Source: an optimization exercise on an open RTL-to-GDS flow (aim: small area and a short achievable clock period). Production flows keep margins and buffers that such runs may drop. RTL that was checked went through simulation tests only; none was proved equivalent to the original. Some runs may be left out. An edit can pass the tests and still lose a function that they never use. Function not checked in runs 2 to 4, 8 and 9: the RTL went through the layout flow alone. Power is estimated from default activity; no workload was simulated.

<file path="design/flow/run.sh">
#!/bin/bash
# synth_recipe.tcl (not shown) runs the flow's synth.tcl, then flattens the netlist and writes it again
# the make line also repeats each setting of config.mk as NAME=value (left out here)
make -C /OpenROAD-flow-scripts/flow DESIGN_CONFIG=/design/flow/config.mk WORK_HOME=/design/flow/orfs CLKGATE_MAP_FILE= SYNTH_SCRIPT=/design/flow/synth_recipe.tcl finish
</file>
<file path="design/flow/config.mk">
export PLATFORM = sky130hd
export DESIGN_NAME = SingleCycleCPU
export DESIGN_NICKNAME = SingleCycleCPU
export VERILOG_FILES = /design/flow/design.v
export SDC_FILE = /design/flow/constraint.sdc
export NUM_CORES = 8
export LEC_CHECK = 0
export CAP_MARGIN = 30
export CORE_MARGIN = 2
export CORE_UTILIZATION = 22
export SLEW_MARGIN = 30
</file>
<file path="design/flow/constraint.sdc">
create_clock -name core_clock -period 20.0 [get_ports {clk}]
set_input_delay 4.0000 -clock core_clock [delete_from_list [all_inputs] [get_ports {clk}]]
set_output_delay 4.0000 -clock core_clock [all_outputs]
set_load 0.01 [all_outputs]
</file>
<file path="design/flow/design.v">
`timescale 1ns / 1ps
module Extend(
    input [15:0] Immediate,
    input ExtSel,
    output [31:0] ImExt
    );
    assign ImExt = (ExtSel == 1 && Immediate[15] == 1) ? 
                   {16'hFFFF, Immediate} : {16'h0000, Immediate};
endmodule
`timescale 1ns / 1ps
module Ins_Mem(
    input [31:0] Ins,
    input InsMemRW,
    output [5:0] opCode,   
    output [4:0] rs, rt, rd,  
    output [15:0] Immediate,
    output [25:0] j_addr,
    output [5:0] sa
    );
    assign opCode = Ins[31:26];
    assign rs = Ins[25:21];
    assign rt = Ins[20:16];
    assign rd = Ins[15:11];
    assign Immediate = Ins[15:0];
    assign j_addr = Ins[25:0];
    assign sa = Ins[10:6];
endmodule
`timescale 1ns / 1ps
module PC(
    input PCWre,
    input [1:0] PCSrc,
    input CLK,
    input Reset,
    input [31:0] ImExt,  
    input [25:0] j_addr,       
    output reg [31:0] currentPC,
    output reg [31:0] nextPC
    );
    always @(posedge CLK or negedge Reset) begin
        if (Reset == 0) begin
            currentPC <= 0;
        end
        else if (PCWre == 1) begin
            currentPC <= nextPC;
        end 
    end
    always @(*) begin
        if (PCWre == 1) begin
            if (PCSrc == 2'b00) 
                nextPC = currentPC + 4;
            else if (PCSrc == 2'b01)
                nextPC = currentPC + 4 + (ImExt << 2);
            else if (PCSrc == 2'b10) begin
                nextPC = currentPC + 4;
                nextPC[27:2] = j_addr;
                nextPC[1:0] = 2'b00;
            end
            else
                nextPC = currentPC + 4;
        end
        else nextPC = currentPC;
    end
endmodule
`timescale 1ns / 1ps
module CU(
    input [5:0] opCode,
    input zero,
    output InsMemRW,
    output ExtSel,
    output PCWre,
    output RegDst,
    output RegWre,
    output reg [2:0] ALUOp,
    output ALUSrcA,
    output ALUSrcB,
    output reg [1:0] PCSrc,
    output mRD,
    output mWR,
    output DBDataSrc
    );
    assign PCWre = (opCode == 6'b111111) ? 0:1;
    assign ALUSrcA = (opCode == 6'b011000) ? 1:0;
    assign ALUSrcB = (opCode == 6'b000001 || opCode == 6'b010000 || opCode == 6'b011011 || opCode == 6'b100110 || opCode == 6'b100111) ? 1:0;
    assign DBDataSrc = (opCode == 6'b100111) ? 1:0;
    assign InsMemRW = 0;
    assign mRD = (opCode == 6'b100111) ? 1:0;
    assign mWR = (opCode == 6'b100110) ? 1:0;
    assign RegDst = (opCode == 6'b000001 || opCode == 6'b010000 || opCode == 6'b100111 || opCode == 6'b011011) ? 0:1;
    assign RegWre = (opCode == 6'b110000 || opCode == 6'b110001 || opCode == 6'b100110 || opCode == 6'b111111 || opCode == 6'b111000) ? 0:1;
    assign ExtSel = (opCode == 6'b010000) ? 0:1;
    always @(opCode or zero) begin
        if ((opCode == 6'b110000&&zero == 1) || (opCode == 6'b110001&&zero == 0))
            PCSrc = 2'b01;
        else if (opCode == 6'b111000)
            PCSrc = 2'b10;
        else
            PCSrc = 2'b00;
        if (opCode == 6'b000000 || opCode == 6'b000001 || opCode == 6'b100110 || opCode == 6'b100111)
            ALUOp = 3'b000;
        else if (opCode == 6'b000010 || opCode == 6'b110000 || opCode == 6'b110001)
            ALUOp = 3'b001;
        else if (opCode == 6'b011000)
            ALUOp = 3'b010;
        else if (opCode == 6'b010000 || opCode == 6'b010010)
            ALUOp = 3'b011;
        else if (opCode == 6'b010001)
            ALUOp = 3'b100;
        else if (opCode == 6'b011011 )
            ALUOp = 3'b110;
        else
            ALUOp= 3'b000;
    end
endmodule
`timescale 1ns / 1ps
module ALU(
    input ALUSrcA,
    input ALUSrcB,
    input [4:0] sa,
    input [2:0] ALUOp,
    input [31:0] ReadData1,
    input [31:0] ReadData2,
    input [31:0] ImExt,
    output reg [31:0] result, 
    output reg zero
    );
    wire [31:0] A, B;
    assign A = (ALUSrcA == 0) ? ReadData1 : {24'h000000, 3'b000, sa};
    assign B = (ALUSrcB == 0) ? ReadData2 : ImExt;
    always @( ALUOp or A or B ) begin
        case (ALUOp)
            3'b000 : result = A + B;
            3'b001 : result = A - B;
            3'b010 : result = B << A;
            3'b011 : result = A | B;
            3'b100 : result = A & B;
            3'b101 : result = (A < B) ? 1 : 0;
            3'b110 : begin 
                        if(A < B && (A[31] == B[31])) result = 1;
                        else if (A[31] == 1 && B[31] == 0) result = 1;
                        else result = 0;
                     end
            3'b111 : result = A ^ B;
            default : begin
                result = 32'h00000000;
            end
        endcase
        zero = (result == 0) ? 1 : 0;
    end
endmodule
`timescale 1ns / 1ps
module Data_Mem(
    input clk,
    input RST,
    input [31:0] address,
    input [31:0] DataIn,  
    input mRD,  
    input mWR,  
    output [31:0] DataOut
    );
    reg [7:0] ram [0:63];
    integer i;  
    wire [5:0] a0 = address[5:0];
    wire [5:0] a1 = address[5:0] + 6'd1;
    wire [5:0] a2 = address[5:0] + 6'd2;
    wire [5:0] a3 = address[5:0] + 6'd3;
    assign DataOut[7:0] = (mRD==1)?ram[a3]:8'b0;
    assign DataOut[15:8] = (mRD==1)?ram[a2]:8'b0;
    assign DataOut[23:16] = (mRD==1)?ram[a1]:8'b0;
    assign DataOut[31:24] = (mRD==1)?ram[a0]:8'b0;
    always@( posedge clk or negedge RST) begin
        if (RST == 0) begin
            for (i = 0; i < 64; i = i+1) ram[i] <= 0;
        end
        else if( mWR==1 ) begin
            ram[a0] <= DataIn[31:24];
            ram[a1] <= DataIn[23:16];
            ram[a2] <= DataIn[15:8];
            ram[a3] <= DataIn[7:0];
        end
    end
endmodule
`timescale 1ns / 1ps
module RegisterFile(
    input CLK,
    input RST,
    input RegWre,
    input RegDst,
    input DBDataSrc,
    input [4:0] rs,
    input [4:0] rt,
    input [4:0] rd,
    input [31:0] ALUresult,
    input [31:0] DMDataOut,
    output [31:0] ReadData1,
    output [31:0] ReadData2
    );
    wire [4:0] WriteReg;
    wire [31:0] WriteData;
    reg [31:0] regFile[1:31];
    integer i;
    assign WriteReg = (RegDst == 1) ? rd : rt;
    assign WriteData = (DBDataSrc == 1) ? DMDataOut : ALUresult;
    assign ReadData1 = (rs == 0) ? 0 : regFile[rs];
    assign ReadData2 = (rt == 0) ? 0 : regFile[rt];
    always @ (posedge CLK or negedge RST) begin  
        if (RST == 0) begin
            for(i = 1; i < 32; i = i+1)
                regFile[i] <= 0;
        end
        else if(RegWre == 1 && WriteReg != 0)  
            regFile[WriteReg] <= WriteData;
    end
endmodule
`timescale 1ns / 1ps
module SingleCycleCPU(
    input clk, Reset,
    input [31:0] instr,
    output [5:0] opCode,
    output [31:0] ReadData1, ReadData2, currentPC, nextPC, result, DMOut,
    output [4:0] rs, rt
);
    wire [4:0] rd;
    wire [2:0] ALUOp;
    wire [1:0] PCSrc;
    wire [31:0] ImExt;
    wire [15:0] Immediate;
    wire [5:0] sa;
    wire [25:0] j_addr;
    wire zero, PCWre, ALUSrcA, ALUSrcB, DBDataSrc, RegWre, InsMemRW, mRD, mWR, ExtSel, RegDst;
    PC pc(PCWre, PCSrc, clk, Reset, ImExt, j_addr, currentPC, nextPC);
    Ins_Mem im(instr, InsMemRW, opCode, rs, rt, rd, Immediate, j_addr, sa);
    CU cu(opCode, zero, InsMemRW, ExtSel, PCWre, RegDst, RegWre, ALUOp, ALUSrcA, ALUSrcB, PCSrc, mRD, mWR, DBDataSrc);
    ALU alu(ALUSrcA, ALUSrcB, sa, ALUOp, ReadData1, ReadData2, ImExt, result, zero);
    Data_Mem dm(clk, Reset, result, ReadData2, mRD, mWR, DMOut);
    RegisterFile rf(clk, Reset, RegWre, RegDst, DBDataSrc, rs, rt, rd, result, DMOut, ReadData1, ReadData2);
    Extend ext(Immediate, ExtSel, ImExt);
endmodule
</file>
==> results by group, run 1 <==
Cells and area
  • Post-layout instance area: 138000 um2
  • FILL cells: 54406
  • Layout cell share with drive strength beyond 1: 16.3%
  • Commonest non-fill, non-tap cell in the layout: nand2_1
  • Most frequent cells in the layout: 1789 x nand2_1, 1535 x dfrtp_1, 1315 x o21ai_0
  • Multi-input gate area: 68500 um2
  • Final nets: 14710
  • Layout area overhead: 24.2%

Setup path
  • Worst r2r src: rf.regFile[30][4]
  • Crit Path Class: input port to output pin
  • Critical Path Start: instr[19]
  • CP max stage delay: 810 ps
  • Most frequent CP cell: buf_4
  • Worst path required time: 16000 ps
  • Crit end category: output pin
  • R2R cell count: 32
  • Flop2flop setup slack: 9150 ps
  • Critical Path End: DMOut[9]
  • CP max FO: 27
  • CP Launch Type: input port
  • Crit path max-delay cell type: nor4_1
  • R2R Path End: rf.regFile[29][28]

Routing
  • Initial DRT Pass Iterations: 10
  • Initial DRC count: 28717
  • Post-route DRC: 0
  • Detail Route Antenna Nets: 0

Worst hold path
  • Worst hold start: dm.ram[32][6]
  • Hold Path Stages: 2
  • Hold endpoint: dm.ram[32][6]
  • Worst hold-check path type: flip-flop to flip-flop

Yosys
  • Netlist cell types: 106
  • Adder-cell share of the synthesized area: 1.49%
  • Main synth FF type: dfrtp_1
  • Synthesis Warnings: 8
  • Most numerous cell in the Yosys netlist: nand2_1
  • Post-synth ARST share: 100%
  • Leading area contributor after synthesis: dfrtp_1
  • Post-synthesis mux area share: 3.44%
  • Simple-gate area share of the yosys netlist: 21.2%
  • Post-synth top area share: 34.7%
  • Synth cell count leaders: 1823 x nand2_1, 1536 x dfrtp_1, 1322 x o21ai_0
  • Main combinational cell family by area after synthesis: compound AO/OA/AOI/OAI gates
  • Sequential-to-total area share from yosys stat: 34.7%
  • Synth area leaders: dfrtp_1 35%, nand2_1 6.2%, o21ai_0 6.0%
  • Synthesized flop and latch total: 1536
  • Synth Area in XOR/XNOR: 0.671%
  • Synthesized area: 111000 um2
  • Synth Area in Compound Gates: 32.4%
  • Syn_area_per_cell: 7.79 um2

Pwr
  • Reg power frac: 23.6%
  • Switching pwr: 16.3 mW
  • Clock power frac: 14.2%
  • PD cells: 196 nW/um2
  • Worst VDD drop: 0.160 mV
  • Leak pwr: 56.4 nW
  • Int Power: 10.6 mW
  • Sw Share: 60.6%
  • Comb pwr: 16.8 mW
  • Combinational Power Share: 62.3%
  • Power Clock: 3.81 mW
  • Pwr top: combinational logic
  • Tot Pwr: 26.9 mW

CTS
  • CTS tree: yes
  • Cts bufs inserted: 192
  • Clock latency (worst-skew pair): 1020 ps
  • Hold buffer count at CTS: 0
  • # H-tree levels: 4
  • CTS clk-pin slew, worst paths: 50 ps
  • Postcts setup bufs: 0
  • CTS Sinks: 1536
  • Root buffer cell: clkbuf_16
  • Max clock buf depth: 4
  • Post-CTS resize count: 0

Global route
  • Total congestion overflow: 0
  • First-pass GRT wire length: 1440000 um
  • Vias in the first global route: 129201
  • Pin count of the biggest net entering global routing: 170
  • Initial antenna violation count: 248

Die
  • Die H: 714 um
  • Die width: 714 um
  • Die ar.: 509000 um2

Timing
  • Min Hold Slack: 478 ps
  • Final Hold Fails: 0
  • Skew final: 94.5 ps
  • Final worst slack: 554 ps
  • Part of the cycle the worst path needs: 97.2%
  • Final setup fails: 0
  • Slew of the pin with the lowest slew margin: 1260 ps
  • Setup_tns: 0 ps
  • Final min period: 19450 ps
  • Fmax: 0.0514 GHz
  • Unrepaired setup endpoints after global routing: no
  • Slew Limit Fails: 0

Placed design
  • DP Area: 130000 um2
  • # port buffers: 241
  • Dpl cells: 21022
  • Dpl ws: 1120 ps
  • Final HPWL DP: 845000 um
  • Routability cong.: 1.10

Flow run
  • Max-cap violation count: 0

Status
  • Status: no timing/DRC/antenna violations
## run 1: per-layer routing
metal / track usage (%) / vias up / wire, um
met3: 21.6 / 4009 / 170000
met5: 0.349 / - / 741
met4: 30.4 / 94 / 99600
li1: - / 54421 / -
met2: 56.6 / 14856 / 432000
met1: 53.4 / 74531 / 442000
## run 1: critical path, delay by kind of cell
family / cells / cell delay (ps)
adders and majority gates: 2 / 670
muxes: 1 / 160
buffers and inverters: 10 / 3380
AOI/OAI and AO/OA: 10 / 3030
and+or+nand+nor: 11 / 4030
## run 1: layout make-up
type	instances	area share, %
diodes	156	0.284
clock buffers	258	3.96
clock inverters	84	0.726
inverters	201	0.555
multi-input cells	10962	49.7
flip-flops and latches	1536	27.9
well taps	6681	6.07
repair buffers	1653	10.7
## run 1: kinds of logic after synthesis
group	after synthesis
AOI/OAI and AO/OA	5408
xor gates and xnor gates	84
adders and majority gates	130
buffers and inverters	1723
DFF	1536
muxes	345
and+or+nand+nor	4995
## run 1: flip-flops by register name (all words and copies together), names as in the netlist
name and flops:
dm.ram 512, pc.currentPC 32, rf.regFile 992
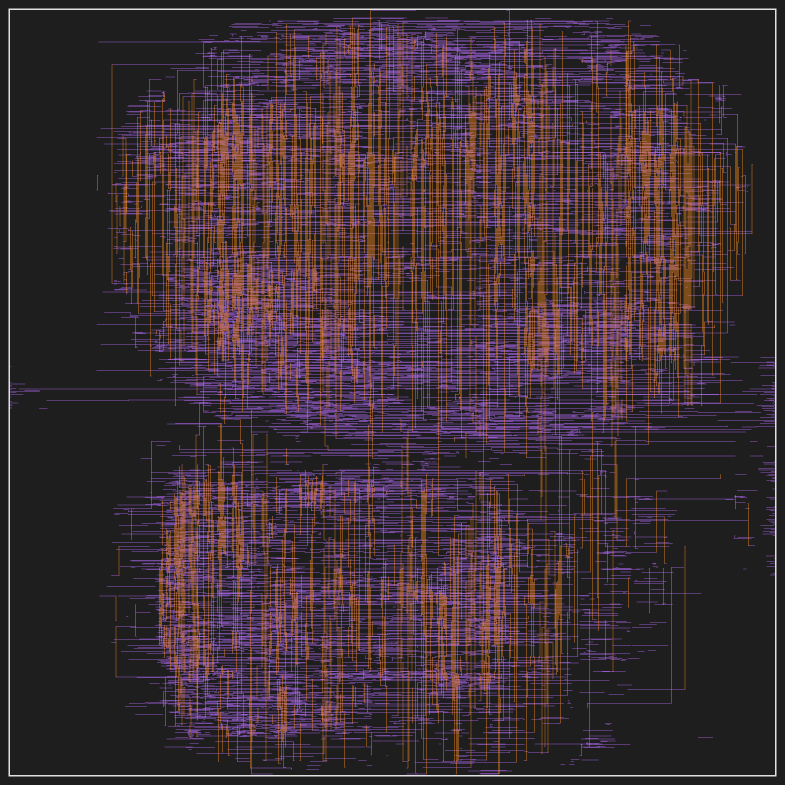
Fig. 1. Wiring by layer (run 1).
Only two layers are drawn.
legend:
  met3:
    colour: purple
    wire_length: 170 mm
  met4:
    colour: orange
    wire_length: 99.6 mm
GRT Overall Usage: 43.0%
wire per inst: 53.2 um
Via Count: 147911
Total Wirelength: 1140000 um

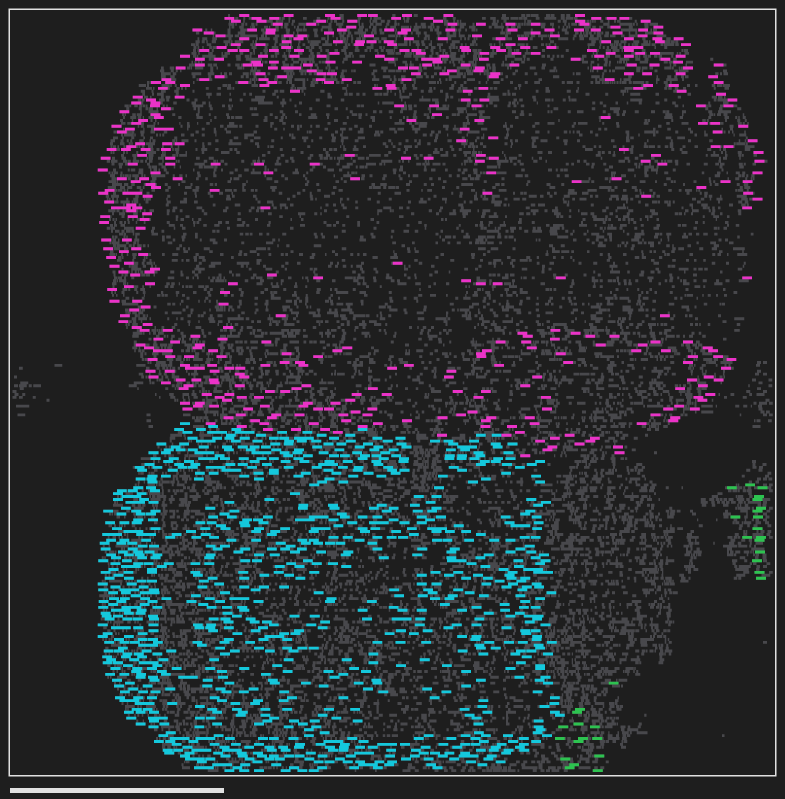
Fig. 2. Sequential cells grouped by signal name (run 1).
Bar = 200 um. Other cells in grey.
legend:
  rf.regFile:
    colour: cyan
    flops: 992
  dm.ram:
    colour: magenta
    flops: 512
  pc.currentPC:
    colour: green
    flops: 32
Final Core Density: 27.4%
register area: 38400 um2

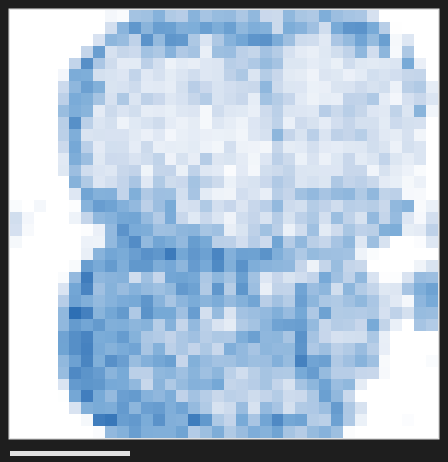
Fig. 3. Placement density heat map (run 1).
Bar = 200 um. 36 x 36 tiles, from white (low) to dark blue (high), 0 to 100% covered.
fullest tile: 75%
emptiest ninth of the die: north-west
densest ninth of the die: south
mean over tiles: 25%
nearly empty tiles: 20%
area of the core: 502000 um2
initial core utilization: 22.1%

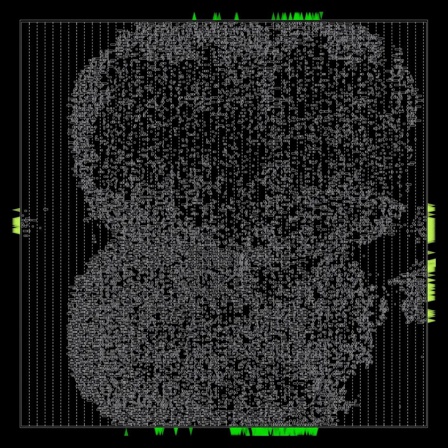
Fig. 4. Placed standard cells (run 1).
tap cells: 6681
Row Count: 260
Seq area share: 27.9%
Seq cells: 1536
final cell count without fillers: 21531

Fig. 5: run 1, the clock network
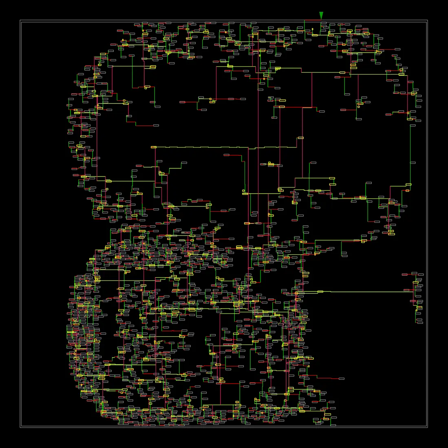

==> run 2: a larger rewrite; changed files in full <==
removed: design/flow/run.sh
==> design/flow/design.v <==
`timescale 1ns / 1ps
module g_aoi222(input a1, b1, a2, b2, a3, b3, output y);
    assign y = ~((a1 & b1) | (a2 & b2) | (a3 & b3));
endmodule
module g_nand2(input a, b, output y);
    assign y = ~(a & b);
endmodule
module g_nand3(input a, b, c, output y);
    assign y = ~(a & b & c);
endmodule
module g_nand4(input a, b, c, d, output y);
    assign y = ~(a & b & c & d);
endmodule
module g_or2(input a, b, output y);
    assign y = a | b;
endmodule
module g_or3(input a, b, c, output y);
    assign y = a | b | c;
endmodule
module g_ha(input a, b, output s, co);
    assign s = a ^ b;
    assign co = a & b;
endmodule
module g_mux2(input a0, a1, s, output y);
    assign y = s ? a1 : a0;
endmodule
module g_inv(input a, output y);
    assign y = ~a;
endmodule
module g_xor2(input a, b, output y);
    assign y = a ^ b;
endmodule
module g_and2(input a, b, output y);
    assign y = a & b;
endmodule
`timescale 1ns / 1ps
module aor31(input [30:0] d, input [30:0] s, output q);
    wire [10:0] n;
    genvar i;
    generate
        for (i = 0; i < 10; i = i + 1) begin : a
            g_aoi222 u(d[3*i], s[3*i], d[3*i+1], s[3*i+1], d[3*i+2], s[3*i+2], n[i]);
        end
    endgenerate
    g_nand2 u10(d[30], s[30], n[10]);
    wire x0, x1, x2;
    g_nand4 c0(n[0], n[1], n[2], n[3], x0);
    g_nand4 c1(n[4], n[5], n[6], n[7], x1);
    g_nand3 c2(n[8], n[9], n[10], x2);
    g_or3 o(x0, x1, x2, q);
endmodule
module aor16(input [15:0] d, input [15:0] s, output q);
    wire [5:0] n;
    genvar i;
    generate
        for (i = 0; i < 5; i = i + 1) begin : a
            g_aoi222 u(d[3*i], s[3*i], d[3*i+1], s[3*i+1], d[3*i+2], s[3*i+2], n[i]);
        end
    endgenerate
    g_nand2 u5(d[15], s[15], n[5]);
    wire x0, x1;
    g_nand3 c0(n[0], n[1], n[2], x0);
    g_nand3 c1(n[3], n[4], n[5], x1);
    g_or2 o(x0, x1, q);
endmodule
module aor4(input [3:0] d, input [3:0] s, output q);
    wire n0, n1;
    g_aoi222 u0(d[0], s[0], d[1], s[1], d[2], s[2], n0);
    g_nand2 u1(d[3], s[3], n1);
    g_nand2 o(n0, n1, q);
endmodule
module aor5(input [4:0] d, input [4:0] s, output q);
    wire n0, n1, n2;
    g_aoi222 u0(d[0], s[0], d[1], s[1], d[2], s[2], n0);
    g_nand2 u1(d[3], s[3], n1);
    g_nand2 u2(d[4], s[4], n2);
    g_nand3 o(n0, n1, n2, q);
endmodule
module aor3(input [2:0] d, input [2:0] s, output q);
    wire n0;
    g_aoi222 u0(d[0], s[0], d[1], s[1], d[2], s[2], n0);
    g_inv o(n0, q);
endmodule
module aorn #(parameter N = 8) (input [N-1:0] d, input [N-1:0] s, output q);
    localparam G = N / 3;               
    localparam R = N - 3 * G;           
    localparam L = G + R;               
    wire [L-1:0] n;
    genvar i;
    generate
        for (i = 0; i < G; i = i + 1) begin : a
            g_aoi222 u(d[3*i], s[3*i], d[3*i+1], s[3*i+1], d[3*i+2], s[3*i+2], n[i]);
        end
        for (i = 0; i < R; i = i + 1) begin : b
            g_nand2 u(d[3*G+i], s[3*G+i], n[G+i]);
        end
        if (N == 1) begin : c1
            g_and2 o(d[0], s[0], q);
        end else if (L == 1) begin : c2
            g_inv o(n[0], q);
        end else if (L == 2) begin : c3
            g_nand2 o(n[0], n[1], q);
        end else if (L == 3) begin : c4
            g_nand3 o(n[0], n[1], n[2], q);
        end else begin : c5
            g_nand4 o(n[0], n[1], n[2], n[3], q);
        end
    endgenerate
endmodule
`timescale 1ns / 1ps
module inc_r #(parameter W = 14) (input [W-1:0] a, input ci, output [W-1:0] y, output co);
    wire [W:0] c;
    assign c[0] = ci;
    genvar i;
    generate
        for (i = 0; i < W; i = i + 1) begin : b
            g_ha h(.a(a[i]), .b(c[i]), .s(y[i]), .co(c[i+1]));
        end
    endgenerate
    assign co = c[W];
endmodule
module dec_r #(parameter W = 14) (input [W-1:0] a, output [W-1:0] y);
    wire [W-1:0] an = ~a;
    wire [W-1:0] yn;
    wire co;
    inc_r #(W) u(.a(an), .ci(1'b1), .y(yn), .co(co));    
    assign y = ~yn;
endmodule
module add16c(input [15:0] a, input [15:0] b, output [15:0] s, output co);
    wire [16:0] p, g;
    adder #(17) u(.a({1'b0, a}), .b({1'b0, b}), .cin(1'b1), .s({co, s}), .p(p), .g(g));
endmodule
module PC(
    input [29:0] pc,
    input halt,
    input beq, bne, eq,
    input jump,
    input [15:0] imm,
    input [25:0] j_addr,
    output [29:0] npc
    );
    wire [15:0] p4_lo, bt_lo;
    wire c_lo, c16, c_y;
    inc_r #(16) il(.a(pc[15:0]), .ci(1'b1), .y(p4_lo), .co(c_lo));
    add16c al(.a(pc[15:0]), .b(imm), .s(bt_lo), .co(c16));
    wire [13:0] hi_p, hi_m;
    inc_r #(14) ip(.a(pc[29:16]), .ci(1'b1), .y(hi_p), .co(c_y));
    dec_r #(14) im(.a(pc[29:16]), .y(hi_m));
    wire taken = eq ? beq : bne;
    wire seq = ~(halt | jump);            
    wire s_bt = taken;
    wire s_p4 = taken ? 1'b0 : seq;
    wire b_same = c16 == imm[15];
    wire b_inc = c16 & ~imm[15];
    wire b_dec = ~c16 & imm[15];
    wire n_same = halt | (seq & ~c_lo);
    wire n_inc = seq & c_lo;
    wire s_same = taken ? b_same : n_same;
    wire s_inc = taken ? b_inc : n_inc;
    wire s_dec = taken & b_dec;
    wire s_same_j = taken ? b_same : (n_same | (jump & ~c_lo));    
    wire s_inc_j = taken ? b_inc : (n_inc | (jump & c_lo));
    genvar i;
    generate
        for (i = 0; i < 16; i = i + 1) begin : lo
            aor4 m(.d({bt_lo[i], j_addr[i], pc[i], p4_lo[i]}), .s({s_bt, jump, halt, s_p4}), .q(npc[i]));
        end
        for (i = 16; i < 26; i = i + 1) begin : mid
            aor4 m(.d({j_addr[i], hi_m[i-16], hi_p[i-16], pc[i]}),
                   .s({jump, s_dec, s_inc, s_same}), .q(npc[i]));
        end
        for (i = 26; i < 30; i = i + 1) begin : hi
            aor3 m(.d({hi_m[i-16], hi_p[i-16], pc[i]}),
                   .s({s_dec, s_inc_j, s_same_j}), .q(npc[i]));
        end
    endgenerate
endmodule
`timescale 1ns / 1ps
module CU(
    input [5:0] opCode,
    output op_ori, op_and, op_or, op_sll, op_slti,
    output op_sw, op_lw, op_beq, op_bne, op_j, op_halt,
    output useImm,    
    output subtract,  
    output RegWre,    
    output RegDst     
    );
    wire op_addi = opCode == 6'b000001;
    wire op_sub  = opCode == 6'b000010;
    assign op_ori  = opCode == 6'b010000;
    assign op_and  = opCode == 6'b010001;
    assign op_or   = opCode == 6'b010010;
    assign op_sll  = opCode == 6'b011000;
    assign op_slti = opCode == 6'b011011;
    assign op_sw   = opCode == 6'b100110;
    assign op_lw   = opCode == 6'b100111;
    assign op_beq  = opCode == 6'b110000;
    assign op_bne  = opCode == 6'b110001;
    assign op_j    = opCode == 6'b111000;
    assign op_halt = opCode == 6'b111111;
    assign useImm = op_addi | op_sw | op_lw | op_slti;
    assign subtract = op_sub | op_beq | op_bne | op_slti;
    assign RegWre = ~(op_sw | op_beq | op_bne | op_j | op_halt);
    assign RegDst = ~(op_addi | op_ori | op_lw | op_slti);
endmodule
`timescale 1ns / 1ps
module prefix #(parameter N = 32) (input [N-1:0] g, input [N-1:0] p, input cin, output [N-1:0] c);
    reg [N-1:0] G, P, Gn, Pn;
    integer l, i;
    always @(*) begin
        G = g;
        P = p;
        G[0] = g[0] | (p[0] & cin);
        for (l = 1; l < N; l = l * 2) begin
            Gn = G;
            Pn = P;
            for (i = l; i < N; i = i + 1) begin
                Gn[i] = G[i] | (P[i] & G[i-l]);
                Pn[i] = P[i] & P[i-l];
            end
            G = Gn;
            P = Pn;
        end
    end
    assign c = {G[N-2:0], cin};
endmodule
module adder #(parameter N = 32) (input [N-1:0] a, input [N-1:0] b, input cin,
                                  output [N-1:0] s, output [N-1:0] p, output [N-1:0] g);
    wire [N-1:0] c;
    genvar i;
    generate
        for (i = 0; i < N; i = i + 1) begin : b_
            g_xor2 xp(a[i], b[i], p[i]);
            g_and2 ag(a[i], b[i], g[i]);
            g_xor2 xs(p[i], c[i], s[i]);
        end
    endgenerate
    prefix #(N) pf(.g(g), .p(p), .cin(cin), .c(c));
endmodule
module eq32(input [31:0] a, input [31:0] b, output eq);
    assign eq = a == b;
endmodule
module shl32(input [31:0] a, input [4:0] sh, output [31:0] y);
    wire [3:0] d1 = 4'b1 << sh[1:0];
    wire [7:0] d2 = 8'b1 << sh[4:2];
    wire [31:0] t;
    genvar i, k;
    generate
        for (i = 0; i < 32; i = i + 1) begin : s1
            localparam N1 = (i < 3) ? i + 1 : 4;
            wire [N1-1:0] dd;
            for (k = 0; k < N1; k = k + 1) begin : t_
                assign dd[k] = a[i-k];
            end
            aorn #(N1) m(.d(dd), .s(d1[N1-1:0]), .q(t[i]));
        end
        for (i = 0; i < 32; i = i + 1) begin : s2
            localparam N2 = i / 4 + 1;
            wire [N2-1:0] dd;
            for (k = 0; k < N2; k = k + 1) begin : t_
                assign dd[k] = t[i-4*k];
            end
            aorn #(N2) m(.d(dd), .s(d2[N2-1:0]), .q(y[i]));
        end
    endgenerate
endmodule
module ALU(
    input [31:0] A,         
    input [31:0] R2,
    input [15:0] imm,
    input [4:0] sa,
    input op_ori, op_and, op_or, op_sll, op_slti,
    input useImm, subtract,
    output [31:0] result
    );
    wire useI = useImm | op_ori;
    wire [31:0] ext = {{16{imm[15] & ~op_ori}}, imm};
    wire [31:0] B = (useI ? ext : R2) ^ {32{subtract}};
    wire [31:0] sum, p, g;
    adder #(32) add(.a(A), .b(B), .cin(subtract), .s(sum), .p(p), .g(g));
    wire lt = (A[31] ^ imm[15]) ? A[31] : sum[31];
    wire [31:0] shl;
    shl32 sh(.a(R2), .sh(sa), .y(shl));
    wire is_sum = ~(op_ori | op_and | op_or | op_sll | op_slti);
    wire s_or = op_ori | op_or;           
    wire s_g = s_or | op_and;             
    aor5 r0(.d({sum[0], op_slti & lt, shl[0], g[0], p[0]}),
            .s({is_sum, 1'b1, op_sll, s_g, s_or}), .q(result[0]));
    genvar i;
    generate
        for (i = 1; i < 32; i = i + 1) begin : r
            aor4 m(.d({sum[i], shl[i], g[i], p[i]}), .s({is_sum, op_sll, s_g, s_or}), .q(result[i]));
        end
    endgenerate
endmodule
`timescale 1ns / 1ps
module MemSel(
    input [5:0] address,
    input we,
    output [63:0] rsel,       
    output [63:0] wen,
    output [15:0] wsel,       
    output [15:0] osel_n      
    );
    wire [3:0] row = address[5:2];
    wire [1:0] off = address[1:0];
    wire [15:0] oh = 16'b1 << row;
    wire [15:0] oh1 = {oh[14:0], oh[15]};
    genvar k, i;
    generate
        for (k = 0; k < 4; k = k + 1) begin : bank
            assign rsel[16*k +: 16] = (k < off) ? oh1 : oh;
            assign wen[16*k +: 16] = ((k < off) ? oh1 : oh) & {16{we}};
            for (i = 0; i < 4; i = i + 1) begin : b
                assign wsel[4*k + i] = ((k - off) & 2'd3) == i;
                assign osel_n[4*i + k] = ((off + i) & 2'd3) == k;
            end
        end
    endgenerate
endmodule
module MemRead(
    input [511:0] ram,         
    input [63:0] rsel,
    input [15:0] osel,
    output [31:0] word
    );
    wire [7:0] bout [0:3];
    genvar k, b, r, i;
    generate
        for (k = 0; k < 4; k = k + 1) begin : bank
            for (b = 0; b < 8; b = b + 1) begin : bit_
                wire [15:0] col;
                for (r = 0; r < 16; r = r + 1) begin : rr
                    assign col[r] = ram[8*(4*r+k) + b];
                end
                aor16 m(.d(col), .s(rsel[16*k +: 16]), .q(bout[k][b]));
            end
        end
        for (i = 0; i < 4; i = i + 1) begin : ob
            for (b = 0; b < 8; b = b + 1) begin : bit_
                aor4 m(.d({bout[3][b], bout[2][b], bout[1][b], bout[0][b]}),
                       .s(osel[4*i +: 4]), .q(word[31-8*i-7+b]));
            end
        end
    endgenerate
endmodule
module MemWData(
    input [31:0] DataIn,
    input [15:0] wsel,
    output [31:0] wbytes       
    );
    genvar k, b;
    generate
        for (k = 0; k < 4; k = k + 1) begin : bank
            for (b = 0; b < 8; b = b + 1) begin : bit_
                aor4 m(.d({DataIn[b], DataIn[8+b], DataIn[16+b], DataIn[24+b]}),
                       .s({wsel[4*k+3], wsel[4*k+2], wsel[4*k+1], wsel[4*k+0]}),
                       .q(wbytes[8*k+b]));
            end
        end
    endgenerate
endmodule
`timescale 1ns / 1ps
module RegRead(
    input [31*32-1:0] d,      
    input [31:1] valid,
    input [4:0] ra,
    output [31:0] q
    );
    wire [31:0] oh = 32'b1 << ra;
    wire [30:0] s = oh[31:1] & valid;
    genvar b, i;
    generate
        for (b = 0; b < 32; b = b + 1) begin : bit_
            wire [30:0] col;
            for (i = 0; i < 31; i = i + 1) begin : r
                assign col[i] = d[32*i + b];
            end
            aor31 m(.d(col), .s(s), .q(q[b]));
        end
    endgenerate
endmodule
`timescale 1ns / 1ps
module SingleCycleCPU(
    input clk, Reset,
    input [31:0] instr,
    output [5:0] opCode,
    output [31:0] ReadData1, ReadData2, currentPC, nextPC, result, DMOut,
    output [4:0] rs, rt
);
    wire [4:0] rd = instr[15:11];
    wire [4:0] sa = instr[10:6];
    wire [15:0] imm = instr[15:0];
    assign opCode = instr[31:26];
    assign rs = instr[25:21];
    assign rt = instr[20:16];
    wire op_ori, op_and, op_or, op_sll, op_slti, op_sw, op_lw, op_beq, op_bne, op_j, op_halt;
    wire useImm, subtract, RegWre, RegDst;
    CU cu(.opCode(opCode), .op_ori(op_ori), .op_and(op_and), .op_or(op_or), .op_sll(op_sll),
          .op_slti(op_slti), .op_sw(op_sw), .op_lw(op_lw), .op_beq(op_beq), .op_bne(op_bne),
          .op_j(op_j), .op_halt(op_halt), .useImm(useImm), .subtract(subtract),
          .RegWre(RegWre), .RegDst(RegDst));
    reg [31:2] pc;                
    reg [31:0] regFile [1:31];    
    reg [31:1] valid;             
    reg [7:0] ram [0:63];         
    reg [63:0] mvalid;            
    wire [31*32-1:0] rflat;
    genvar g;
    generate
        for (g = 1; g < 32; g = g + 1) begin : rf
            assign rflat[32*(g-1) +: 32] = regFile[g];
        end
    endgenerate
    RegRead rp1(.d(rflat), .valid(valid), .ra(rs), .q(ReadData1));
    RegRead rp2(.d(rflat), .valid(valid), .ra(rt), .q(ReadData2));
    ALU alu(.A(ReadData1), .R2(ReadData2), .imm(imm), .sa(sa),
            .op_ori(op_ori), .op_and(op_and), .op_or(op_or), .op_sll(op_sll),
            .op_slti(op_slti), .useImm(useImm), .subtract(subtract), .result(result));
    wire [5:0] maddr, ap, ag;     
    adder #(6) aa(.a(ReadData1[5:0]), .b(imm[5:0]), .cin(1'b0), .s(maddr), .p(ap), .g(ag));
    wire eq;
    eq32 cmp(.a(ReadData1), .b(ReadData2), .eq(eq));
    wire [29:0] npc;
    PC pcl(.pc(pc), .halt(op_halt), .beq(op_beq), .bne(op_bne), .eq(eq), .jump(op_j),
           .imm(imm), .j_addr(instr[25:0]), .npc(npc));
    assign currentPC = {pc, 2'b00};
    assign nextPC = {npc, 2'b00};
    wire [63:0] rsel, wen;
    wire [15:0] wsel, osel_n;
    MemSel ms(.address(maddr), .we(op_sw), .rsel(rsel), .wen(wen), .wsel(wsel), .osel_n(osel_n));
    wire [511:0] rambits;
    generate
        for (g = 0; g < 64; g = g + 1) begin : rb
            assign rambits[8*g +: 8] = ram[g];
        end
    endgenerate
    wire [63:0] rsel_v;
    generate
        for (g = 0; g < 64; g = g + 1) begin : rv
            assign rsel_v[g] = rsel[g] & mvalid[4*(g%16) + g/16];
        end
    endgenerate
    MemRead mr(.ram(rambits), .rsel(rsel_v), .osel(osel_n), .word(DMOut));
    wire [31:0] wd = op_lw ? DMOut : result;
    wire [31:0] wbytes;
    MemWData mw(.DataIn(ReadData2), .wsel(wsel), .wbytes(wbytes));
    wire [4:0] wa = RegDst ? rd : rt;
    integer j;
    always @(posedge clk or negedge Reset) begin
        if (Reset == 0) pc <= 0;
        else pc <= npc;
    end
    generate
        for (g = 1; g < 32; g = g + 1) begin : w
            wire wen_r = RegWre && wa == g;
            always @(posedge clk) if (wen_r) regFile[g] <= wd;
            always @(posedge clk or negedge Reset) begin
                if (Reset == 0) valid[g] <= 1'b0;
                else if (wen_r) valid[g] <= 1'b1;
            end
        end
        for (g = 0; g < 64; g = g + 1) begin : m
            always @(posedge clk) if (wen[16*(g%4) + g/4]) ram[g] <= wbytes[8*(g%4) +: 8];
            always @(posedge clk or negedge Reset) begin
                if (Reset == 0) mvalid[g] <= 1'b0;
                else if (wen[16*(g%4) + g/4]) mvalid[g] <= 1'b1;
            end
        end
    endgenerate
endmodule
==> design/flow/flow/run.sh <==
#!/bin/bash
# Layout flow: the standard synthesis unchanged, then the standard ORFS
# steps with our own port buffers, clock tree settings and timing target.
set -euo pipefail
HERE=$(cd "$(dirname "$0")" && pwd)
source "$HERE/settings.sh"

bash standard.sh synth > synth.log 2>&1
bash standard.sh \
  BUFFER_PORTS_ARGS="$PORT_BUF_ARGS" \
  CTS_ARGS="$CTS_ARGS_V" \
  SETUP_SLACK_MARGIN="$SETUP_MARGIN" \
  $EXTRA_MAKE_ARGS \
  finish > layout.log 2>&1
==> design/flow/flow/settings.sh <==
# Settings read by run.sh
PORT_BUF_ARGS="-buffer_cell sky130_fd_sc_hd__buf_2"
CTS_ARGS_V="-sink_clustering_enable -repair_clock_nets -buf_list {sky130_fd_sc_hd__clkbuf_8} -sink_clustering_size 16 -sink_clustering_max_diameter 50 -dont_use_dummy_load"
SETUP_MARGIN=9
EXTRA_MAKE_ARGS=""
==> design/flow/standard.sh <==
#!/bin/bash
# synth_recipe.tcl (not shown) runs the flow's synth.tcl, then flattens the netlist and writes it again
# the make line also repeats each setting of config.mk as NAME=value (left out here)
make -C /OpenROAD-flow-scripts/flow DESIGN_CONFIG=/design/flow/config.mk WORK_HOME=/design/flow/orfs CLKGATE_MAP_FILE= SYNTH_SCRIPT=/design/flow/synth_recipe.tcl "${@:-finish}"
==> design/flow/config.mk <==
export PLATFORM = sky130hd
export DESIGN_NAME = SingleCycleCPU
export DESIGN_NICKNAME = SingleCycleCPU
export VERILOG_FILES = /design/flow/design.v
export SDC_FILE = /design/flow/constraint.sdc
export NUM_CORES = 8
export LEC_CHECK = 0
export CAP_MARGIN = 30
export CORE_MARGIN = 2
export CORE_UTILIZATION = 22
export SLEW_MARGIN = 30
export SYNTH_HIERARCHICAL = 1
export SYNTH_MINIMUM_KEEP_SIZE = 0
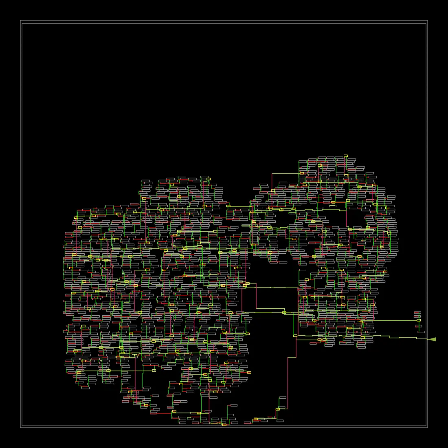
Fig. 6. The clock network (run 2).
cts bufs inserted: 140
CTS Sinks: 1629
Power Clock: 1.72 mW
skew final: 177 ps

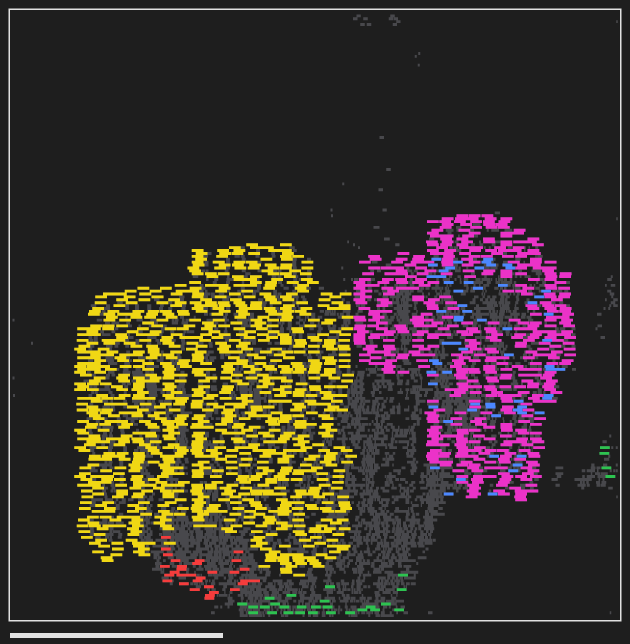
Fig. 7. Sequential cells grouped by signal name (run 2).
Bar = 200 um. Other cells in grey.
legend:
  pc:
    colour: green
    flops: 30
  regFile:
    colour: yellow
    flops: 992
  valid:
    colour: red
    flops: 31
  mvalid:
    colour: blue
    flops: 64
    where: east
  ram:
    colour: magenta
    flops: 512
    where: east
Final Core Density: 27.6%
Seq area share: 54.4%
register area: 48300 um2
seq pwr: 4.48 mW

==> results by group, run 2 <==
CTS
  • CTS clk-pin slew, worst paths: 90 ps (+40 ps)
  • Clock latency (worst-skew pair): 1000 ps (-20 ps)
  • Root buffer cell: clkbuf_8
  • Max clock buf depth: 3 (-1)
  • CTS tree: yes
  • Hold buffer count at CTS: 0 (unchanged)
  • # H-tree levels: 4 (unchanged)

Pwr
  • Tot Pwr: 9.43 mW (-65%)
  • Comb pwr: 3.23 mW (-81%)
  • Worst VDD drop: 0.0925 mV (-42%)
  • PD cells: 106 nW/um2 (-46%)
  • Combinational Power Share: 34.3% (-28 points)
  • Clock power frac: 18.2% (+4.0 points)
  • Switching pwr: 3.45 mW (-79%)
  • Sw Share: 36.6% (-24 points)
  • Reg power frac: 47.5% (+24 points)
  • Leak pwr: 30.9 nW (-45%)
  • Int Power: 5.98 mW (-44%)
  • Pwr top: sequential cells

Routing
  • Via density per instance: 5.91
  • Met2 routed WL: 147000 um (-66%)
  • Initial DRT Pass Iterations: 17 (+7)
  • Via Count: 59144 (-60%)
  • Uppermost layer routed: met5
  • Post-route DRC: 0 (unchanged)
  • Metal3 WL: 50000 um (-71%)
  • Detail Route Antenna Nets: 0 (unchanged)
  • Routed met1 length: 106000 um (-76%)
  • Initial DRC count: 16029 (-44%)
  • Total Wirelength: 336000 um (-71%)
  • Wire per inst: 33.5 um (-37%)

Setup path
  • Worst path required time: 16000 ps (about the same)
  • Crit path max-delay family: simple AND/OR/NAND/NOR gates
  • CP max stage delay: 600 ps (-210 ps)
  • Critical Path AT: 9690 ps
  • R2R cell count: 23 (-28%)
  • Crit end category: output pin
  • Worst r2r src: valid[9]
  • Crit path cell chain: buf_12 > and3b_2 > and3_4 > a222oi_1 > nand4_1 > or3_4 > xor2_4 > nand2_2 > o21ai_4 > a21o_1 > xor2_4 > or2_4 > buf_6 > nor2_1 > and2_4 > a222oi_1 > nand3_1 > or2_4 > a222oi_1 > nand2_2 > buf_6
  • R2R Path End: regFile[29][5]
  • Crit Path Class: input port to output pin
  • CP max FO: 8 (-70%)
  • CP Launch Type: input port
  • Flop2flop setup slack: 12940 ps (+3790 ps)
  • Crit path max-delay cell type: a222oi_1
  • Worst Path Buf+Inv: 3 (-7)
  • Most frequent CP cell: a222oi_1

Timing
  • Slew Limit Fails: 0 (unchanged)
  • Min Hold Slack: 466 ps (-11.9 ps)
  • Final min period: 13690 ps (-5760 ps)
  • Fmax: 0.0731 GHz (+42%)
  • Slew of the pin with the lowest slew margin: 1100 ps (-161 ps)
  • Final setup fails: 0 (unchanged)
  • Final Hold Fails: 0 (unchanged)
  • Unrepaired setup endpoints after global routing: yes
  • Setup_tns: 0 ps (unchanged)
  • Max transition margin: 27.0%
  • Part of the cycle the worst path needs: 68.4% (-29 points)

Cells and area
  • Reg with most FFs: regFile
  • Largest register FFs: 992 (unchanged)
  • Post-layout instance area: 88800 um2 (-35%)
  • Layout area overhead: 24.8%
  • Final nets: 5761 (-61%)
  • FILL cells: 32163 (-41%)
  • Most frequent cells in the layout: 1504 x edfxtp_1, 992 x a222oi_1, 434 x buf_4
  • Layout cell share with drive strength beyond 1: 29.4% (+13 points)
  • Commonest non-fill, non-tap cell in the layout: edfxtp_1
  • Largest registers: regFile (992), ram (512), mvalid (64)

Global route
  • Met3 global-route usage: 7.44% (-14 points)
  • Total congestion overflow: 0 (unchanged)
  • Pin count of the biggest net entering global routing: 68 (-60%)
  • Initial antenna violation count: 38 (-85%)
  • First-pass GRT wire length: 450000 um (-69%)
  • Vias in the first global route: 54691 (-58%)
  • Met1 Usage GRT: 22.0% (-31 points)
  • Met2 Use GR: 30.3% (-26 points)
  • Top Usage Layer GRT: met2
  • GRT Overall Usage: 19.6% (-23 points)

Worst hold path
  • Hold Path Stages: 1 (-1)
  • Hold endpoint: mvalid[11]
  • Worst hold start: mvalid[11]
  • Worst hold-check path type: flip-flop to flip-flop

Die
  • Area of the core: 321000 um2 (-36%)
  • # IOs: 242
  • Row Count: 208 (-20%)
  • Initial core utilization: 22.1% (+0.045 points)
  • Die width: 573 um (-20%)
  • Die ar.: 328000 um2 (-36%)
  • Die H: 573 um (-20%)

Placed design
  • DP Area: 78900 um2 (-40%)
  • Routability cong.: 0.904 (-18%)
  • Final HPWL DP: 186000 um (-78%)
  • # port buffers: 237 (-1.7%)

Flow run
  • Max-cap violation count: 0 (unchanged)

Yosys
  • Synthesis Warnings: 13 (+5)
  • Gate count after technology mapping: 4754
  • Synthesized area: 71100 um2 (-36%)
  • Syn_area_per_cell: 15.0 um2 (+92%)

Status
  • Status: no timing/DRC/antenna violations
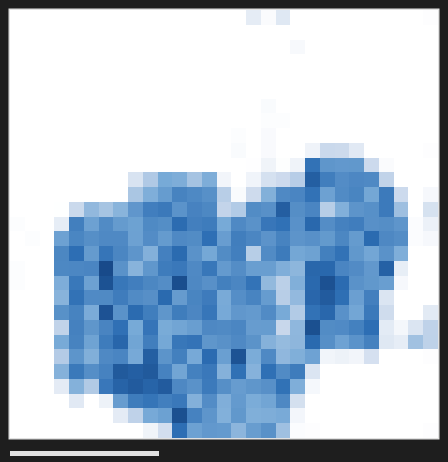
Fig. 8. Placement density heat map (run 2).
Bar = 200 um. 29 x 29 tiles, from white (low) to dark blue (high), 0 to 100% covered.
emptiest ninth of the die: north-west
densest ninth of the die: south
nearly empty tiles: 53%
mean over tiles: 25%
tiles over 75% full: 4.3%
fullest tile: 89%

run 2: cell type report:
type | instances | area (um2) | area share [%]
flip-flops and latches | 1629 | 48300 | 54.4
multi-input cells | 3009 | 25300 | 28.4
repair buffers | 827 | 7580 | 8.54
well taps | 4305 | 5390 | 6.07
clock buffers | 140 | 1930 | 2.17
inverters | 74 | 279 | 0.314
diodes | 30 | 75.1 | 0.0845
run 2: per-stage QoR:
step	instances	setup WS, ps	utilization, %
2_1_floorplan	4762	7940	-
3_3_place_gp	9286	4980	24.5
3_5_place_dp	9286	4840	24.6
4_1_cts	9894	6510	27.2
5_1_grt	9991	6250	27.6
6_report	10014	6310	27.6
run 2: how the worst max path moves through the flow:
stage | slack (ps) | to | from | cells past startpoint
floorplan | 7940 | DMOut[31] | instr[25] | 19
global route | 6250 | DMOut[19] | instr[22] | 20
global placement | 4980 | DMOut[12] | instr[25] | 22
finish | 6310 | DMOut[23] | instr[22] | 21
detailed placement | 4840 | DMOut[12] | instr[25] | 22
CTS | 6510 | DMOut[3] | instr[23] | 23
run 2: repair_timing:
action | CTS | global route
cloned | 70 | 5
buffers inserted | 398 | 84
gates resized for setup | 549 | 115
pin swaps | 417 | 253
endpoints found under the setup margin | 94 | 97
==> run 3: changes to the inputs <==
==> design/flow/flow/settings.sh (replaced) <==
# Settings read by run.sh
PORT_BUF_ARGS="-buffer_cell sky130_fd_sc_hd__buf_2"
CTS_ARGS_V="-sink_clustering_enable -repair_clock_nets -buf_list {sky130_fd_sc_hd__clkbuf_8} -sink_clustering_size 16 -sink_clustering_max_diameter 50 -dont_use_dummy_load"
SETUP_MARGIN=12
EXTRA_MAKE_ARGS=""
==> results by group, run 3 <==
Die
  • Row Count: 208 (unchanged)
  • Die width: 573 um (unchanged)
  • # IOs: 242 (unchanged)
  • Initial core utilization: 22.1% (unchanged)
  • Die H: 573 um (unchanged)

Status
  • Fail Step: global routing (5_1_grt)
  • Stop Error: [ERROR GRT-0232] Routing congestion too high. Check the congestion heatmap in the GUI.
  • Status: stopped before the end

Global route
  • Total congestion overflow: 1
  • Pin count of the biggest net entering global routing: 122
  • GRT Overall Usage: 21.7%

Yosys
  • Synthesized area: 71100 um2 (unchanged)
  • Gate count after technology mapping: 4754 (unchanged)
  • Synthesis Warnings: 13 (unchanged)
  • Syn_area_per_cell: 15.0 um2 (unchanged)

CTS
  • Hold buffer count at CTS: 0 (unchanged)
  • Root buffer cell: clkbuf_8
  • Cts bufs inserted: 142 (+1.4%)
  • Max clock buf depth: 3 (unchanged)
  • # H-tree levels: 4 (unchanged)
  • CTS Sinks: 1629 (unchanged)

Placed design
  • Final HPWL DP: 191000 um (+2.3%)
  • # port buffers: 237 (unchanged)
  • Routability cong.: 0.939 (+4.0%)
  • DP Area: 79200 um2 (+0.34%)
## run 3: per-layer routing
metal  track usage [%]  GRT overflow
met1              24.1             0
met2              31.1             0
met3              12.1             1
met4              15.0             0
met5              1.68             0
## run 3: what timing repair did
item	in CTS
pin swaps	479
endpoints found under the setup margin	2159
buffers inserted	479
cloned	157
resized for setup	826
## run 3: worst max path at each step
stage	end	slack, ps
after floorplan	DMOut[15]	7940
after global placement	DMOut[0]	5310
after detailed placement	DMOut[0]	5170
after CTS	DMOut[23]	6700
## run 3: through the flow
stage,hold slack [ps],worst slack [ps],cells,util [%],power (mW)
2_1_floorplan,430,7940,4762,-,5.77
3_3_place_gp,441,5310,9278,24.6,6.97
3_5_place_dp,445,5170,9280,24.6,7.04
4_1_cts,464,6700,10058,28.0,9.93
## run 3: power groups by stage
stage / combinational (mW) / sequential (mW) / clock (mW)
floorplan: 1.28 / 4.49 / 0
global placement: 2.46 / 4.51 / 0
detailed placement: 2.52 / 4.52 / 0
CTS: 3.74 / 4.46 / 1.73
==> run 4: changes to the inputs <==
--- a/design/flow/design.v
+++ b/design/flow/design.v
@@ -297,20 +297,28 @@
 module MemSel(
     input [5:0] address,
     input we,
+    input [63:0] mvalid,      
     output [63:0] rsel,       
     output [63:0] wen,
     output [15:0] wsel,       
     output [15:0] osel_n      
     );
-    wire [3:0] row = address[5:2];
     wire [1:0] off = address[1:0];
-    wire [15:0] oh = 16'b1 << row;
-    wire [15:0] oh1 = {oh[14:0], oh[15]};
-    genvar k, i;
+    wire [3:0] lo = 4'b1 << address[3:2];
+    wire [3:0] hi = 4'b1 << address[5:4];
+    wire [3:0] lo1 = {lo[2:0], lo[3]};
+    wire [3:0] hi1 = {hi[2:0], hi[3]};
+    genvar k, i, r;
     generate
         for (k = 0; k < 4; k = k + 1) begin : bank
-            assign rsel[16*k +: 16] = (k < off) ? oh1 : oh;
-            assign wen[16*k +: 16] = ((k < off) ? oh1 : oh) & {16{we}};
+            wire nx = k < off;
+            wire [3:0] lo_k = nx ? lo1 : lo;
+            wire [3:0] hi_k = (nx & lo[3]) ? hi1 : hi;
+            wire [3:0] lo_kw = lo_k & {4{we}};
+            for (r = 0; r < 16; r = r + 1) begin : row
+                assign rsel[16*k + r] = hi_k[r/4] & lo_k[r%4] & mvalid[4*r + k];
+                assign wen[16*k + r] = hi_k[r/4] & lo_kw[r%4];
+            end
             for (i = 0; i < 4; i = i + 1) begin : b
                 assign wsel[4*k + i] = ((k - off) & 2'd3) == i;
                 assign osel_n[4*i + k] = ((off + i) & 2'd3) == k;
@@ -428,20 +436,14 @@
     assign nextPC = {npc, 2'b00};
     wire [63:0] rsel, wen;
     wire [15:0] wsel, osel_n;
-    MemSel ms(.address(maddr), .we(op_sw), .rsel(rsel), .wen(wen), .wsel(wsel), .osel_n(osel_n));
+    MemSel ms(.address(maddr), .we(op_sw), .mvalid(mvalid), .rsel(rsel), .wen(wen), .wsel(wsel), .osel_n(osel_n));
     wire [511:0] rambits;
     generate
         for (g = 0; g < 64; g = g + 1) begin : rb
             assign rambits[8*g +: 8] = ram[g];
         end
     endgenerate
-    wire [63:0] rsel_v;
-    generate
-        for (g = 0; g < 64; g = g + 1) begin : rv
-            assign rsel_v[g] = rsel[g] & mvalid[4*(g%16) + g/16];
-        end
-    endgenerate
-    MemRead mr(.ram(rambits), .rsel(rsel_v), .osel(osel_n), .word(DMOut));
+    MemRead mr(.ram(rambits), .rsel(rsel), .osel(osel_n), .word(DMOut));
     wire [31:0] wd = op_lw ? DMOut : result;
     wire [31:0] wbytes;
     MemWData mw(.DataIn(ReadData2), .wsel(wsel), .wbytes(wbytes));
==> design/flow/flow/settings.sh (replaced) <==
# Settings read by run.sh
PORT_BUF_ARGS="-buffer_cell sky130_fd_sc_hd__buf_2"
CTS_ARGS_V="-sink_clustering_enable -repair_clock_nets -buf_list {sky130_fd_sc_hd__clkbuf_8} -sink_clustering_size 16 -sink_clustering_max_diameter 50 -dont_use_dummy_load"
SETUP_MARGIN=7
EXTRA_MAKE_ARGS=""
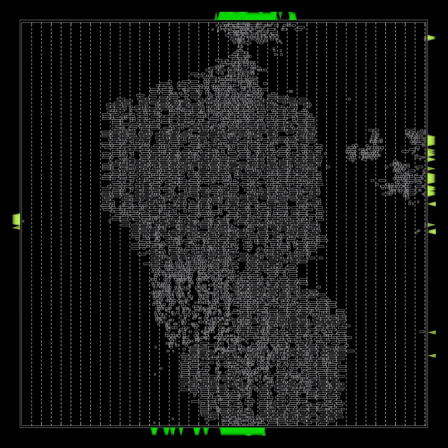
Fig. 9. Placed standard cells (run 4).
Seq area share: 56.1%
Seq cells: 1629
FILL cells: 32539
Row Count: 208

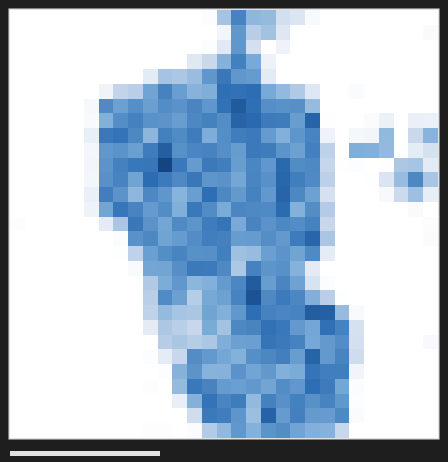
Fig. 10. Placement density heat map (run 4).
Bar = 200 um. 29 x 29 tiles, from white (low) to dark blue (high), 0 to 100% covered.
tiles over 75% full: 2.4%
emptiest ninth of the die: south-west
densest ninth of the die: centre
fullest tile: 92%
Final Core Density: 26.8%
area of the core: 321000 um2
initial core utilization: 22.1%

==> results by group, run 4 <==
CTS
  • # H-tree levels: 4 (unchanged)
  • CTS Sinks: 1629 (unchanged)
  • CTS tree: yes
  • Hold buffer count at CTS: 0 (unchanged)
  • Cts bufs inserted: 153 (+7.7%)
  • Clock latency (worst-skew pair): 1000 ps
  • Root buffer cell: clkbuf_8
  • Max clock buf depth: 4 (+1)
  • CTS clk-pin slew, worst paths: 50 ps

Cells and area
  • Largest registers: regFile (992), ram (512), mvalid (64)
  • Layout cell share with drive strength beyond 1: 24.6%
  • Most frequent cells in the layout: 1504 x edfxtp_1, 992 x a222oi_1, 458 x nand2_1
  • Layout area overhead: 21.3%
  • Multi-input gate area: 23700 um2
  • Reg with most FFs: regFile

Routing
  • Metal3 WL: 44900 um
  • Met2 routed WL: 141000 um
  • Uppermost layer routed: met5
  • Routed met1 length: 104000 um
  • Post-route DRC: 0
  • Initial DRT Pass Iterations: 17
  • Detail Route Antenna Nets: 0
  • Initial DRC count: 14493

Global route
  • Pin count of the biggest net entering global routing: 83
  • Vias in the first global route: 52218
  • Met3 global-route usage: 5.44%
  • Total congestion overflow: 0
  • First-pass GRT wire length: 420000 um
  • Top Usage Layer GRT: met2
  • Met1 Usage GRT: 21.0%
  • Initial antenna violation count: 54
  • Met2 Use GR: 28.1%

Setup path
  • Worst r2r src: valid[1]
  • Crit end category: output pin
  • R2R Path End: regFile[28][12]
  • CP max FO: 8
  • Critical Path Start: instr[22]
  • Worst path required time: 16000 ps
  • Flop2flop setup slack: 13260 ps

Pwr
  • Power Clock: 1.79 mW
  • Worst VDD drop: 0.0743 mV
  • PD cells: 107 nW/um2
  • Seq pwr: 4.46 mW
  • Leak pwr: 29.8 nW
  • Sw Share: 36.6%
  • Int Power: 5.83 mW
  • Switching pwr: 3.36 mW
  • Reg power frac: 48.5%

Worst hold path
  • Worst hold-check path type: flip-flop to flip-flop
  • Worst hold start: mvalid[19]
  • Hold Path Stages: 1

Yosys
  • Syn_area_per_cell: 15.1 um2 (+0.66%)
  • Synthesized area: 71000 um2 (-0.18%)
  • Gate count after technology mapping: 4714 (-0.84%)
  • Synthesis Warnings: 13 (unchanged)

Placed design
  • Dpl ws: 5190 ps (+12.9 ps)
  • Final HPWL DP: 196000 um (+2.8%)
  • Dpl cells: 9320 (+0.43%)
  • # port buffers: 237 (unchanged)
  • Routability cong.: 0.930 (-1.0%)

Die
  • Die H: 572 um (about the same)
  • Die width: 572 um (about the same)
  • # IOs: 242 (unchanged)
  • Die ar.: 327000 um2

Timing
  • Setup_tns: 0 ps
  • Part of the cycle the worst path needs: 67.2%
  • Slew Limit Fails: 0
  • Skew final: 185 ps
  • Fmax: 0.0744 GHz
  • Final setup fails: 0
  • Max transition margin: 26.0%
  • Unrepaired setup endpoints after global routing: yes
  • Min Hold Slack: 460 ps
  • Final worst slack: 6560 ps
  • Final Hold Fails: 0
  • Slew of the pin with the lowest slew margin: 1110 ps

Status
  • Status: no timing/DRC/antenna violations
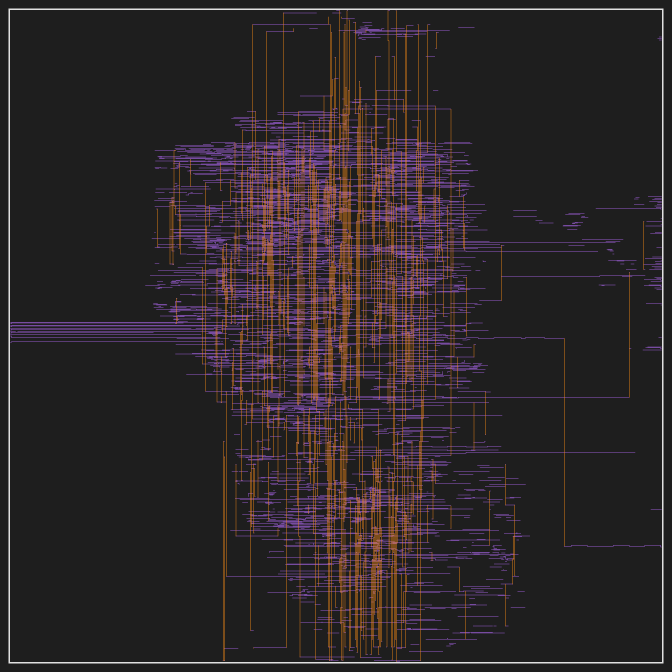
Fig. 11. Wiring by layer (run 4).
Only two layers are drawn.
legend:
  met4:
    colour: orange
    wire_length: 29.1 mm
  met3:
    colour: purple
    wire_length: 44.9 mm
Total Wirelength: 319000 um
Via Count: 56082
GRT Overall Usage: 18.2%
wire per inst: 32.7 um

[run 4: area by class of cell]
class	count	share of cell area, %
multi-input cells	2919	27.6
diodes	25	0.0726
well taps	4305	6.25
inverters	74	0.324
repair buffers	662	7.29
clock buffers	153	2.44
flip-flops and latches	1629	56.1
[run 4: worst max-delay path, cell delays in order]
cell	delay, ps
buf_12	110
and3b_2	250
and3_4	190
buf_12	130
a222oi_1	380
nand4_1	320
or3_4	520
and2_4	190
a21oi_4	170
o21ai_2	90
buf_4	160
xor2_4	210
buf_12	160
buf_4	140
nand2b_4	110
mux2i_4	130
and3_4	250
a222oi_1	520
nand3_1	300
or2_4	350
a222oi_1	320
nand2_1	190
buf_2	180
[run 4: what timing repair did]
action | 4_1_cts | 5_1_grt
endpoints found under the setup margin | 89 | 82
setup buffers | 123 | 104
gates resized for setup | 480 | 167
pin swaps | 227 | 196
cloned | 24 | 17
[run 4: stage by stage]
| stage | power, mW | area, um2 |
|---|---|---|
| after floorplan | 5.67 | 71000 |
| after global placement | 6.89 | 78400 |
| after detailed placement | 6.96 | 78500 |
| after CTS | 8.96 | 84200 |
| after global routing | 9.39 | 86100 |
| final | 9.19 | 86200 |
--- run 5: outline of the changes from run 4 ---
design/flow/design.v: 473 -> 868 lines; modules unchanged: 29
  g_xnor2: new, 3 lines
  g_nor2: new, 3 lines
  g_aoi21: new, 3 lines
  g_oai21: new, 3 lines
  g_and4: new, 3 lines
  ALU: edited, 29 -> 29 lines
  adder32k: new, 339 lines
  SumDec4: new, 27 lines
  MemSel: edited, 32 -> 48 lines
  SingleCycleCPU: edited, 82 -> 80 lines
==> module g_and4 as of run 5 <==
module g_and4(input a, b, c, d, output y);
    assign y = a & b & c & d;
endmodule
==> module adder32k as of run 5 <==
module adder32k(input [31:0] a, input [31:0] b, input cin,
               output [31:0] s, output [31:0] p, output [31:0] g);
    wire w0, w1, w2, w3, w4, w5, w6, w7, w8, w9, w10, w11, w12, w13, w14, w15, w16, w17, w18, w19, w20, w21, w22, w23, w24, w25, w26, w27, w28, w29, w30, w31, w32, w33, w34, w35, w36, w37, w38, w39, w40, w41, w42, w43, w44, w45, w46, w47, w48, w49, w50, w51, w52, w53, w54, w55, w56, w57, w58, w59, w60, w61, w62, w63, w64, w65, w66, w67, w68, w69, w70, w71, w72, w73, w74, w75, w76, w77, w78, w79, w80, w81, w82, w83, w84, w85, w86, w87, w88, w89, w90, w91, w92, w93, w94, w95, w96, w97, w98, w99, w100, w101, w102, w103, w104, w105, w106, w107, w108, w109, w110, w111, w112, w113, w114, w115, w116, w117, w118, w119, w120, w121, w122, w123, w124, w125, w126, w127, w128, w129, w130, w131, w132, w133, w134, w135, w136, w137, w138, w139, w140, w141, w142, w143, w144, w145, w146, w147, w148, w149, w150, w151, w152, w153, w154, w155, w156, w157, w158, w159, w160, w161, w162, w163, w164, w165, w166, w167, w168, w169, w170, w171, w172, w173, w174, w175, w176, w177, w178, w179, w180, w181, w182, w183, w184, w185, w186, w187, w188, w189, w190, w191, w192, w193, w194, w195, w196, w197, w198, w199, w200, w201, w202, w203, w204, w205, w206, w207, w208, w209, w210, w211, w212, w213, w214, w215, w216, w217, w218, w219, w220, w221, w222, w223, w224, w225, w226, w227, w228, w229, w230, w231, w232, w233, w234, w235, w236, w237, w238;
    g_xor2 xp0(a[0], b[0], p[0]);
    g_and2 ag0(a[0], b[0], g[0]);
    g_xor2 xp1(a[1], b[1], p[1]);
    g_and2 ag1(a[1], b[1], g[1]);
    g_xor2 xp2(a[2], b[2], p[2]);
    g_and2 ag2(a[2], b[2], g[2]);
    g_xor2 xp3(a[3], b[3], p[3]);
    g_and2 ag3(a[3], b[3], g[3]);
    g_xor2 xp4(a[4], b[4], p[4]);
    g_and2 ag4(a[4], b[4], g[4]);
    g_xor2 xp5(a[5], b[5], p[5]);
    g_and2 ag5(a[5], b[5], g[5]);
    g_xor2 xp6(a[6], b[6], p[6]);
    g_and2 ag6(a[6], b[6], g[6]);
    g_xor2 xp7(a[7], b[7], p[7]);
    g_and2 ag7(a[7], b[7], g[7]);
    g_xor2 xp8(a[8], b[8], p[8]);
    g_and2 ag8(a[8], b[8], g[8]);
    g_xor2 xp9(a[9], b[9], p[9]);
    g_and2 ag9(a[9], b[9], g[9]);
    g_xor2 xp10(a[10], b[10], p[10]);
    g_and2 ag10(a[10], b[10], g[10]);
    g_xor2 xp11(a[11], b[11], p[11]);
    g_and2 ag11(a[11], b[11], g[11]);
    g_xor2 xp12(a[12], b[12], p[12]);
    g_and2 ag12(a[12], b[12], g[12]);
    g_xor2 xp13(a[13], b[13], p[13]);
    g_and2 ag13(a[13], b[13], g[13]);
    g_xor2 xp14(a[14], b[14], p[14]);
    g_and2 ag14(a[14], b[14], g[14]);
    g_xor2 xp15(a[15], b[15], p[15]);
    g_and2 ag15(a[15], b[15], g[15]);
    g_xor2 xp16(a[16], b[16], p[16]);
    g_and2 ag16(a[16], b[16], g[16]);
    g_xor2 xp17(a[17], b[17], p[17]);
    g_and2 ag17(a[17], b[17], g[17]);
    g_xor2 xp18(a[18], b[18], p[18]);
    g_and2 ag18(a[18], b[18], g[18]);
    g_xor2 xp19(a[19], b[19], p[19]);
    g_and2 ag19(a[19], b[19], g[19]);
    g_xor2 xp20(a[20], b[20], p[20]);
    g_and2 ag20(a[20], b[20], g[20]);
    g_xor2 xp21(a[21], b[21], p[21]);
    g_and2 ag21(a[21], b[21], g[21]);
    g_xor2 xp22(a[22], b[22], p[22]);
    g_and2 ag22(a[22], b[22], g[22]);
    g_xor2 xp23(a[23], b[23], p[23]);
    g_and2 ag23(a[23], b[23], g[23]);
    g_xor2 xp24(a[24], b[24], p[24]);
    g_and2 ag24(a[24], b[24], g[24]);
    g_xor2 xp25(a[25], b[25], p[25]);
    g_and2 ag25(a[25], b[25], g[25]);
    g_xor2 xp26(a[26], b[26], p[26]);
    g_and2 ag26(a[26], b[26], g[26]);
    g_xor2 xp27(a[27], b[27], p[27]);
    g_and2 ag27(a[27], b[27], g[27]);
    g_xor2 xp28(a[28], b[28], p[28]);
    g_and2 ag28(a[28], b[28], g[28]);
    g_xor2 xp29(a[29], b[29], p[29]);
    g_and2 ag29(a[29], b[29], g[29]);
    g_xor2 xp30(a[30], b[30], p[30]);
    g_and2 ag30(a[30], b[30], g[30]);
    g_xor2 xp31(a[31], b[31], p[31]);
    g_and2 ag31(a[31], b[31], g[31]);
    g_xor2 xs0(p[0], cin, s[0]);
    g_xnor2 xs1(p[1], w0, s[1]);
    g_xnor2 xs2(p[2], w2, s[2]);
    g_xor2 xs3(p[3], w63, s[3]);
    g_xor2 xs4(p[4], w64, s[4]);
    g_xnor2 xs5(p[5], w122, s[5]);
    g_xnor2 xs6(p[6], w124, s[6]);
    g_xnor2 xs7(p[7], w125, s[7]);
    g_xnor2 xs8(p[8], w126, s[8]);
    g_xor2 xs9(p[9], w175, s[9]);
    g_xor2 xs10(p[10], w176, s[10]);
    g_xor2 xs11(p[11], w178, s[11]);
    g_xor2 xs12(p[12], w180, s[12]);
    g_xor2 xs13(p[13], w181, s[13]);
    g_xor2 xs14(p[14], w182, s[14]);
    g_xor2 xs15(p[15], w183, s[15]);
    g_xor2 xs16(p[16], w184, s[16]);
    g_xnor2 xs17(p[17], w218, s[17]);
    g_xnor2 xs18(p[18], w220, s[18]);
    g_xnor2 xs19(p[19], w221, s[19]);
    g_xnor2 xs20(p[20], w222, s[20]);
    g_xnor2 xs21(p[21], w224, s[21]);
    g_xnor2 xs22(p[22], w226, s[22]);
    g_xnor2 xs23(p[23], w228, s[23]);
    g_xnor2 xs24(p[24], w230, s[24]);
    g_xnor2 xs25(p[25], w231, s[25]);
    g_xnor2 xs26(p[26], w232, s[26]);
    g_xnor2 xs27(p[27], w233, s[27]);
    g_xnor2 xs28(p[28], w234, s[28]);
    g_xnor2 xs29(p[29], w235, s[29]);
    g_xnor2 xs30(p[30], w236, s[30]);
    g_xnor2 xs31(p[31], w237, s[31]);
    g_aoi21 u0(p[0], cin, g[0], w0);
    g_inv u1(w0, w1);
    g_aoi21 u2(p[1], w1, g[1], w2);
    g_aoi21 u3(p[2], g[1], g[2], w3);
    g_nand2 u4(p[2], p[1], w4);
    g_aoi21 u5(p[3], g[2], g[3], w5);
    g_nand2 u6(p[3], p[2], w6);
    g_aoi21 u7(p[4], g[3], g[4], w7);
    g_nand2 u8(p[4], p[3], w8);
    g_aoi21 u9(p[5], g[4], g[5], w9);
    g_nand2 u10(p[5], p[4], w10);
    g_aoi21 u11(p[6], g[5], g[6], w11);
    g_nand2 u12(p[6], p[5], w12);
    g_aoi21 u13(p[7], g[6], g[7], w13);
    g_nand2 u14(p[7], p[6], w14);
    g_aoi21 u15(p[8], g[7], g[8], w15);
    g_nand2 u16(p[8], p[7], w16);
    g_aoi21 u17(p[9], g[8], g[9], w17);
    g_nand2 u18(p[9], p[8], w18);
    g_aoi21 u19(p[10], g[9], g[10], w19);
    g_nand2 u20(p[10], p[9], w20);
    g_aoi21 u21(p[11], g[10], g[11], w21);
    g_nand2 u22(p[11], p[10], w22);
    g_aoi21 u23(p[12], g[11], g[12], w23);
    g_nand2 u24(p[12], p[11], w24);
    g_aoi21 u25(p[13], g[12], g[13], w25);
    g_nand2 u26(p[13], p[12], w26);
    g_aoi21 u27(p[14], g[13], g[14], w27);
    g_nand2 u28(p[14], p[13], w28);
    g_aoi21 u29(p[15], g[14], g[15], w29);
    g_nand2 u30(p[15], p[14], w30);
    g_aoi21 u31(p[16], g[15], g[16], w31);
    g_nand2 u32(p[16], p[15], w32);
    g_aoi21 u33(p[17], g[16], g[17], w33);
    g_nand2 u34(p[17], p[16], w34);
    g_aoi21 u35(p[18], g[17], g[18], w35);
    g_nand2 u36(p[18], p[17], w36);
    g_aoi21 u37(p[19], g[18], g[19], w37);
    g_nand2 u38(p[19], p[18], w38);
    g_aoi21 u39(p[20], g[19], g[20], w39);
    g_nand2 u40(p[20], p[19], w40);
    g_aoi21 u41(p[21], g[20], g[21], w41);
    g_nand2 u42(p[21], p[20], w42);
    g_aoi21 u43(p[22], g[21], g[22], w43);
    g_nand2 u44(p[22], p[21], w44);
    g_aoi21 u45(p[23], g[22], g[23], w45);
    g_nand2 u46(p[23], p[22], w46);
    g_aoi21 u47(p[24], g[23], g[24], w47);
    g_nand2 u48(p[24], p[23], w48);
    g_aoi21 u49(p[25], g[24], g[25], w49);
    g_nand2 u50(p[25], p[24], w50);
    g_aoi21 u51(p[26], g[25], g[26], w51);
    g_nand2 u52(p[26], p[25], w52);
    g_aoi21 u53(p[27], g[26], g[27], w53);
    g_nand2 u54(p[27], p[26], w54);
    g_aoi21 u55(p[28], g[27], g[28], w55);
    g_nand2 u56(p[28], p[27], w56);
    g_aoi21 u57(p[29], g[28], g[29], w57);
    g_nand2 u58(p[29], p[28], w58);
    g_aoi21 u59(p[30], g[29], g[30], w59);
    g_nand2 u60(p[30], p[29], w60);
    g_aoi21 u61(p[31], g[30], g[31], w61);
    g_nand2 u62(p[31], p[30], w62);
    g_oai21 u63(w4, w0, w3, w63);
    g_oai21 u64(w6, w2, w5, w64);
    g_oai21 u65(w8, w3, w7, w65);
    g_nor2 u66(w8, w4, w66);
    g_oai21 u67(w10, w5, w9, w67);
    g_nor2 u68(w10, w6, w68);
    g_oai21 u69(w12, w7, w11, w69);
    g_nor2 u70(w12, w8, w70);
    g_oai21 u71(w14, w9, w13, w71);
    g_nor2 u72(w14, w10, w72);
    g_oai21 u73(w16, w11, w15, w73);
    g_nor2 u74(w16, w12, w74);
    g_oai21 u75(w18, w13, w17, w75);
    g_nor2 u76(w18, w14, w76);
    g_oai21 u77(w20, w15, w19, w77);
    g_nor2 u78(w20, w16, w78);
    g_oai21 u79(w22, w17, w21, w79);
    g_nor2 u80(w22, w18, w80);
    g_oai21 u81(w24, w19, w23, w81);
    g_nor2 u82(w24, w20, w82);
    g_oai21 u83(w26, w21, w25, w83);
    g_nor2 u84(w26, w22, w84);
    g_oai21 u85(w28, w23, w27, w85);
    g_nor2 u86(w28, w24, w86);
    g_oai21 u87(w30, w25, w29, w87);
    g_nor2 u88(w30, w26, w88);
    g_oai21 u89(w32, w27, w31, w89);
    g_nor2 u90(w32, w28, w90);
    g_oai21 u91(w34, w29, w33, w91);
    g_nor2 u92(w34, w30, w92);
    g_oai21 u93(w36, w31, w35, w93);
    g_nor2 u94(w36, w32, w94);
    g_oai21 u95(w38, w33, w37, w95);
    g_nor2 u96(w38, w34, w96);
    g_oai21 u97(w40, w35, w39, w97);
    g_nor2 u98(w40, w36, w98);
    g_oai21 u99(w42, w37, w41, w99);
    g_nor2 u100(w42, w38, w100);
    g_oai21 u101(w44, w39, w43, w101);
    g_nor2 u102(w44, w40, w102);
    g_oai21 u103(w46, w41, w45, w103);
    g_nor2 u104(w46, w42, w104);
    g_oai21 u105(w48, w43, w47, w105);
    g_nor2 u106(w48, w44, w106);
    g_oai21 u107(w50, w45, w49, w107);
    g_nor2 u108(w50, w46, w108);
    g_oai21 u109(w52, w47, w51, w109);
    g_nor2 u110(w52, w48, w110);
    g_oai21 u111(w54, w49, w53, w111);
    g_nor2 u112(w54, w50, w112);
    g_oai21 u113(w56, w51, w55, w113);
    g_nor2 u114(w56, w52, w114);
    g_oai21 u115(w58, w53, w57, w115);
    g_nor2 u116(w58, w54, w116);
    g_oai21 u117(w60, w55, w59, w117);
    g_nor2 u118(w60, w56, w118);
    g_oai21 u119(w62, w57, w61, w119);
    g_nor2 u120(w62, w58, w120);
    g_inv u121(w0, w121);
    g_aoi21 u122(w66, w121, w65, w122);
    g_inv u123(w2, w123);
    g_aoi21 u124(w68, w123, w67, w124);
    g_aoi21 u125(w70, w63, w69, w125);
    g_aoi21 u126(w72, w64, w71, w126);
    g_aoi21 u127(w74, w65, w73, w127);
    g_nand2 u128(w74, w66, w128);
    g_aoi21 u129(w76, w67, w75, w129);
    g_nand2 u130(w76, w68, w130);
    g_aoi21 u131(w78, w69, w77, w131);
    g_nand2 u132(w78, w70, w132);
    g_aoi21 u133(w80, w71, w79, w133);
    g_nand2 u134(w80, w72, w134);
    g_aoi21 u135(w82, w73, w81, w135);
    g_nand2 u136(w82, w74, w136);
    g_aoi21 u137(w84, w75, w83, w137);
    g_nand2 u138(w84, w76, w138);
    g_aoi21 u139(w86, w77, w85, w139);
    g_nand2 u140(w86, w78, w140);
    g_aoi21 u141(w88, w79, w87, w141);
    g_nand2 u142(w88, w80, w142);
    g_aoi21 u143(w90, w81, w89, w143);
    g_nand2 u144(w90, w82, w144);
    g_aoi21 u145(w92, w83, w91, w145);
    g_nand2 u146(w92, w84, w146);
    g_aoi21 u147(w94, w85, w93, w147);
    g_nand2 u148(w94, w86, w148);
    g_aoi21 u149(w96, w87, w95, w149);
    g_nand2 u150(w96, w88, w150);
    g_aoi21 u151(w98, w89, w97, w151);
    g_nand2 u152(w98, w90, w152);
    g_aoi21 u153(w100, w91, w99, w153);
    g_nand2 u154(w100, w92, w154);
    g_aoi21 u155(w102, w93, w101, w155);
    g_nand2 u156(w102, w94, w156);
    g_aoi21 u157(w104, w95, w103, w157);
    g_nand2 u158(w104, w96, w158);
    g_aoi21 u159(w106, w97, w105, w159);
    g_nand2 u160(w106, w98, w160);
    g_aoi21 u161(w108, w99, w107, w161);
    g_nand2 u162(w108, w100, w162);
    g_aoi21 u163(w110, w101, w109, w163);
    g_nand2 u164(w110, w102, w164);
    g_aoi21 u165(w112, w103, w111, w165);
    g_nand2 u166(w112, w104, w166);
    g_aoi21 u167(w114, w105, w113, w167);
    g_nand2 u168(w114, w106, w168);
    g_aoi21 u169(w116, w107, w115, w169);
    g_nand2 u170(w116, w108, w170);
    g_aoi21 u171(w118, w109, w117, w171);
    g_nand2 u172(w118, w110, w172);
    g_aoi21 u173(w120, w111, w119, w173);
    g_nand2 u174(w120, w112, w174);
    g_oai21 u175(w128, w0, w127, w175);
    g_oai21 u176(w130, w2, w129, w176);
    g_inv u177(w63, w177);
    g_oai21 u178(w132, w177, w131, w178);
    g_inv u179(w64, w179);
    g_oai21 u180(w134, w179, w133, w180);
    g_oai21 u181(w136, w122, w135, w181);
    g_oai21 u182(w138, w124, w137, w182);
    g_oai21 u183(w140, w125, w139, w183);
    g_oai21 u184(w142, w126, w141, w184);
    g_oai21 u185(w144, w127, w143, w185);
    g_nor2 u186(w144, w128, w186);
    g_oai21 u187(w146, w129, w145, w187);
    g_nor2 u188(w146, w130, w188);
    g_oai21 u189(w148, w131, w147, w189);
    g_nor2 u190(w148, w132, w190);
    g_oai21 u191(w150, w133, w149, w191);
    g_nor2 u192(w150, w134, w192);
    g_oai21 u193(w152, w135, w151, w193);
    g_nor2 u194(w152, w136, w194);
    g_oai21 u195(w154, w137, w153, w195);
    g_nor2 u196(w154, w138, w196);
    g_oai21 u197(w156, w139, w155, w197);
    g_nor2 u198(w156, w140, w198);
    g_oai21 u199(w158, w141, w157, w199);
    g_nor2 u200(w158, w142, w200);
    g_oai21 u201(w160, w143, w159, w201);
    g_nor2 u202(w160, w144, w202);
    g_oai21 u203(w162, w145, w161, w203);
    g_nor2 u204(w162, w146, w204);
    g_oai21 u205(w164, w147, w163, w205);
    g_nor2 u206(w164, w148, w206);
    g_oai21 u207(w166, w149, w165, w207);
    g_nor2 u208(w166, w150, w208);
    g_oai21 u209(w168, w151, w167, w209);
    g_nor2 u210(w168, w152, w210);
    g_oai21 u211(w170, w153, w169, w211);
    g_nor2 u212(w170, w154, w212);
    g_oai21 u213(w172, w155, w171, w213);
    g_nor2 u214(w172, w156, w214);
    g_oai21 u215(w174, w157, w173, w215);
    g_nor2 u216(w174, w158, w216);
    g_inv u217(w0, w217);
    g_aoi21 u218(w186, w217, w185, w218);
    g_inv u219(w2, w219);
    g_aoi21 u220(w188, w219, w187, w220);
    g_aoi21 u221(w190, w63, w189, w221);
    g_aoi21 u222(w192, w64, w191, w222);
    g_inv u223(w122, w223);
    g_aoi21 u224(w194, w223, w193, w224);
    g_inv u225(w124, w225);
    g_aoi21 u226(w196, w225, w195, w226);
    g_inv u227(w125, w227);
    g_aoi21 u228(w198, w227, w197, w228);
    g_inv u229(w126, w229);
    g_aoi21 u230(w200, w229, w199, w230);
    g_aoi21 u231(w202, w175, w201, w231);
    g_aoi21 u232(w204, w176, w203, w232);
    g_aoi21 u233(w206, w178, w205, w233);
    g_aoi21 u234(w208, w180, w207, w234);
    g_aoi21 u235(w210, w181, w209, w235);
    g_aoi21 u236(w212, w182, w211, w236);
    g_aoi21 u237(w214, w183, w213, w237);
    g_aoi21 u238(w216, w184, w215, w238);
endmodule
==> module g_oai21 as of run 5 <==
module g_oai21(input a1, a2, b, output y);
    assign y = ~((a1 | a2) & b);
endmodule
==> module g_aoi21 as of run 5 <==
module g_aoi21(input a1, a2, b, output y);
    assign y = ~((a1 & a2) | b);
endmodule
==> module g_nor2 as of run 5 <==
module g_nor2(input a, b, output y);
    assign y = ~(a | b);
endmodule
==> design/flow/flow/settings.sh (replaced) <==
# Settings read by run.sh
PORT_BUF_ARGS="-buffer_cell sky130_fd_sc_hd__buf_2"
CTS_ARGS_V="-sink_clustering_enable -repair_clock_nets -buf_list {sky130_fd_sc_hd__clkbuf_8} -sink_clustering_size 16 -sink_clustering_max_diameter 50 -dont_use_dummy_load"
SETUP_MARGIN=6
EXTRA_MAKE_ARGS=""
--- a/design/flow/config.mk
+++ b/design/flow/config.mk
@@ -8,5 +8,5 @@
 export CAP_MARGIN = 30
 export CORE_MARGIN = 2
-export CORE_UTILIZATION = 22
+export CORE_UTILIZATION = 40
 export SLEW_MARGIN = 30
 export SYNTH_HIERARCHICAL = 1
==> results by group, run 5 <==
Status
  • Status: no timing/DRC/antenna violations

Setup path
  • Crit Path Class: input port to output pin
  • Flop2flop setup slack: 13140 ps (-120 ps)
  • R2R cell count: 16
  • CP Launch Type: input port
  • Critical Path AT: 10110 ps
  • Crit path cell chain: buf_2 > and3b_1 > and3_1 > buf_4 > a222oi_1 > nand4_1 > or3_2 > xor2_1 > nor4_4 > nand4_1 > nor2_1 > mux2_4 > nor2b_4 > a21oi_2 > a222oi_1 > nand2_1 > buf_2
  • Crit end category: output pin
  • Crit path max-delay cell type: or3_2
  • Worst r2r src: valid[2]
  • CP max stage delay: 860 ps (+340 ps)
  • Worst path required time: 16000 ps (about the same)
  • CP max FO: 25 (+17)
  • R2R Path End: regFile[22][14]

Pwr
  • Leak pwr: 27.6 nW (-7.5%)
  • PD cells: 104 nW/um2 (-2.2%)
  • Worst VDD drop: 0.0723 mV (-2.6%)
  • Tot Pwr: 8.38 mW (-8.9%)

Timing
  • Final setup fails: 0 (unchanged)
  • Min Hold Slack: 456 ps (-4.53 ps)
  • Part of the cycle the worst path needs: 70.5% (+3.4 points)
  • Max transition margin: 31.0% (+4.9 points)
  • Slew Limit Fails: 0 (unchanged)
  • Slew of the pin with the lowest slew margin: 1040 ps (-74.1 ps)
  • Final min period: 14110 ps
  • Final Hold Fails: 0 (unchanged)
  • Fmax: 0.0709 GHz (-4.8%)
  • Unrepaired setup endpoints after global routing: yes
  • Setup_tns: 0 ps (unchanged)
  • Final worst slack: 5890 ps (-673 ps)

Cells and area
  • Post-layout instance area: 80300 um2 (-6.8%)
  • Layout cell share with drive strength beyond 1: 18.9% (-5.8 points)
  • Largest register FFs: 992
  • Commonest non-fill, non-tap cell in the layout: edfxtp_1
  • Seq cells: 1629 (unchanged)
  • Multi-In Gates: 3082 (+5.6%)
  • Multi-input gate area: 23900 um2 (+0.55%)
  • Final non-clock buffer share: 3.43% (-3.9 points)
  • Most frequent cells in the layout: 1504 x edfxtp_1, 992 x a222oi_1, 504 x nand2_1
  • Seq area share: 60.1% (+4.1 points)
  • Clk tree area frac: 2.64% (+0.19 points)
  • Total inserted antenna cells: 6 (-76%)
  • Reg with most FFs: regFile
  • Non-clk invs: 76 (+2.7%)
  • Layout area overhead: 10.8%
  • FILL cells: 16044 (-51%)
  • Largest registers: regFile (992), ram (512), mvalid (64)
  • Final Core Density: 44.5% (+18 points)
  • Final nets: 5459
  • Clock buffer count: 154 (+0.65%)
  • Fraction of area in multi-input gates: 29.7% (+2.2 points)
  • Bufs w/o clock: 436 (-34%)
  • Leading cell kind: sequential cells
  • Register area: 48300 um2

Placed design
  • Routability cong.: 1.03 (+10%)
  • Dpl ws: 5130 ps (-57.0 ps)
  • DP Area: 77700 um2 (-1.1%)
  • Final HPWL DP: 185000 um (-5.8%)
  • # port buffers: 237 (unchanged)
  • Dpl cells: 7586 (-19%)

CTS
  • # H-tree levels: 4 (unchanged)
  • CTS Sinks: 1629 (unchanged)
  • CTS tree: yes
  • CTS clk-pin slew, worst paths: 30 ps (-20 ps)
  • Root buffer cell: clkbuf_8
  • Max clock buf depth: 3 (-1)

Routing
  • Via Count: 54904 (-2.1%)
  • Detail Route Antenna Nets: 0 (unchanged)
  • Initial DRC count: 12420 (-14%)
  • Total Wirelength: 285000 um (-11%)
  • Wire per inst: 36.7 um (+12%)
  • Initial DRT Pass Iterations: 17 (unchanged)
  • Via density per instance: 7.08
  • Post-route DRC: 0 (unchanged)

Worst hold path
  • Hold Path Stages: 1 (unchanged)
  • Worst hold-check path type: flip-flop to flip-flop
  • Hold endpoint: mvalid[52]
  • Worst hold start: mvalid[52]

Die
  • Die ar.: 185000 um2 (-44%)
  • Tap cells: 2370 (-45%)
  • # IOs: 242 (unchanged)
  • Area of the core: 180000 um2 (-44%)
  • Initial core utilization: 40.2% (+18 points)
  • Die H: 430 um (-25%)
  • Die width: 430 um (-25%)

Yosys
  • Synthesized area: 72500 um2 (+2.1%)
  • Synthesis Warnings: 12 (-1)
  • Syn_area_per_cell: 14.8 um2 (-1.9%)
  • Gate count after technology mapping: 4908 (+4.1%)

Global route
  • Vias in the first global route: 52394 (+0.34%)
  • Initial antenna violation count: 17 (-69%)
  • Pin count of the biggest net entering global routing: 73 (-12%)
  • First-pass GRT wire length: 394000 um (-6.3%)
  • GRT Overall Usage: 29.8% (+12 points)
  • Total congestion overflow: 0 (unchanged)

Flow run
  • Max-cap violation count: 0
-- run 5: where the power goes --
part	switching [mW]	internal, mW
registers	0.0859	4.33
logic	1.72	0.493
clock network	1.07	0.684
-- run 5: worst max path at each step --
stage / start / slack, ps / end / cells past startpoint
3_3_place_gp: instr[17] / 5310 / nextPC[5] / 15
4_1_cts: instr[25] / 6000 / DMOut[14] / 18
6_report: instr[19] / 5890 / nextPC[19] / 17
3_5_place_dp: instr[17] / 5130 / nextPC[4] / 15
5_1_grt: instr[19] / 5900 / result[0] / 21
2_1_floorplan: instr[24] / 7840 / DMOut[27] / 16
-- run 5: metal layers --
layer	share of wire, %	GRT usage [%]	routed length [um]	vias to the layer above
li1	-	-	-	22386
met1	35	36.9	100000	27345
met2	45	45.5	127000	4249
met3	12	7.88	35000	914
met4	7.9	20.6	22600	10
met5	0.050	0.338	143	-
-- run 5: worst max-delay path, delay by kind of cell --
kind	cells	cell delay, ps
simple gates	9	3460
compound gates	3	1030
buf+inv	3	800
mux	1	480
xor+xnor	1	280
-- run 5: timing repair --
item / in CTS / in global routing
setup buffers: 1 / 5
endpoints found under the setup margin: 64 / 64
pin swaps: 1 / 8
gates resized for setup: 36 / 71
hold buffers: 0 / 0
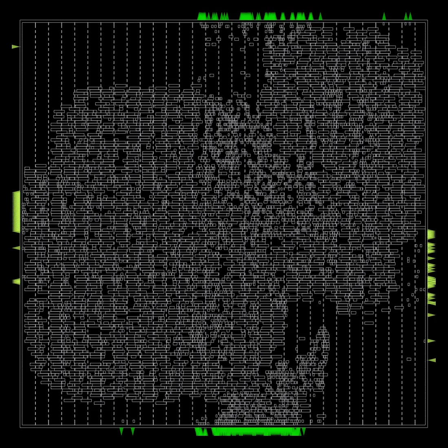
Fig. 12. Placed standard cells (run 5).
Row Count: 156
final cell count without fillers: 7753

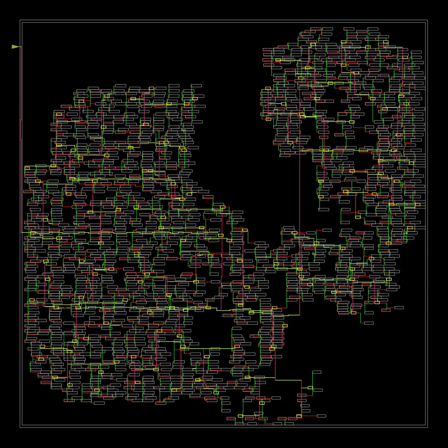
Fig. 13. The clock network (run 5).
skew final: 131 ps
cts bufs inserted: 154
clock latency (worst-skew pair): 970 ps
Power Clock: 1.75 mW

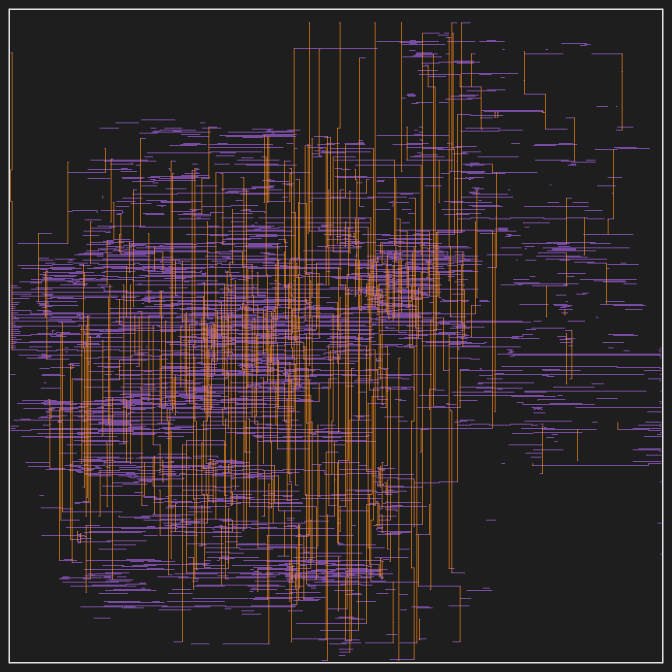
Fig. 14. Wiring by layer (run 5).
Only two layers are drawn.
legend:
  met4:
    colour: orange
    wire_length: 22.6 mm
  met3:
    colour: purple
    wire_length: 35.0 mm

Fig. 15: run 5, sequential cells grouped by signal name
Bar = 100 um. Other cells in grey.
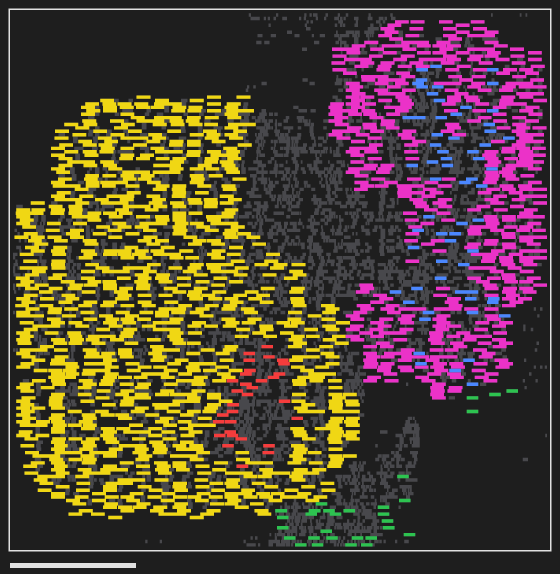

==> run 6: changes to the inputs <==
--- a/design/flow/config.mk
+++ b/design/flow/config.mk
@@ -7,7 +7,8 @@
 export LEC_CHECK = 0
 export CAP_MARGIN = 30
 export CORE_MARGIN = 2
-export CORE_UTILIZATION = 40
+export CORE_UTILIZATION = 55
+export PLACE_DENSITY = 0.7
 export SLEW_MARGIN = 30
 export SYNTH_HIERARCHICAL = 1
 export SYNTH_MINIMUM_KEEP_SIZE = 0
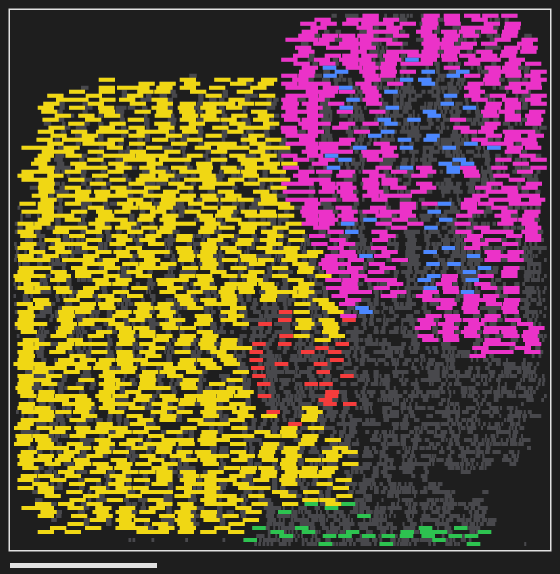
Fig. 16. Sequential cells grouped by signal name (run 6).
Bar = 100 um. Other cells in grey.
seq pwr: 4.41 mW
Final Core Density: 60.3%
Seq area share: 61.1%

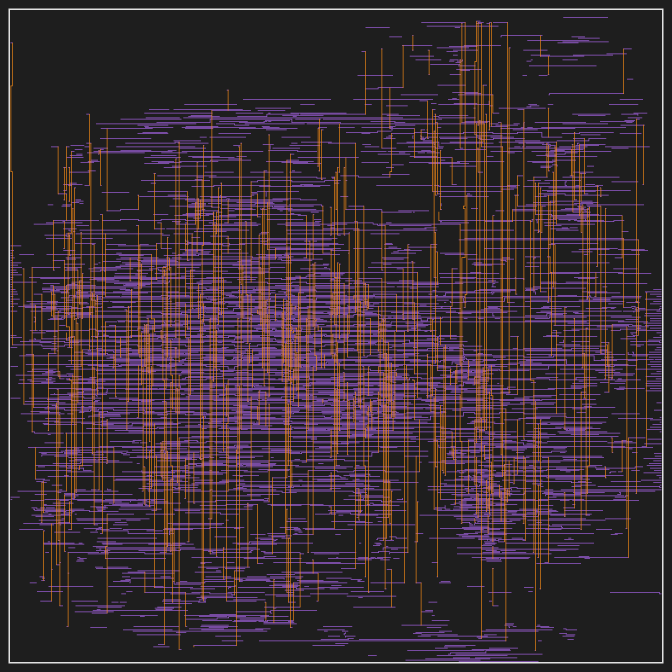
Fig. 17. Wiring by layer (run 6).
Only two layers are drawn.
wire per inst: 38.4 um
Via Count: 56554

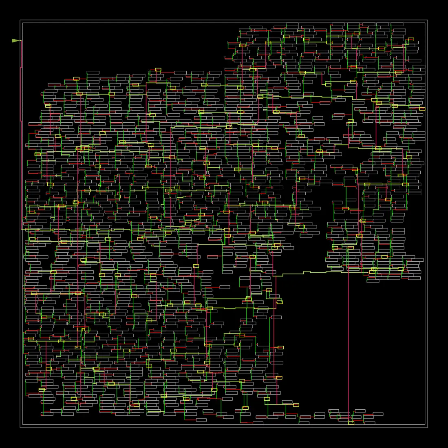
Fig. 18. The clock network (run 6).
Power Clock: 1.69 mW
cts bufs inserted: 145
skew final: 154 ps
clock buffer count: 145
clock latency (worst-skew pair): 950 ps

==> results by group, run 6 <==
Cells and area
  • Final nets: 5426 (-0.60%)
  • Final cell count without fillers: 7106 (-8.3%)
  • Most frequent cells in the layout: 1504 x edfxtp_1, 992 x a222oi_1, 508 x nand2_1
  • Largest register FFs: 992 (unchanged)
  • FILL cells: 10101 (-37%)
  • Layout area overhead: 9.11%
  • Largest registers: regFile (992), ram (512), mvalid (64)
  • Reg with most FFs: regFile
  • Layout cell share with drive strength beyond 1: 17.7% (-1.2 points)
  • Commonest non-fill, non-tap cell in the layout: edfxtp_1
  • Post-layout instance area: 79100 um2 (-1.5%)

Setup path
  • Worst Path Buf+Inv: 3 (unchanged)
  • Crit path max-delay cell type: a21boi_0
  • CP max stage delay: 830 ps (-30 ps)
  • R2R cell count: 16 (unchanged)
  • Critical Path Stages: 18 (+1)
  • Worst path required time: 16000 ps (about the same)
  • CP max FO: 32 (+28%)
  • Crit path cell chain: buf_2 > and3b_2 > and3_1 > buf_4 > a222oi_1 > nand4_1 > or3_4 > or2_1 > xnor2_1 > and4_2 > o21ai_0 > a21boi_0 > a222oi_1 > nand3_1 > or2_1 > nand2_1 > nand2_1 > buf_2
  • Critical Path AT: 10050 ps (-60 ps)
  • Crit path max-delay family: simple AND/OR/NAND/NOR gates
  • Crit Path Class: input port to output pin
  • Crit end category: output pin
  • CP Launch Type: input port

Worst hold path
  • Hold Path Stages: 1 (unchanged)
  • Worst hold-check path type: flip-flop to flip-flop

Placed design
  • # port buffers: 237 (unchanged)
  • Routability cong.: 1.04 (+1.5%)
  • Dpl cells: 6954 (-8.3%)
  • Dpl ws: 5520 ps (+392 ps)
  • Final HPWL DP: 172000 um (-6.8%)
  • DP Area: 76800 um2 (-1.1%)

Timing
  • Final Hold Fails: 0 (unchanged)
  • Fmax: 0.0712 GHz (+0.45%)
  • Slew of the pin with the lowest slew margin: 1190 ps (+155 ps)
  • Min Hold Slack: 464 ps (+7.72 ps)
  • Unrepaired setup endpoints after global routing: yes
  • Final setup fails: 0 (unchanged)
  • Max transition margin: 20.6% (-10 points)
  • Slew Limit Fails: 0 (unchanged)
  • Setup_tns: 0 ps (unchanged)
  • Final worst slack: 5950 ps (+63.4 ps)
  • Final min period: 14050 ps (-63.4 ps)
  • Part of the cycle the worst path needs: 70.2% (-0.32 points)

Global route
  • GRT Overall Usage: 38.9% (+9.2 points)
  • Vias in the first global route: 52227 (-0.32%)
  • Total congestion overflow: 0 (unchanged)
  • Pin count of the biggest net entering global routing: 65 (-11%)
  • Initial antenna violation count: 17 (unchanged)
  • First-pass GRT wire length: 376000 um (-4.6%)

Routing
  • Via density per instance: 7.96 (+12%)
  • Initial DRT Pass Iterations: 22 (+5)
  • Initial DRC count: 15485 (+25%)
  • Post-route DRC: 0 (unchanged)
  • Total Wirelength: 273000 um (-4.1%)
  • Detail Route Antenna Nets: 0 (unchanged)

Pwr
  • Comb pwr: 2.27 mW (+3%)
  • Leak pwr: 27.4 nW (-0.63%)
  • Worst VDD drop: 0.0845 mV (+17%)
  • Sw Share: 34.8% (+0.53 points)
  • Pwr top: sequential cells
  • PD cells: 106 nW/um2 (+1.5%)
  • Reg power frac: 52.7% (about the same)
  • Switching pwr: 2.92 mW (+1.5%)
  • Combinational Power Share: 27.1% (+0.7 points)
  • Int Power: 5.46 mW (-0.85%)
  • Tot Pwr: 8.37 mW (about the same)
  • Clock power frac: 20.2% (-0.7 points)

Die
  • Initial core utilization: 55.3% (+15 points)
  • # IOs: 242 (unchanged)
  • Row Count: 133 (-15%)
  • Area of the core: 131000 um2 (-27%)
  • Die ar.: 135000 um2 (-27%)
  • Die width: 367 um (-15%)
  • Die H: 367 um (-15%)

CTS
  • Postcts setup bufs: 0 (-1)
  • CTS Sinks: 1629 (unchanged)
  • # H-tree levels: 4 (unchanged)
  • CTS tree: yes
  • Max clock buf depth: 3 (unchanged)
  • Hold buffer count at CTS: 0 (unchanged)
  • CTS clk-pin slew, worst paths: 60 ps (+30 ps)
  • Root buffer cell: clkbuf_8
  • Post-CTS resize count: 17 (-53%)

Yosys
  • Synthesis Warnings: 12 (unchanged)
  • Gate count after technology mapping: 4908 (unchanged)
  • Syn_area_per_cell: 14.8 um2 (unchanged)
  • Synthesized area: 72500 um2 (unchanged)

Flow run
  • Max-cap violation count: 0 (unchanged)

Status
  • Status: no timing/DRC/antenna violations
[run 6: cell types whose count changed in the layout (fill, tap and decap cells not counted), sizes merged]
cell and delta:
buf -24, clkbuf -9, diode +1
[run 6: path summary, 6_finish.rpt]
kind                                 start              end  slack (ps)
worst max-delay path             instr[25]        DMOut[14]        5950
worst min-delay path            mvalid[36]       mvalid[36]         460
worst max register to register   valid[13]  regFile[28][14]       13060
worst min register to register  mvalid[36]       mvalid[36]         460
max in group asynchronous            Reset       mvalid[40]       15670
min in group asynchronous            Reset            pc[3]        3120
[run 6: cell type report]
cell class | instances | area, um2 | area share (%)
inverter | 76 | 285 | 0.361
multi-input combinational | 3082 | 23700 | 30.0
timing repair buffer | 412 | 2600 | 3.29
tap | 1755 | 2200 | 2.78
sequential | 1629 | 48300 | 61.1
antenna | 7 | 17.5 | 0.0221
clock buffer | 145 | 2000 | 2.52
[run 6: metal layers]
layer / up-vias / track usage [%] / wire length (um)
met5: - / 0 / 96
met4: 14 / 26.0 / 22200
met3: 1081 / 13.7 / 45500
met2: 5625 / 55.6 / 115000
met1: 27503 / 50.1 / 90300
li1: 22331 / - / -
Fig. 19: run 6, placed standard cells
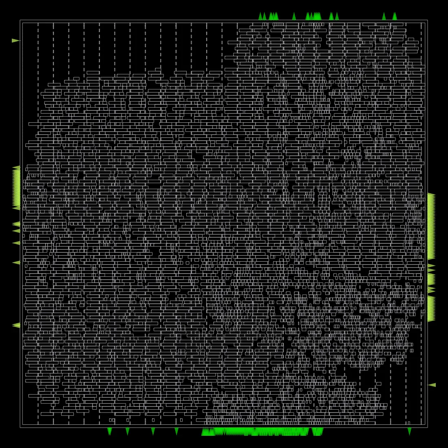

==> run 7: changes to the inputs <==
==> design/flow/flow/settings.sh (replaced) <==
# Settings read by run.sh
PORT_BUF_ARGS="-buffer_cell sky130_fd_sc_hd__buf_2"
CTS_ARGS_V="-sink_clustering_enable -repair_clock_nets -buf_list {sky130_fd_sc_hd__clkbuf_8} -sink_clustering_size 16 -sink_clustering_max_diameter 50 -dont_use_dummy_load"
SETUP_MARGIN=7
EXTRA_MAKE_ARGS=""
--- a/design/flow/config.mk
+++ b/design/flow/config.mk
@@ -7,8 +7,7 @@
 export LEC_CHECK = 0
 export CAP_MARGIN = 30
 export CORE_MARGIN = 2
-export CORE_UTILIZATION = 55
-export PLACE_DENSITY = 0.7
+export CORE_UTILIZATION = 22
 export SLEW_MARGIN = 30
 export SYNTH_HIERARCHICAL = 1
 export SYNTH_MINIMUM_KEEP_SIZE = 0
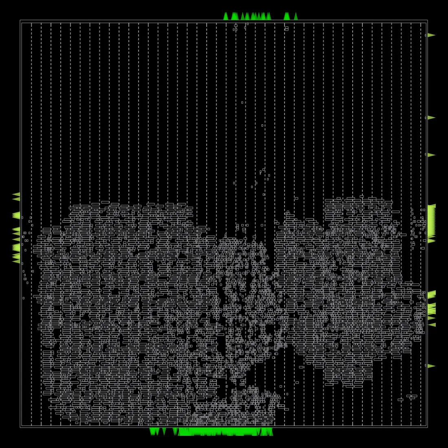
Fig. 20. Placed standard cells (run 7).
FILL cells: 33266
Seq area share: 55.9%
tap cells: 4346
area of the core: 328000 um2

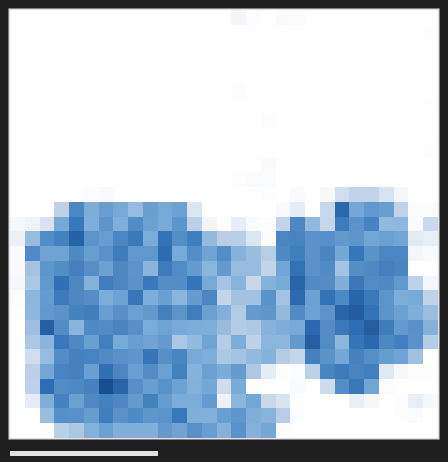
Fig. 21. Placement density heat map (run 7).
Bar = 200 um. 29 x 29 tiles, from white (low) to dark blue (high), 0 to 100% covered.
Final Core Density: 26.4%
initial core utilization: 22.1%

==> results by group, run 7 <==
Status
  • Status: no timing/DRC/antenna violations

Cells and area
  • Final nets: 5632 (+3.8%)
  • Largest registers: regFile (992), ram (512), mvalid (64)
  • Commonest non-fill, non-tap cell in the layout: edfxtp_1
  • Layout area overhead: 19.2%
  • Largest register FFs: 992 (unchanged)
  • Most frequent cells in the layout: 1504 x edfxtp_1, 992 x a222oi_1, 473 x nand2_1
  • Reg with most FFs: regFile

Placed design
  • Dpl cells: 9554 (+37%)
  • Routability cong.: 0.959 (-8.0%)
  • Final HPWL DP: 201000 um (+17%)

Yosys
  • Syn_area_per_cell: 14.8 um2 (unchanged)
  • Synthesized area: 72500 um2 (unchanged)

Routing
  • Detail Route Antenna Nets: 0 (unchanged)
  • Met2 routed WL: 138000 um (+20%)
  • Post-route DRC: 0 (unchanged)
  • Metal3 WL: 47500 um (+4.4%)
  • Via density per instance: 5.80 (-27%)
  • Via Count: 57425 (+1.5%)
  • Initial DRC count: 13843 (-11%)
  • Wire per inst: 32.0 um (-17%)
  • Initial DRT Pass Iterations: 17 (-23%)

Global route
  • Top Usage Layer GRT: met2
  • Total congestion overflow: 0 (unchanged)
  • First-pass GRT wire length: 426000 um (+13%)
  • Initial antenna violation count: 15 (-2)
  • Vias in the first global route: 53760 (+2.9%)

Pwr
  • Sw Share: 36.4% (+1.6 points)
  • Int Power: 5.62 mW (+3.0%)
  • Clock power frac: 19.5% (-0.7 points)
  • Comb pwr: 2.70 mW (+19%)
  • Switching pwr: 3.22 mW (+10%)
  • Reg power frac: 50.0% (-2.7 points)
  • Worst VDD drop: 0.0769 mV (-9.0%)
  • Pwr top: sequential cells
  • Combinational Power Share: 30.6% (+3.5 points)
  • Leak pwr: 28.9 nW (+5.4%)

Die
  • Row Count: 210 (+58%)
  • Die ar.: 334000 um2 (+150%)
  • # IOs: 242 (unchanged)
  • Die width: 578 um (+57%)

Timing
  • Fmax: 0.0746 GHz (+4.8%)
  • Final Hold Fails: 0 (unchanged)
  • Setup_tns: 0 ps (unchanged)
  • Final setup fails: 0 (unchanged)
  • Part of the cycle the worst path needs: 67.0% (-3.2 points)
  • Final min period: 13400 ps (-648 ps)

Setup path
  • Worst Path Buf+Inv: 4 (+1)
  • R2R Path End: regFile[21][29]
  • R2R cell count: 18 (+2)
  • Crit Path Class: input port to output pin
  • CP max FO: 10 (-69%)
  • Flop2flop setup slack: 13460 ps (+400 ps)
  • Crit path max-delay family: simple AND/OR/NAND/NOR gates
  • Critical Path Stages: 19 (+1)

Flow run
  • Max-cap violation count: 0 (unchanged)

CTS
  • Post-CTS resize count: 399 (+382)
  • Max clock buf depth: 4 (+1)
  • CTS tree: yes
  • CTS clk-pin slew, worst paths: 100 ps (+40 ps)
  • Root buffer cell: clkbuf_8
  • Hold buffer count at CTS: 0 (unchanged)
  • Postcts setup bufs: 102 (+102)

Worst hold path
  • Hold endpoint: mvalid[29]
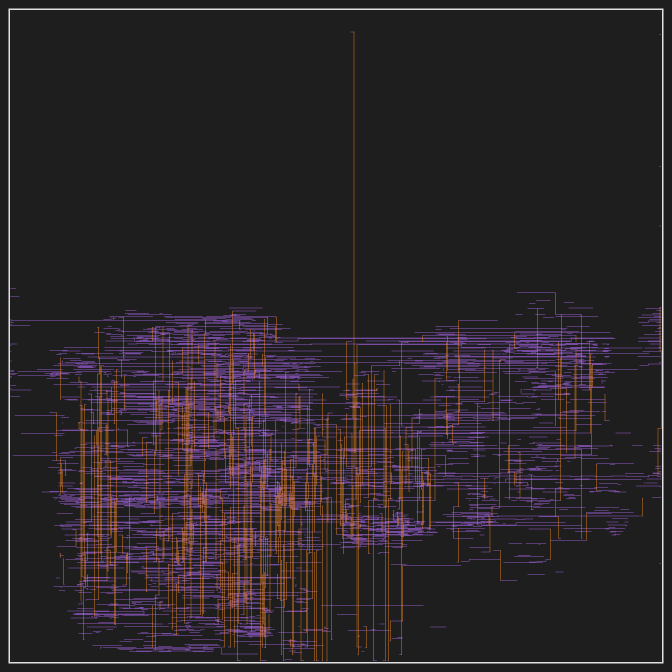
Fig. 22. Wiring by layer (run 7).
Only two layers are drawn.
legend:
  met3:
    colour: purple
    wire_length: 47.5 mm
  met4:
    colour: orange
    wire_length: 20.3 mm

==> run 7: changes by cell type in the layout (fill, tap and decap cells not counted), sizes merged <==
| cell | before | now |
|---|---|---|
| o211a | 1 | 2 |
| clkbuf | 145 | 152 |
| diode | 7 | 12 |
| or4 | 2 | 3 |
| mux2 | 34 | 35 |
| a21oi | 103 | 104 |
| bufbuf | 0 | 5 |
| buf | 412 | 602 |
==> run 7: area by class of cell <==
cell class / instances / area, um2 / share of cell area (%)
Sequential cell: 1629 / 48300 / 55.9
Multi-Input combinational cell: 3086 / 25200 / 29.2
Tap cell: 4346 / 5440 / 6.29
Timing Repair Buffer: 617 / 5200 / 6.02
Clock buffer: 142 / 1950 / 2.26
Inverter: 76 / 285 / 0.330
Antenna cell: 12 / 30.0 / 0.0348
==> run 7: metrics by stage <==
| stage | hold slack, ps | setup slack, ps | total power, mW | cell area (um2) |
|---|---|---|---|---|
| after floorplan | 432 | 7840 | 5.55 | 72500 |
| after global placement | 444 | 5320 | 6.80 | 80000 |
| after detailed placement | 447 | 5310 | 6.85 | 80000 |
| after CTS | 466 | 6810 | 8.65 | 84600 |
| after global routing | 487 | 6640 | 9.07 | 86400 |
| final | 469 | 6600 | 8.84 | 86400 |
Fig. 23: run 7, sequential cells grouped by signal name
Bar = 200 um. Other cells in grey.
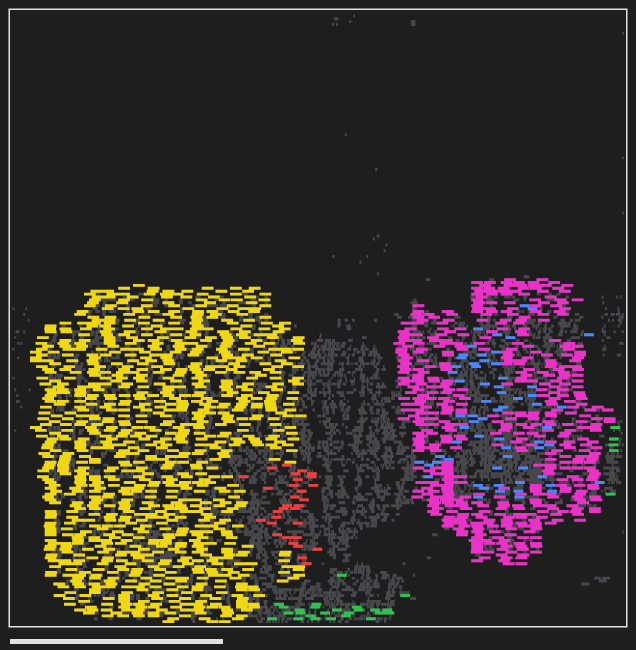

==> run 8: changes to the inputs <==
--- a/design/flow/design.v
+++ b/design/flow/design.v
@@ -162,31 +162,34 @@
     inc_r #(14) ip(.a(pc[29:16]), .ci(1'b1), .y(hi_p), .co(c_y));
     dec_r #(14) im(.a(pc[29:16]), .y(hi_m));
     wire taken = eq ? beq : bne;
+    wire taken_n = ~taken;
     wire seq = ~(halt | jump);            
-    wire s_bt = taken;
-    wire s_p4 = taken ? 1'b0 : seq;
+    wire n_same = halt | ((seq | jump) & ~c_lo);    
+    wire n_inc = (seq | jump) & c_lo;               
+    wire [29:0] other, bt;
     wire b_same = c16 == imm[15];
     wire b_inc = c16 & ~imm[15];
     wire b_dec = ~c16 & imm[15];
-    wire n_same = halt | (seq & ~c_lo);
-    wire n_inc = seq & c_lo;
-    wire s_same = taken ? b_same : n_same;
-    wire s_inc = taken ? b_inc : n_inc;
-    wire s_dec = taken & b_dec;
-    wire s_same_j = taken ? b_same : (n_same | (jump & ~c_lo));    
-    wire s_inc_j = taken ? b_inc : (n_inc | (jump & c_lo));
     genvar i;
     generate
         for (i = 0; i < 16; i = i + 1) begin : lo
-            aor4 m(.d({bt_lo[i], j_addr[i], pc[i], p4_lo[i]}), .s({s_bt, jump, halt, s_p4}), .q(npc[i]));
+            aor3 m(.d({j_addr[i], pc[i], p4_lo[i]}), .s({jump, halt, seq}), .q(other[i]));
+            assign bt[i] = bt_lo[i];
         end
         for (i = 16; i < 26; i = i + 1) begin : mid
-            aor4 m(.d({j_addr[i], hi_m[i-16], hi_p[i-16], pc[i]}),
-                   .s({jump, s_dec, s_inc, s_same}), .q(npc[i]));
+            aor3 m(.d({j_addr[i], hi_p[i-16], pc[i]}), .s({jump, n_inc & ~jump, n_same & ~jump}), .q(other[i]));
         end
         for (i = 26; i < 30; i = i + 1) begin : hi
-            aor3 m(.d({hi_m[i-16], hi_p[i-16], pc[i]}),
-                   .s({s_dec, s_inc_j, s_same_j}), .q(npc[i]));
+            aor3 m(.d({1'b0, hi_p[i-16], pc[i]}), .s({1'b0, n_inc, ~n_inc}), .q(other[i]));
+        end
+        for (i = 16; i < 30; i = i + 1) begin : bh
+            aor3 m(.d({hi_m[i-16], hi_p[i-16], pc[i]}), .s({b_dec, b_inc, b_same}), .q(bt[i]));
+        end
+        for (i = 0; i < 30; i = i + 1) begin : f
+            wire n0, n1;
+            g_nand2 u0(other[i], taken_n, n0);
+            g_nand2 u1(bt[i], taken, n1);
+            g_nand2 u2(n0, n1, npc[i]);
         end
     endgenerate
 endmodule
@@ -709,16 +712,19 @@
     end
     assign osel_n = sel[43:28];
     assign wsel = sel[27:12];
+    wire we_n = ~we;
     wire [15:0] m;
     SumDec4 sd(.a(ra[5:2]), .b(ia[5:2]), .m(m));
     genvar k, i, r;
     generate
         for (k = 0; k < 4; k = k + 1) begin : bank
-            wire s0 = sel[3*k], s1 = sel[3*k+1], s2 = sel[3*k+2];
-            wire [15:0] rs = ({16{s0}} & m) | ({16{s1}} & {m[14:0], m[15]}) | ({16{s2}} & {m[13:0], m[15:14]});
             for (r = 0; r < 16; r = r + 1) begin : row
-                assign rsel[16*k + r] = rs[r] & mvalid[4*r + k];
-                assign wen[16*k + r] = rs[r] & we;
+                wire n;    
+                g_aoi222 u(m[r], sel[3*k], m[(r+15)%16], sel[3*k+1], m[(r+14)%16], sel[3*k+2], n);
+                wire vn;
+                g_inv uv(mvalid[4*r + k], vn);
+                g_nor2 ur(n, vn, rsel[16*k + r]);
+                g_nor2 uw(n, we_n, wen[16*k + r]);
             end
         end
     endgenerate
==> design/flow/flow/settings.sh (replaced) <==
# Settings read by run.sh
PORT_BUF_ARGS="-buffer_cell sky130_fd_sc_hd__buf_2"
CTS_ARGS_V="-sink_clustering_enable -repair_clock_nets -buf_list {sky130_fd_sc_hd__clkbuf_8} -sink_clustering_size 16 -sink_clustering_max_diameter 50 -dont_use_dummy_load"
SETUP_MARGIN=6
EXTRA_MAKE_ARGS=""
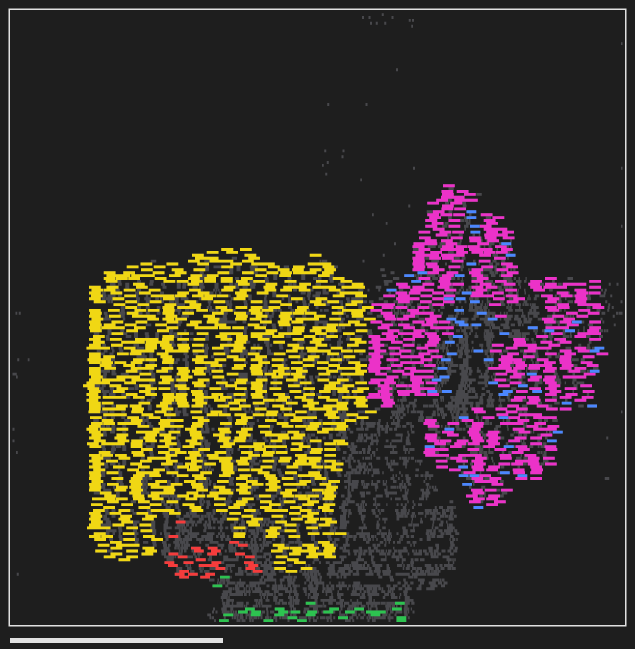
Fig. 24. Sequential cells grouped by signal name (run 8).
Bar = 200 um. Other cells in grey.
legend:
  pc:
    colour: green
    flops: 30
    where: south
  valid:
    colour: red
    flops: 31
  ram:
    colour: magenta
    flops: 512
    where: east
  mvalid:
    colour: blue
    flops: 64
    where: east
  regFile:
    colour: yellow
    flops: 992
Seq area share: 58.5%
seq pwr: 4.42 mW
Final Core Density: 25.2%

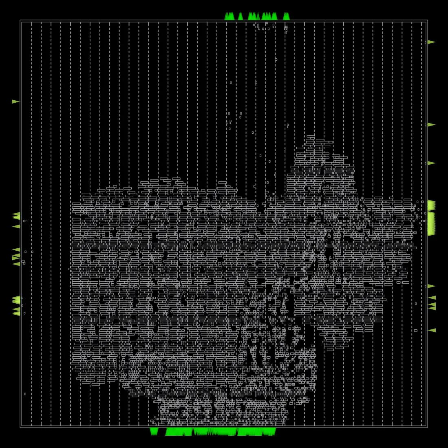
Fig. 25. Placed standard cells (run 8).
FILL cells: 33689
final cell count without fillers: 9853
area of the core: 327000 um2
Row Count: 210

==> results by group, run 8 <==
Yosys
  • Gate count after technology mapping: 4954
  • Syn_area_per_cell: 14.6 um2 (-1.3%)
  • Synthesis Warnings: 12
  • Synthesized area: 72200 um2 (-0.40%)

Setup path
  • Crit end category: output pin
  • Critical Path AT: 10010 ps
  • Worst r2r src: valid[1]
  • Crit path cell chain: buf_2 > nor2_1 > and3_1 > buf_4 > a222oi_1 > nand4_1 > or3_4 > or2_1 > xor2_1 > and4_2 > a222oi_1 > nor2_1 > nand2_1 > nand3_1 > or2_1 > a222oi_1 > nand2_2 > buf_6 > buf_2
  • CP max FO: 32 (+22)
  • Critical Path Start: instr[23]
  • CP Launch Type: input port
  • Most frequent CP cell: a222oi_1
  • Crit path max-delay cell type: a222oi_1
  • CP max stage delay: 790 ps
  • Worst path required time: 16000 ps
  • Crit path max-delay family: simple AND/OR/NAND/NOR gates
  • Worst Path Buf+Inv: 4 (unchanged)
  • Crit Path Class: input port to output pin

Cells and area
  • Multi-input gate area: 23400 um2 (-7.3%)
  • Reg with most FFs: regFile
  • Largest register FFs: 992 (unchanged)
  • Layout area overhead: 14.3%
  • Register area: 48300 um2 (unchanged)
  • Layout cell share with drive strength beyond 1: 17.1%
  • Most frequent cells in the layout: 1504 x edfxtp_1, 1070 x a222oi_1, 529 x nand2_1
  • Largest registers: regFile (992), ram (512), mvalid (64)
  • Post-layout instance area: 82500 um2 (-4.5%)
  • Final nets: 5563 (-1.2%)
  • Commonest non-fill, non-tap cell in the layout: edfxtp_1

Pwr
  • Reg power frac: 51.0% (+1.0 points)
  • Sw Share: 36.2% (-0.22 points)
  • Leak pwr: 27.9 nW (-3.2%)
  • Combinational Power Share: 29.3% (-1.3 points)
  • Switching pwr: 3.13 mW (-2.6%)
  • Tot Pwr: 8.66 mW (-2.0%)
  • Clock power frac: 19.7% (+0.2 points)
  • Worst VDD drop: 0.0853 mV (+11%)
  • Int Power: 5.52 mW (-1.7%)
  • PD cells: 105 nW/um2

CTS
  • # H-tree levels: 4
  • CTS tree: yes
  • CTS Sinks: 1629
  • Max clock buf depth: 3 (-1)
  • Postcts setup bufs: 30 (-71%)
  • Hold buffer count at CTS: 0 (unchanged)
  • CTS clk-pin slew, worst paths: 70 ps (-30 ps)
  • Post-CTS resize count: 41 (-90%)
  • Root buffer cell: clkbuf_8

Placed design
  • # port buffers: 237
  • Dpl ws: 4760 ps (-548 ps)
  • Routability cong.: 0.933 (-2.6%)
  • DP Area: 79800 um2 (-0.21%)
  • Final HPWL DP: 195000 um (-3.1%)
  • Dpl cells: 9647 (+0.97%)

Worst hold path
  • Worst hold-check path type: flip-flop to flip-flop
  • Worst hold start: mvalid[42]

Timing
  • Skew final: 167 ps
  • Part of the cycle the worst path needs: 70.0% (+3.0 points)
  • Min Hold Slack: 468 ps (-0.890 ps)
  • Final worst slack: 5990 ps (-610 ps)
  • Slew Limit Fails: 0
  • Fmax: 0.0714 GHz (-4.4%)
  • Slew of the pin with the lowest slew margin: 1080 ps
  • Final min period: 14010 ps (+610 ps)
  • Max transition margin: 27.9%
  • Setup_tns: 0 ps (unchanged)
  • Unrepaired setup endpoints after global routing: no
  • Final setup fails: 0 (unchanged)
  • Final Hold Fails: 0 (unchanged)

Routing
  • Initial DRC count: 13886 (+0.31%)
  • Total Wirelength: 294000 um
  • Wire per inst: 29.9 um (-6.8%)
  • Initial DRT Pass Iterations: 22 (+5)
  • Via Count: 55582 (-3.2%)
  • Post-route DRC: 0 (unchanged)
  • Via density per instance: 5.64 (-2.7%)
  • Detail Route Antenna Nets: 0 (unchanged)

Global route
  • Top Usage Layer GRT: met2
  • Pin count of the biggest net entering global routing: 66
  • First-pass GRT wire length: 403000 um (-5.3%)
  • GRT Overall Usage: 16.8%
  • Met3 global-route usage: 5.20%
  • Met2 Use GR: 27.0%
  • Total congestion overflow: 0 (unchanged)
  • Met1 Usage GRT: 20.5%
  • Vias in the first global route: 52392 (-2.5%)
  • Initial antenna violation count: 42 (+27)

Status
  • Status: no timing/DRC/antenna violations

Die
  • # IOs: 242 (unchanged)
  • Die width: 577 um (-0.20%)
  • Initial core utilization: 22.1% (-0.036 points)
  • Die H: 577 um
  • Die ar.: 333000 um2 (-0.40%)

Flow run
  • Max-cap violation count: 0 (unchanged)
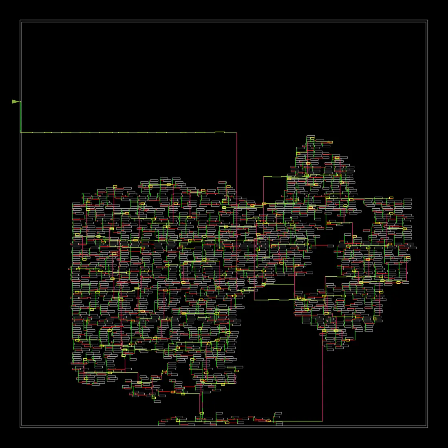
Fig. 26. The clock network (run 8).
clock latency (worst-skew pair): 1010 ps
cts bufs inserted: 143

run 8: metal layers:
| layer | part of all wire (%) | vias to the layer above |
|---|---|---|
| met1 | 35 | 27885 |
| met2 | 46 | 4414 |
| li1 | - | 22550 |
| met5 | 0.055 | - |
| met4 | 5.4 | 16 |
| met3 | 14 | 717 |
run 8: cell type report:
cell class              count  share of cell area (%)
multi-input cells        3099                    28.3
inverters                 183                   0.832
diodes                     26                  0.0788
clock buffers             143                    2.39
flip-flops and latches   1629                    58.5
repair buffers            427                    3.28
well taps                4346                    6.59
run 8: path summary, 6_finish.rpt:
kind | cells past startpoint | slack (ps) | end
max in group asynchronous | 2 | 15440 | valid[14]
min in group asynchronous | 1 | 3080 | mvalid[40]
hold / removal | 1 | 470 | mvalid[42]
setup / recovery | 19 | 5990 | DMOut[23]
setup reg to reg | 17 | 13250 | regFile[15][9]
hold reg to reg | 1 | 470 | mvalid[42]
run 8: power groups by stage:
stage | Sequential [mW] | Combinational [mW] | Clock [mW]
after global placement | 4.48 | 2.38 | 0
after detailed placement | 4.49 | 2.44 | 0
after global routing | 4.43 | 2.63 | 1.85
after CTS | 4.41 | 2.47 | 1.73
after floorplan | 4.46 | 1.18 | 0
final | 4.42 | 2.53 | 1.71
Fig. 27: run 8, placement density heat map
Bar = 200 um. 29 x 29 tiles, from white (low) to dark blue (high), 0 to 100% covered.
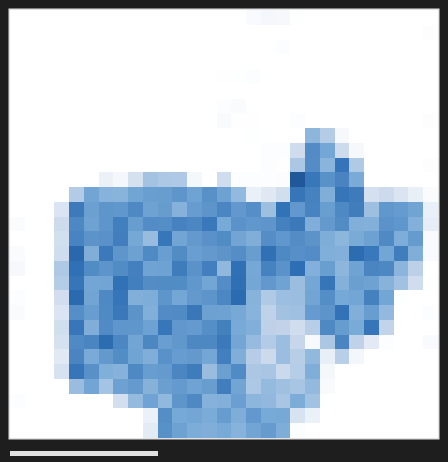

--- run 9: outline of the changes from run 8 ---
design/flow/design.v: 874 -> 889 lines; modules unchanged: 36
  g_mux2i: new, 3 lines
  takensel: new, 4 lines
  PC: edited, 48 -> 53 lines
  ALU: edited, 29 -> 30 lines
  adder32k: edited, 339 -> 341 lines
==> module ALU as of run 9 <==
module ALU(
    input [31:0] A,         
    input [31:0] R2,
    input [15:0] imm,
    input [4:0] sa,
    input op_ori, op_and, op_or, op_sll, op_slti,
    input useImm, subtract,
    output [31:0] result
    );
    wire useI = useImm | op_ori;
    wire [31:0] ext = {{16{imm[15] & ~op_ori}}, imm};
    wire [31:0] B = (useI ? ext : R2) ^ {32{subtract}};
    wire [31:0] sum, p, g;
    wire c31;
    adder32k add(.a(A), .b(B), .cin(subtract), .s(sum), .p(p), .g(g), .cm(c31));
    wire lt = (A[31] ^ imm[15]) ? A[31] : ~c31;
    wire [31:0] shl;
    shl32 sh(.a(R2), .sh(sa), .y(shl));
    wire is_sum = ~(op_ori | op_and | op_or | op_sll | op_slti);
    wire s_or = op_ori | op_or;           
    wire s_g = s_or | op_and;             
    aor5 r0(.d({sum[0], op_slti & lt, shl[0], g[0], p[0]}),
            .s({is_sum, 1'b1, op_sll, s_g, s_or}), .q(result[0]));
    genvar i;
    generate
        for (i = 1; i < 32; i = i + 1) begin : r
            aor4 m(.d({sum[i], shl[i], g[i], p[i]}), .s({is_sum, op_sll, s_g, s_or}), .q(result[i]));
        end
    endgenerate
endmodule
==> module takensel as of run 9 <==
module takensel(input eq, beq, bne, beq_n, bne_n, output t, tn);
    g_mux2i u0(.a0(bne_n), .a1(beq_n), .s(eq), .y(t));
    g_mux2i u1(.a0(bne), .a1(beq), .s(eq), .y(tn));
endmodule
==> module g_mux2i as of run 9 <==
module g_mux2i(input a0, a1, s, output y);
    assign y = ~(s ? a1 : a0);
endmodule
--- a/design/flow/flow/run.sh
+++ b/design/flow/flow/run.sh
@@ -11,4 +11,5 @@
   CTS_ARGS="$CTS_ARGS_V" \
   SETUP_SLACK_MARGIN="$SETUP_MARGIN" \
+  PRE_RESIZE_TCL="$HERE/pre_resize.tcl" \
   $EXTRA_MAKE_ARGS \
   finish > layout.log 2>&1
==> design/flow/flow/pre_resize.tcl (new file) <==
# Stronger buffers on the input ports (they drive the decoders directly).
foreach inst [get_cells input*] {
  replace_cell $inst sky130_fd_sc_hd__buf_8
}
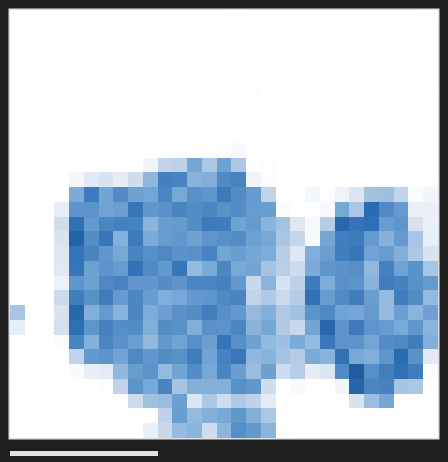
Fig. 28. Placement density heat map (run 9).
Bar = 200 um. 29 x 29 tiles, from white (low) to dark blue (high), 0 to 100% covered.
fullest tile: 82%
mean over tiles: 23%
tiles over 75% full: 1.0%
initial core utilization: 22.1%
area of the core: 327000 um2
Final Core Density: 25.3%

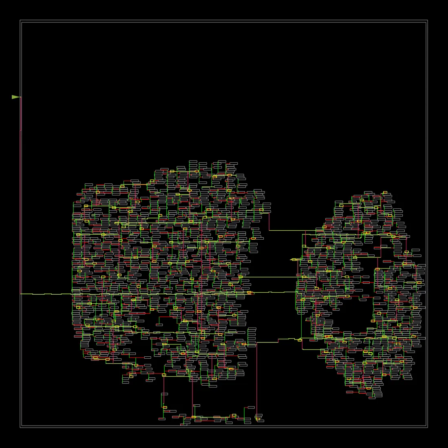
Fig. 29. The clock network (run 9).
clock latency (worst-skew pair): 970 ps
Power Clock: 1.70 mW
skew final: 154 ps

==> results by group, run 9 <==
Setup path
  • Critical Path AT: 10040 ps (+30 ps)
  • R2R cell count: 17 (unchanged)
  • Crit path max-delay family: simple AND/OR/NAND/NOR gates
  • Crit path max-delay cell type: or3_4
  • Worst path required time: 16000 ps (about the same)
  • Worst Path Buf+Inv: 3 (-1)
  • R2R Path End: regFile[9][19]
  • Worst r2r src: valid[6]
  • Most frequent CP cell: a222oi_1
  • Flop2flop setup slack: 12960 ps (-290 ps)
  • Crit path cell chain: buf_8 > nor2b_1 > and3_1 > buf_6 > a222oi_1 > nand4_1 > or3_4 > and2_1 > xor2_1 > and4_1 > a222oi_1 > nor2_1 > a222oi_1 > nand3_1 > or2_1 > a222oi_1 > nand2_1 > buf_2
  • CP max FO: 32 (unchanged)
  • Crit end category: output pin
  • CP max stage delay: 630 ps (-160 ps)

Cells and area
  • Layout cell share with drive strength beyond 1: 16.4% (-0.64 points)
  • Total inserted antenna cells: 15 (-42%)
  • Fraction of area in multi-input gates: 28.3% (about the same)
  • FILL cells: 33597 (-0.27%)
  • Non-clk invs: 186 (+1.6%)
  • Commonest non-fill, non-tap cell in the layout: edfxtp_1
  • Final nets: 5550 (-0.23%)
  • Post-layout instance area: 82700 um2 (+0.18%)
  • Largest register FFs: 992 (unchanged)
  • Seq area share: 58.4% (-0.10 points)
  • Most frequent cells in the layout: 1504 x edfxtp_1, 1070 x a222oi_1, 537 x nand2_1
  • Register area: 48300 um2 (unchanged)
  • Leading cell kind: sequential cells
  • Seq cells: 1629 (unchanged)
  • Largest registers: regFile (992), ram (512), mvalid (64)
  • Multi-input gate area: 23400 um2 (+0.21%)
  • Final non-clock buffer share: 3.46% (+0.18 points)
  • Bufs w/o clock: 407 (-4.7%)
  • Clock buffer count: 140 (-2.1%)

Yosys
  • Syn_area_per_cell: 14.6 um2 (about the same)
  • Synthesis Warnings: 12 (unchanged)
  • Synthesized area: 72300 um2 (+0.14%)
  • Gate count after technology mapping: 4964 (+0.20%)

Flow run
  • Max-cap violation count: 0 (unchanged)

Timing
  • Max transition margin: 28.0% (+0.064 points)
  • Slew Limit Fails: 0 (unchanged)
  • Final setup fails: 0 (unchanged)
  • Final min period: 14040 ps (+35.1 ps)
  • Setup_tns: 0 ps (unchanged)
  • Final Hold Fails: 0 (unchanged)
  • Part of the cycle the worst path needs: 70.2% (+0.18 points)
  • Slew of the pin with the lowest slew margin: 1080 ps (-0.964 ps)
  • Fmax: 0.0712 GHz (-0.25%)

Status
  • Status: no timing/DRC/antenna violations

CTS
  • CTS tree: yes
  • Max clock buf depth: 3 (unchanged)
  • Root buffer cell: clkbuf_8
  • CTS Sinks: 1629 (unchanged)
  • # H-tree levels: 4 (unchanged)

Worst hold path
  • Hold endpoint: mvalid[8]
  • Worst hold start: mvalid[8]
  • Hold Path Stages: 1 (unchanged)
  • Worst hold-check path type: flip-flop to flip-flop

Global route
  • Vias in the first global route: 53282 (+1.7%)
  • Total congestion overflow: 0 (unchanged)
  • GRT Overall Usage: 17.1% (+0.32 points)
  • Pin count of the biggest net entering global routing: 69 (+4.5%)
  • First-pass GRT wire length: 409000 um (+1.5%)
  • Met3 global-route usage: 5.63% (+0.42 points)
  • Initial antenna violation count: 35 (-17%)

Placed design
  • Routability cong.: 0.949 (+1.7%)
  • # port buffers: 237 (unchanged)
  • Final HPWL DP: 197000 um (+1.3%)
  • Dpl ws: 5120 ps (+365 ps)
  • DP Area: 80200 um2 (+0.39%)
  • Dpl cells: 9644 (-0.031%)

Die
  • Die H: 577 um (about the same)
  • Die width: 577 um (about the same)
  • # IOs: 242 (unchanged)
  • Die ar.: 333000 um2 (+0.14%)
  • Row Count: 210 (unchanged)
  • Tap cells: 4346 (unchanged)

Pwr
  • Tot Pwr: 8.62 mW (-0.40%)
  • Int Power: 5.51 mW (-0.31%)
  • Clock power frac: 19.7% (about the same)
  • Switching pwr: 3.12 mW (-0.57%)
  • Pwr top: sequential cells
  • Combinational Power Share: 29.1% (-0.2 points)
  • Sw Share: 36.1% (-0.059 points)
  • Comb pwr: 2.51 mW (about the same)
  • PD cells: 104 nW/um2 (-0.58%)
  • Reg power frac: 51.2% (+0.2 points)

Routing
  • Via density per instance: 5.74 (+1.8%)
  • Wire per inst: 30.7 um (+2.9%)
  • Initial DRC count: 14083 (+1.4%)
  • Via Count: 56425 (+1.5%)
  • Post-route DRC: 0 (unchanged)
  • Initial DRT Pass Iterations: 23 (+4.5%)
  • Total Wirelength: 302000 um (+2.6%)
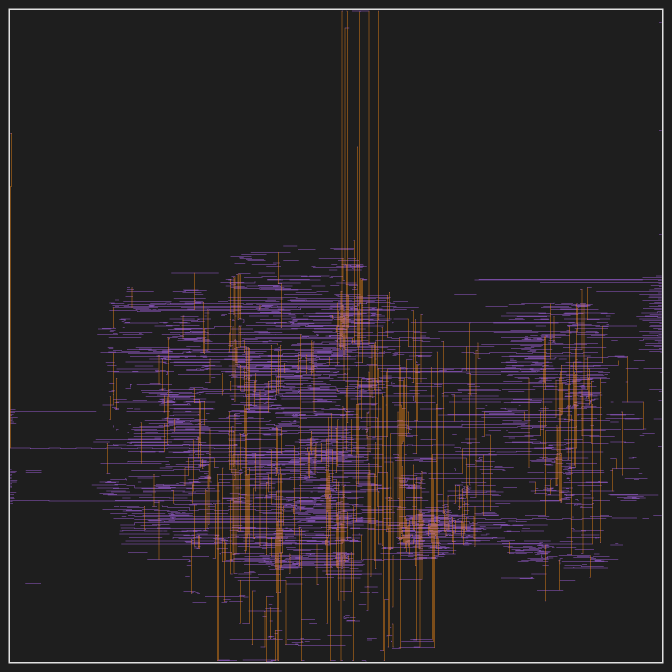
Fig. 30. Wiring by layer (run 9).
Only two layers are drawn.
legend:
  met3:
    colour: purple
    wire_length: 42.1 mm
  met4:
    colour: orange
    wire_length: 19700 um

[run 9: repair_timing]
| action | in CTS | in global routing |
|---|---|---|
| endpoints found under the setup margin | 32 | 44 |
| buffers inserted | 7 | 21 |
| resized for setup | 17 | 57 |
| cloned | 0 | 1 |
| pin swaps | 15 | 65 |
| hold buffers | 0 | 0 |
[run 9: worst register-to-register path: cells and delay by family, from the launching register on]
family	cells	cell delay, ps
buffers and inverters	2	490
flip-flops	1	420
AO/OA/AOI/OAI	4	2140
AND/OR/NAND/NOR	9	2860
XOR/XNOR	1	210
multiplexers	1	570
[run 9: worst max-delay path by stage]
stage / from / endpoint / depth (start not counted)
after floorplan: instr[24] / DMOut[27] / 15
after global placement: instr[24] / DMOut[23] / 18
after detailed placement: instr[24] / DMOut[23] / 18
after CTS: instr[25] / DMOut[13] / 18
after global routing: instr[24] / DMOut[21] / 18
final: instr[23] / DMOut[27] / 18
[run 9: layer usage]
layer / vias up / part of all wire [%]
met3: 862 / 14
met5: - / 0.017
met2: 4712 / 44
met4: 8 / 6.5
li1: 22561 / -
met1: 28282 / 35

Setup slack of run 9, layout unchanged: 5.957 ns with ideal ports, 5.873 ns with driving cells assumed (clock clkbuf_16, inputs buf_2), 5.873 ns with port delays also shifted by the 1.002 ns mid clock arrival.
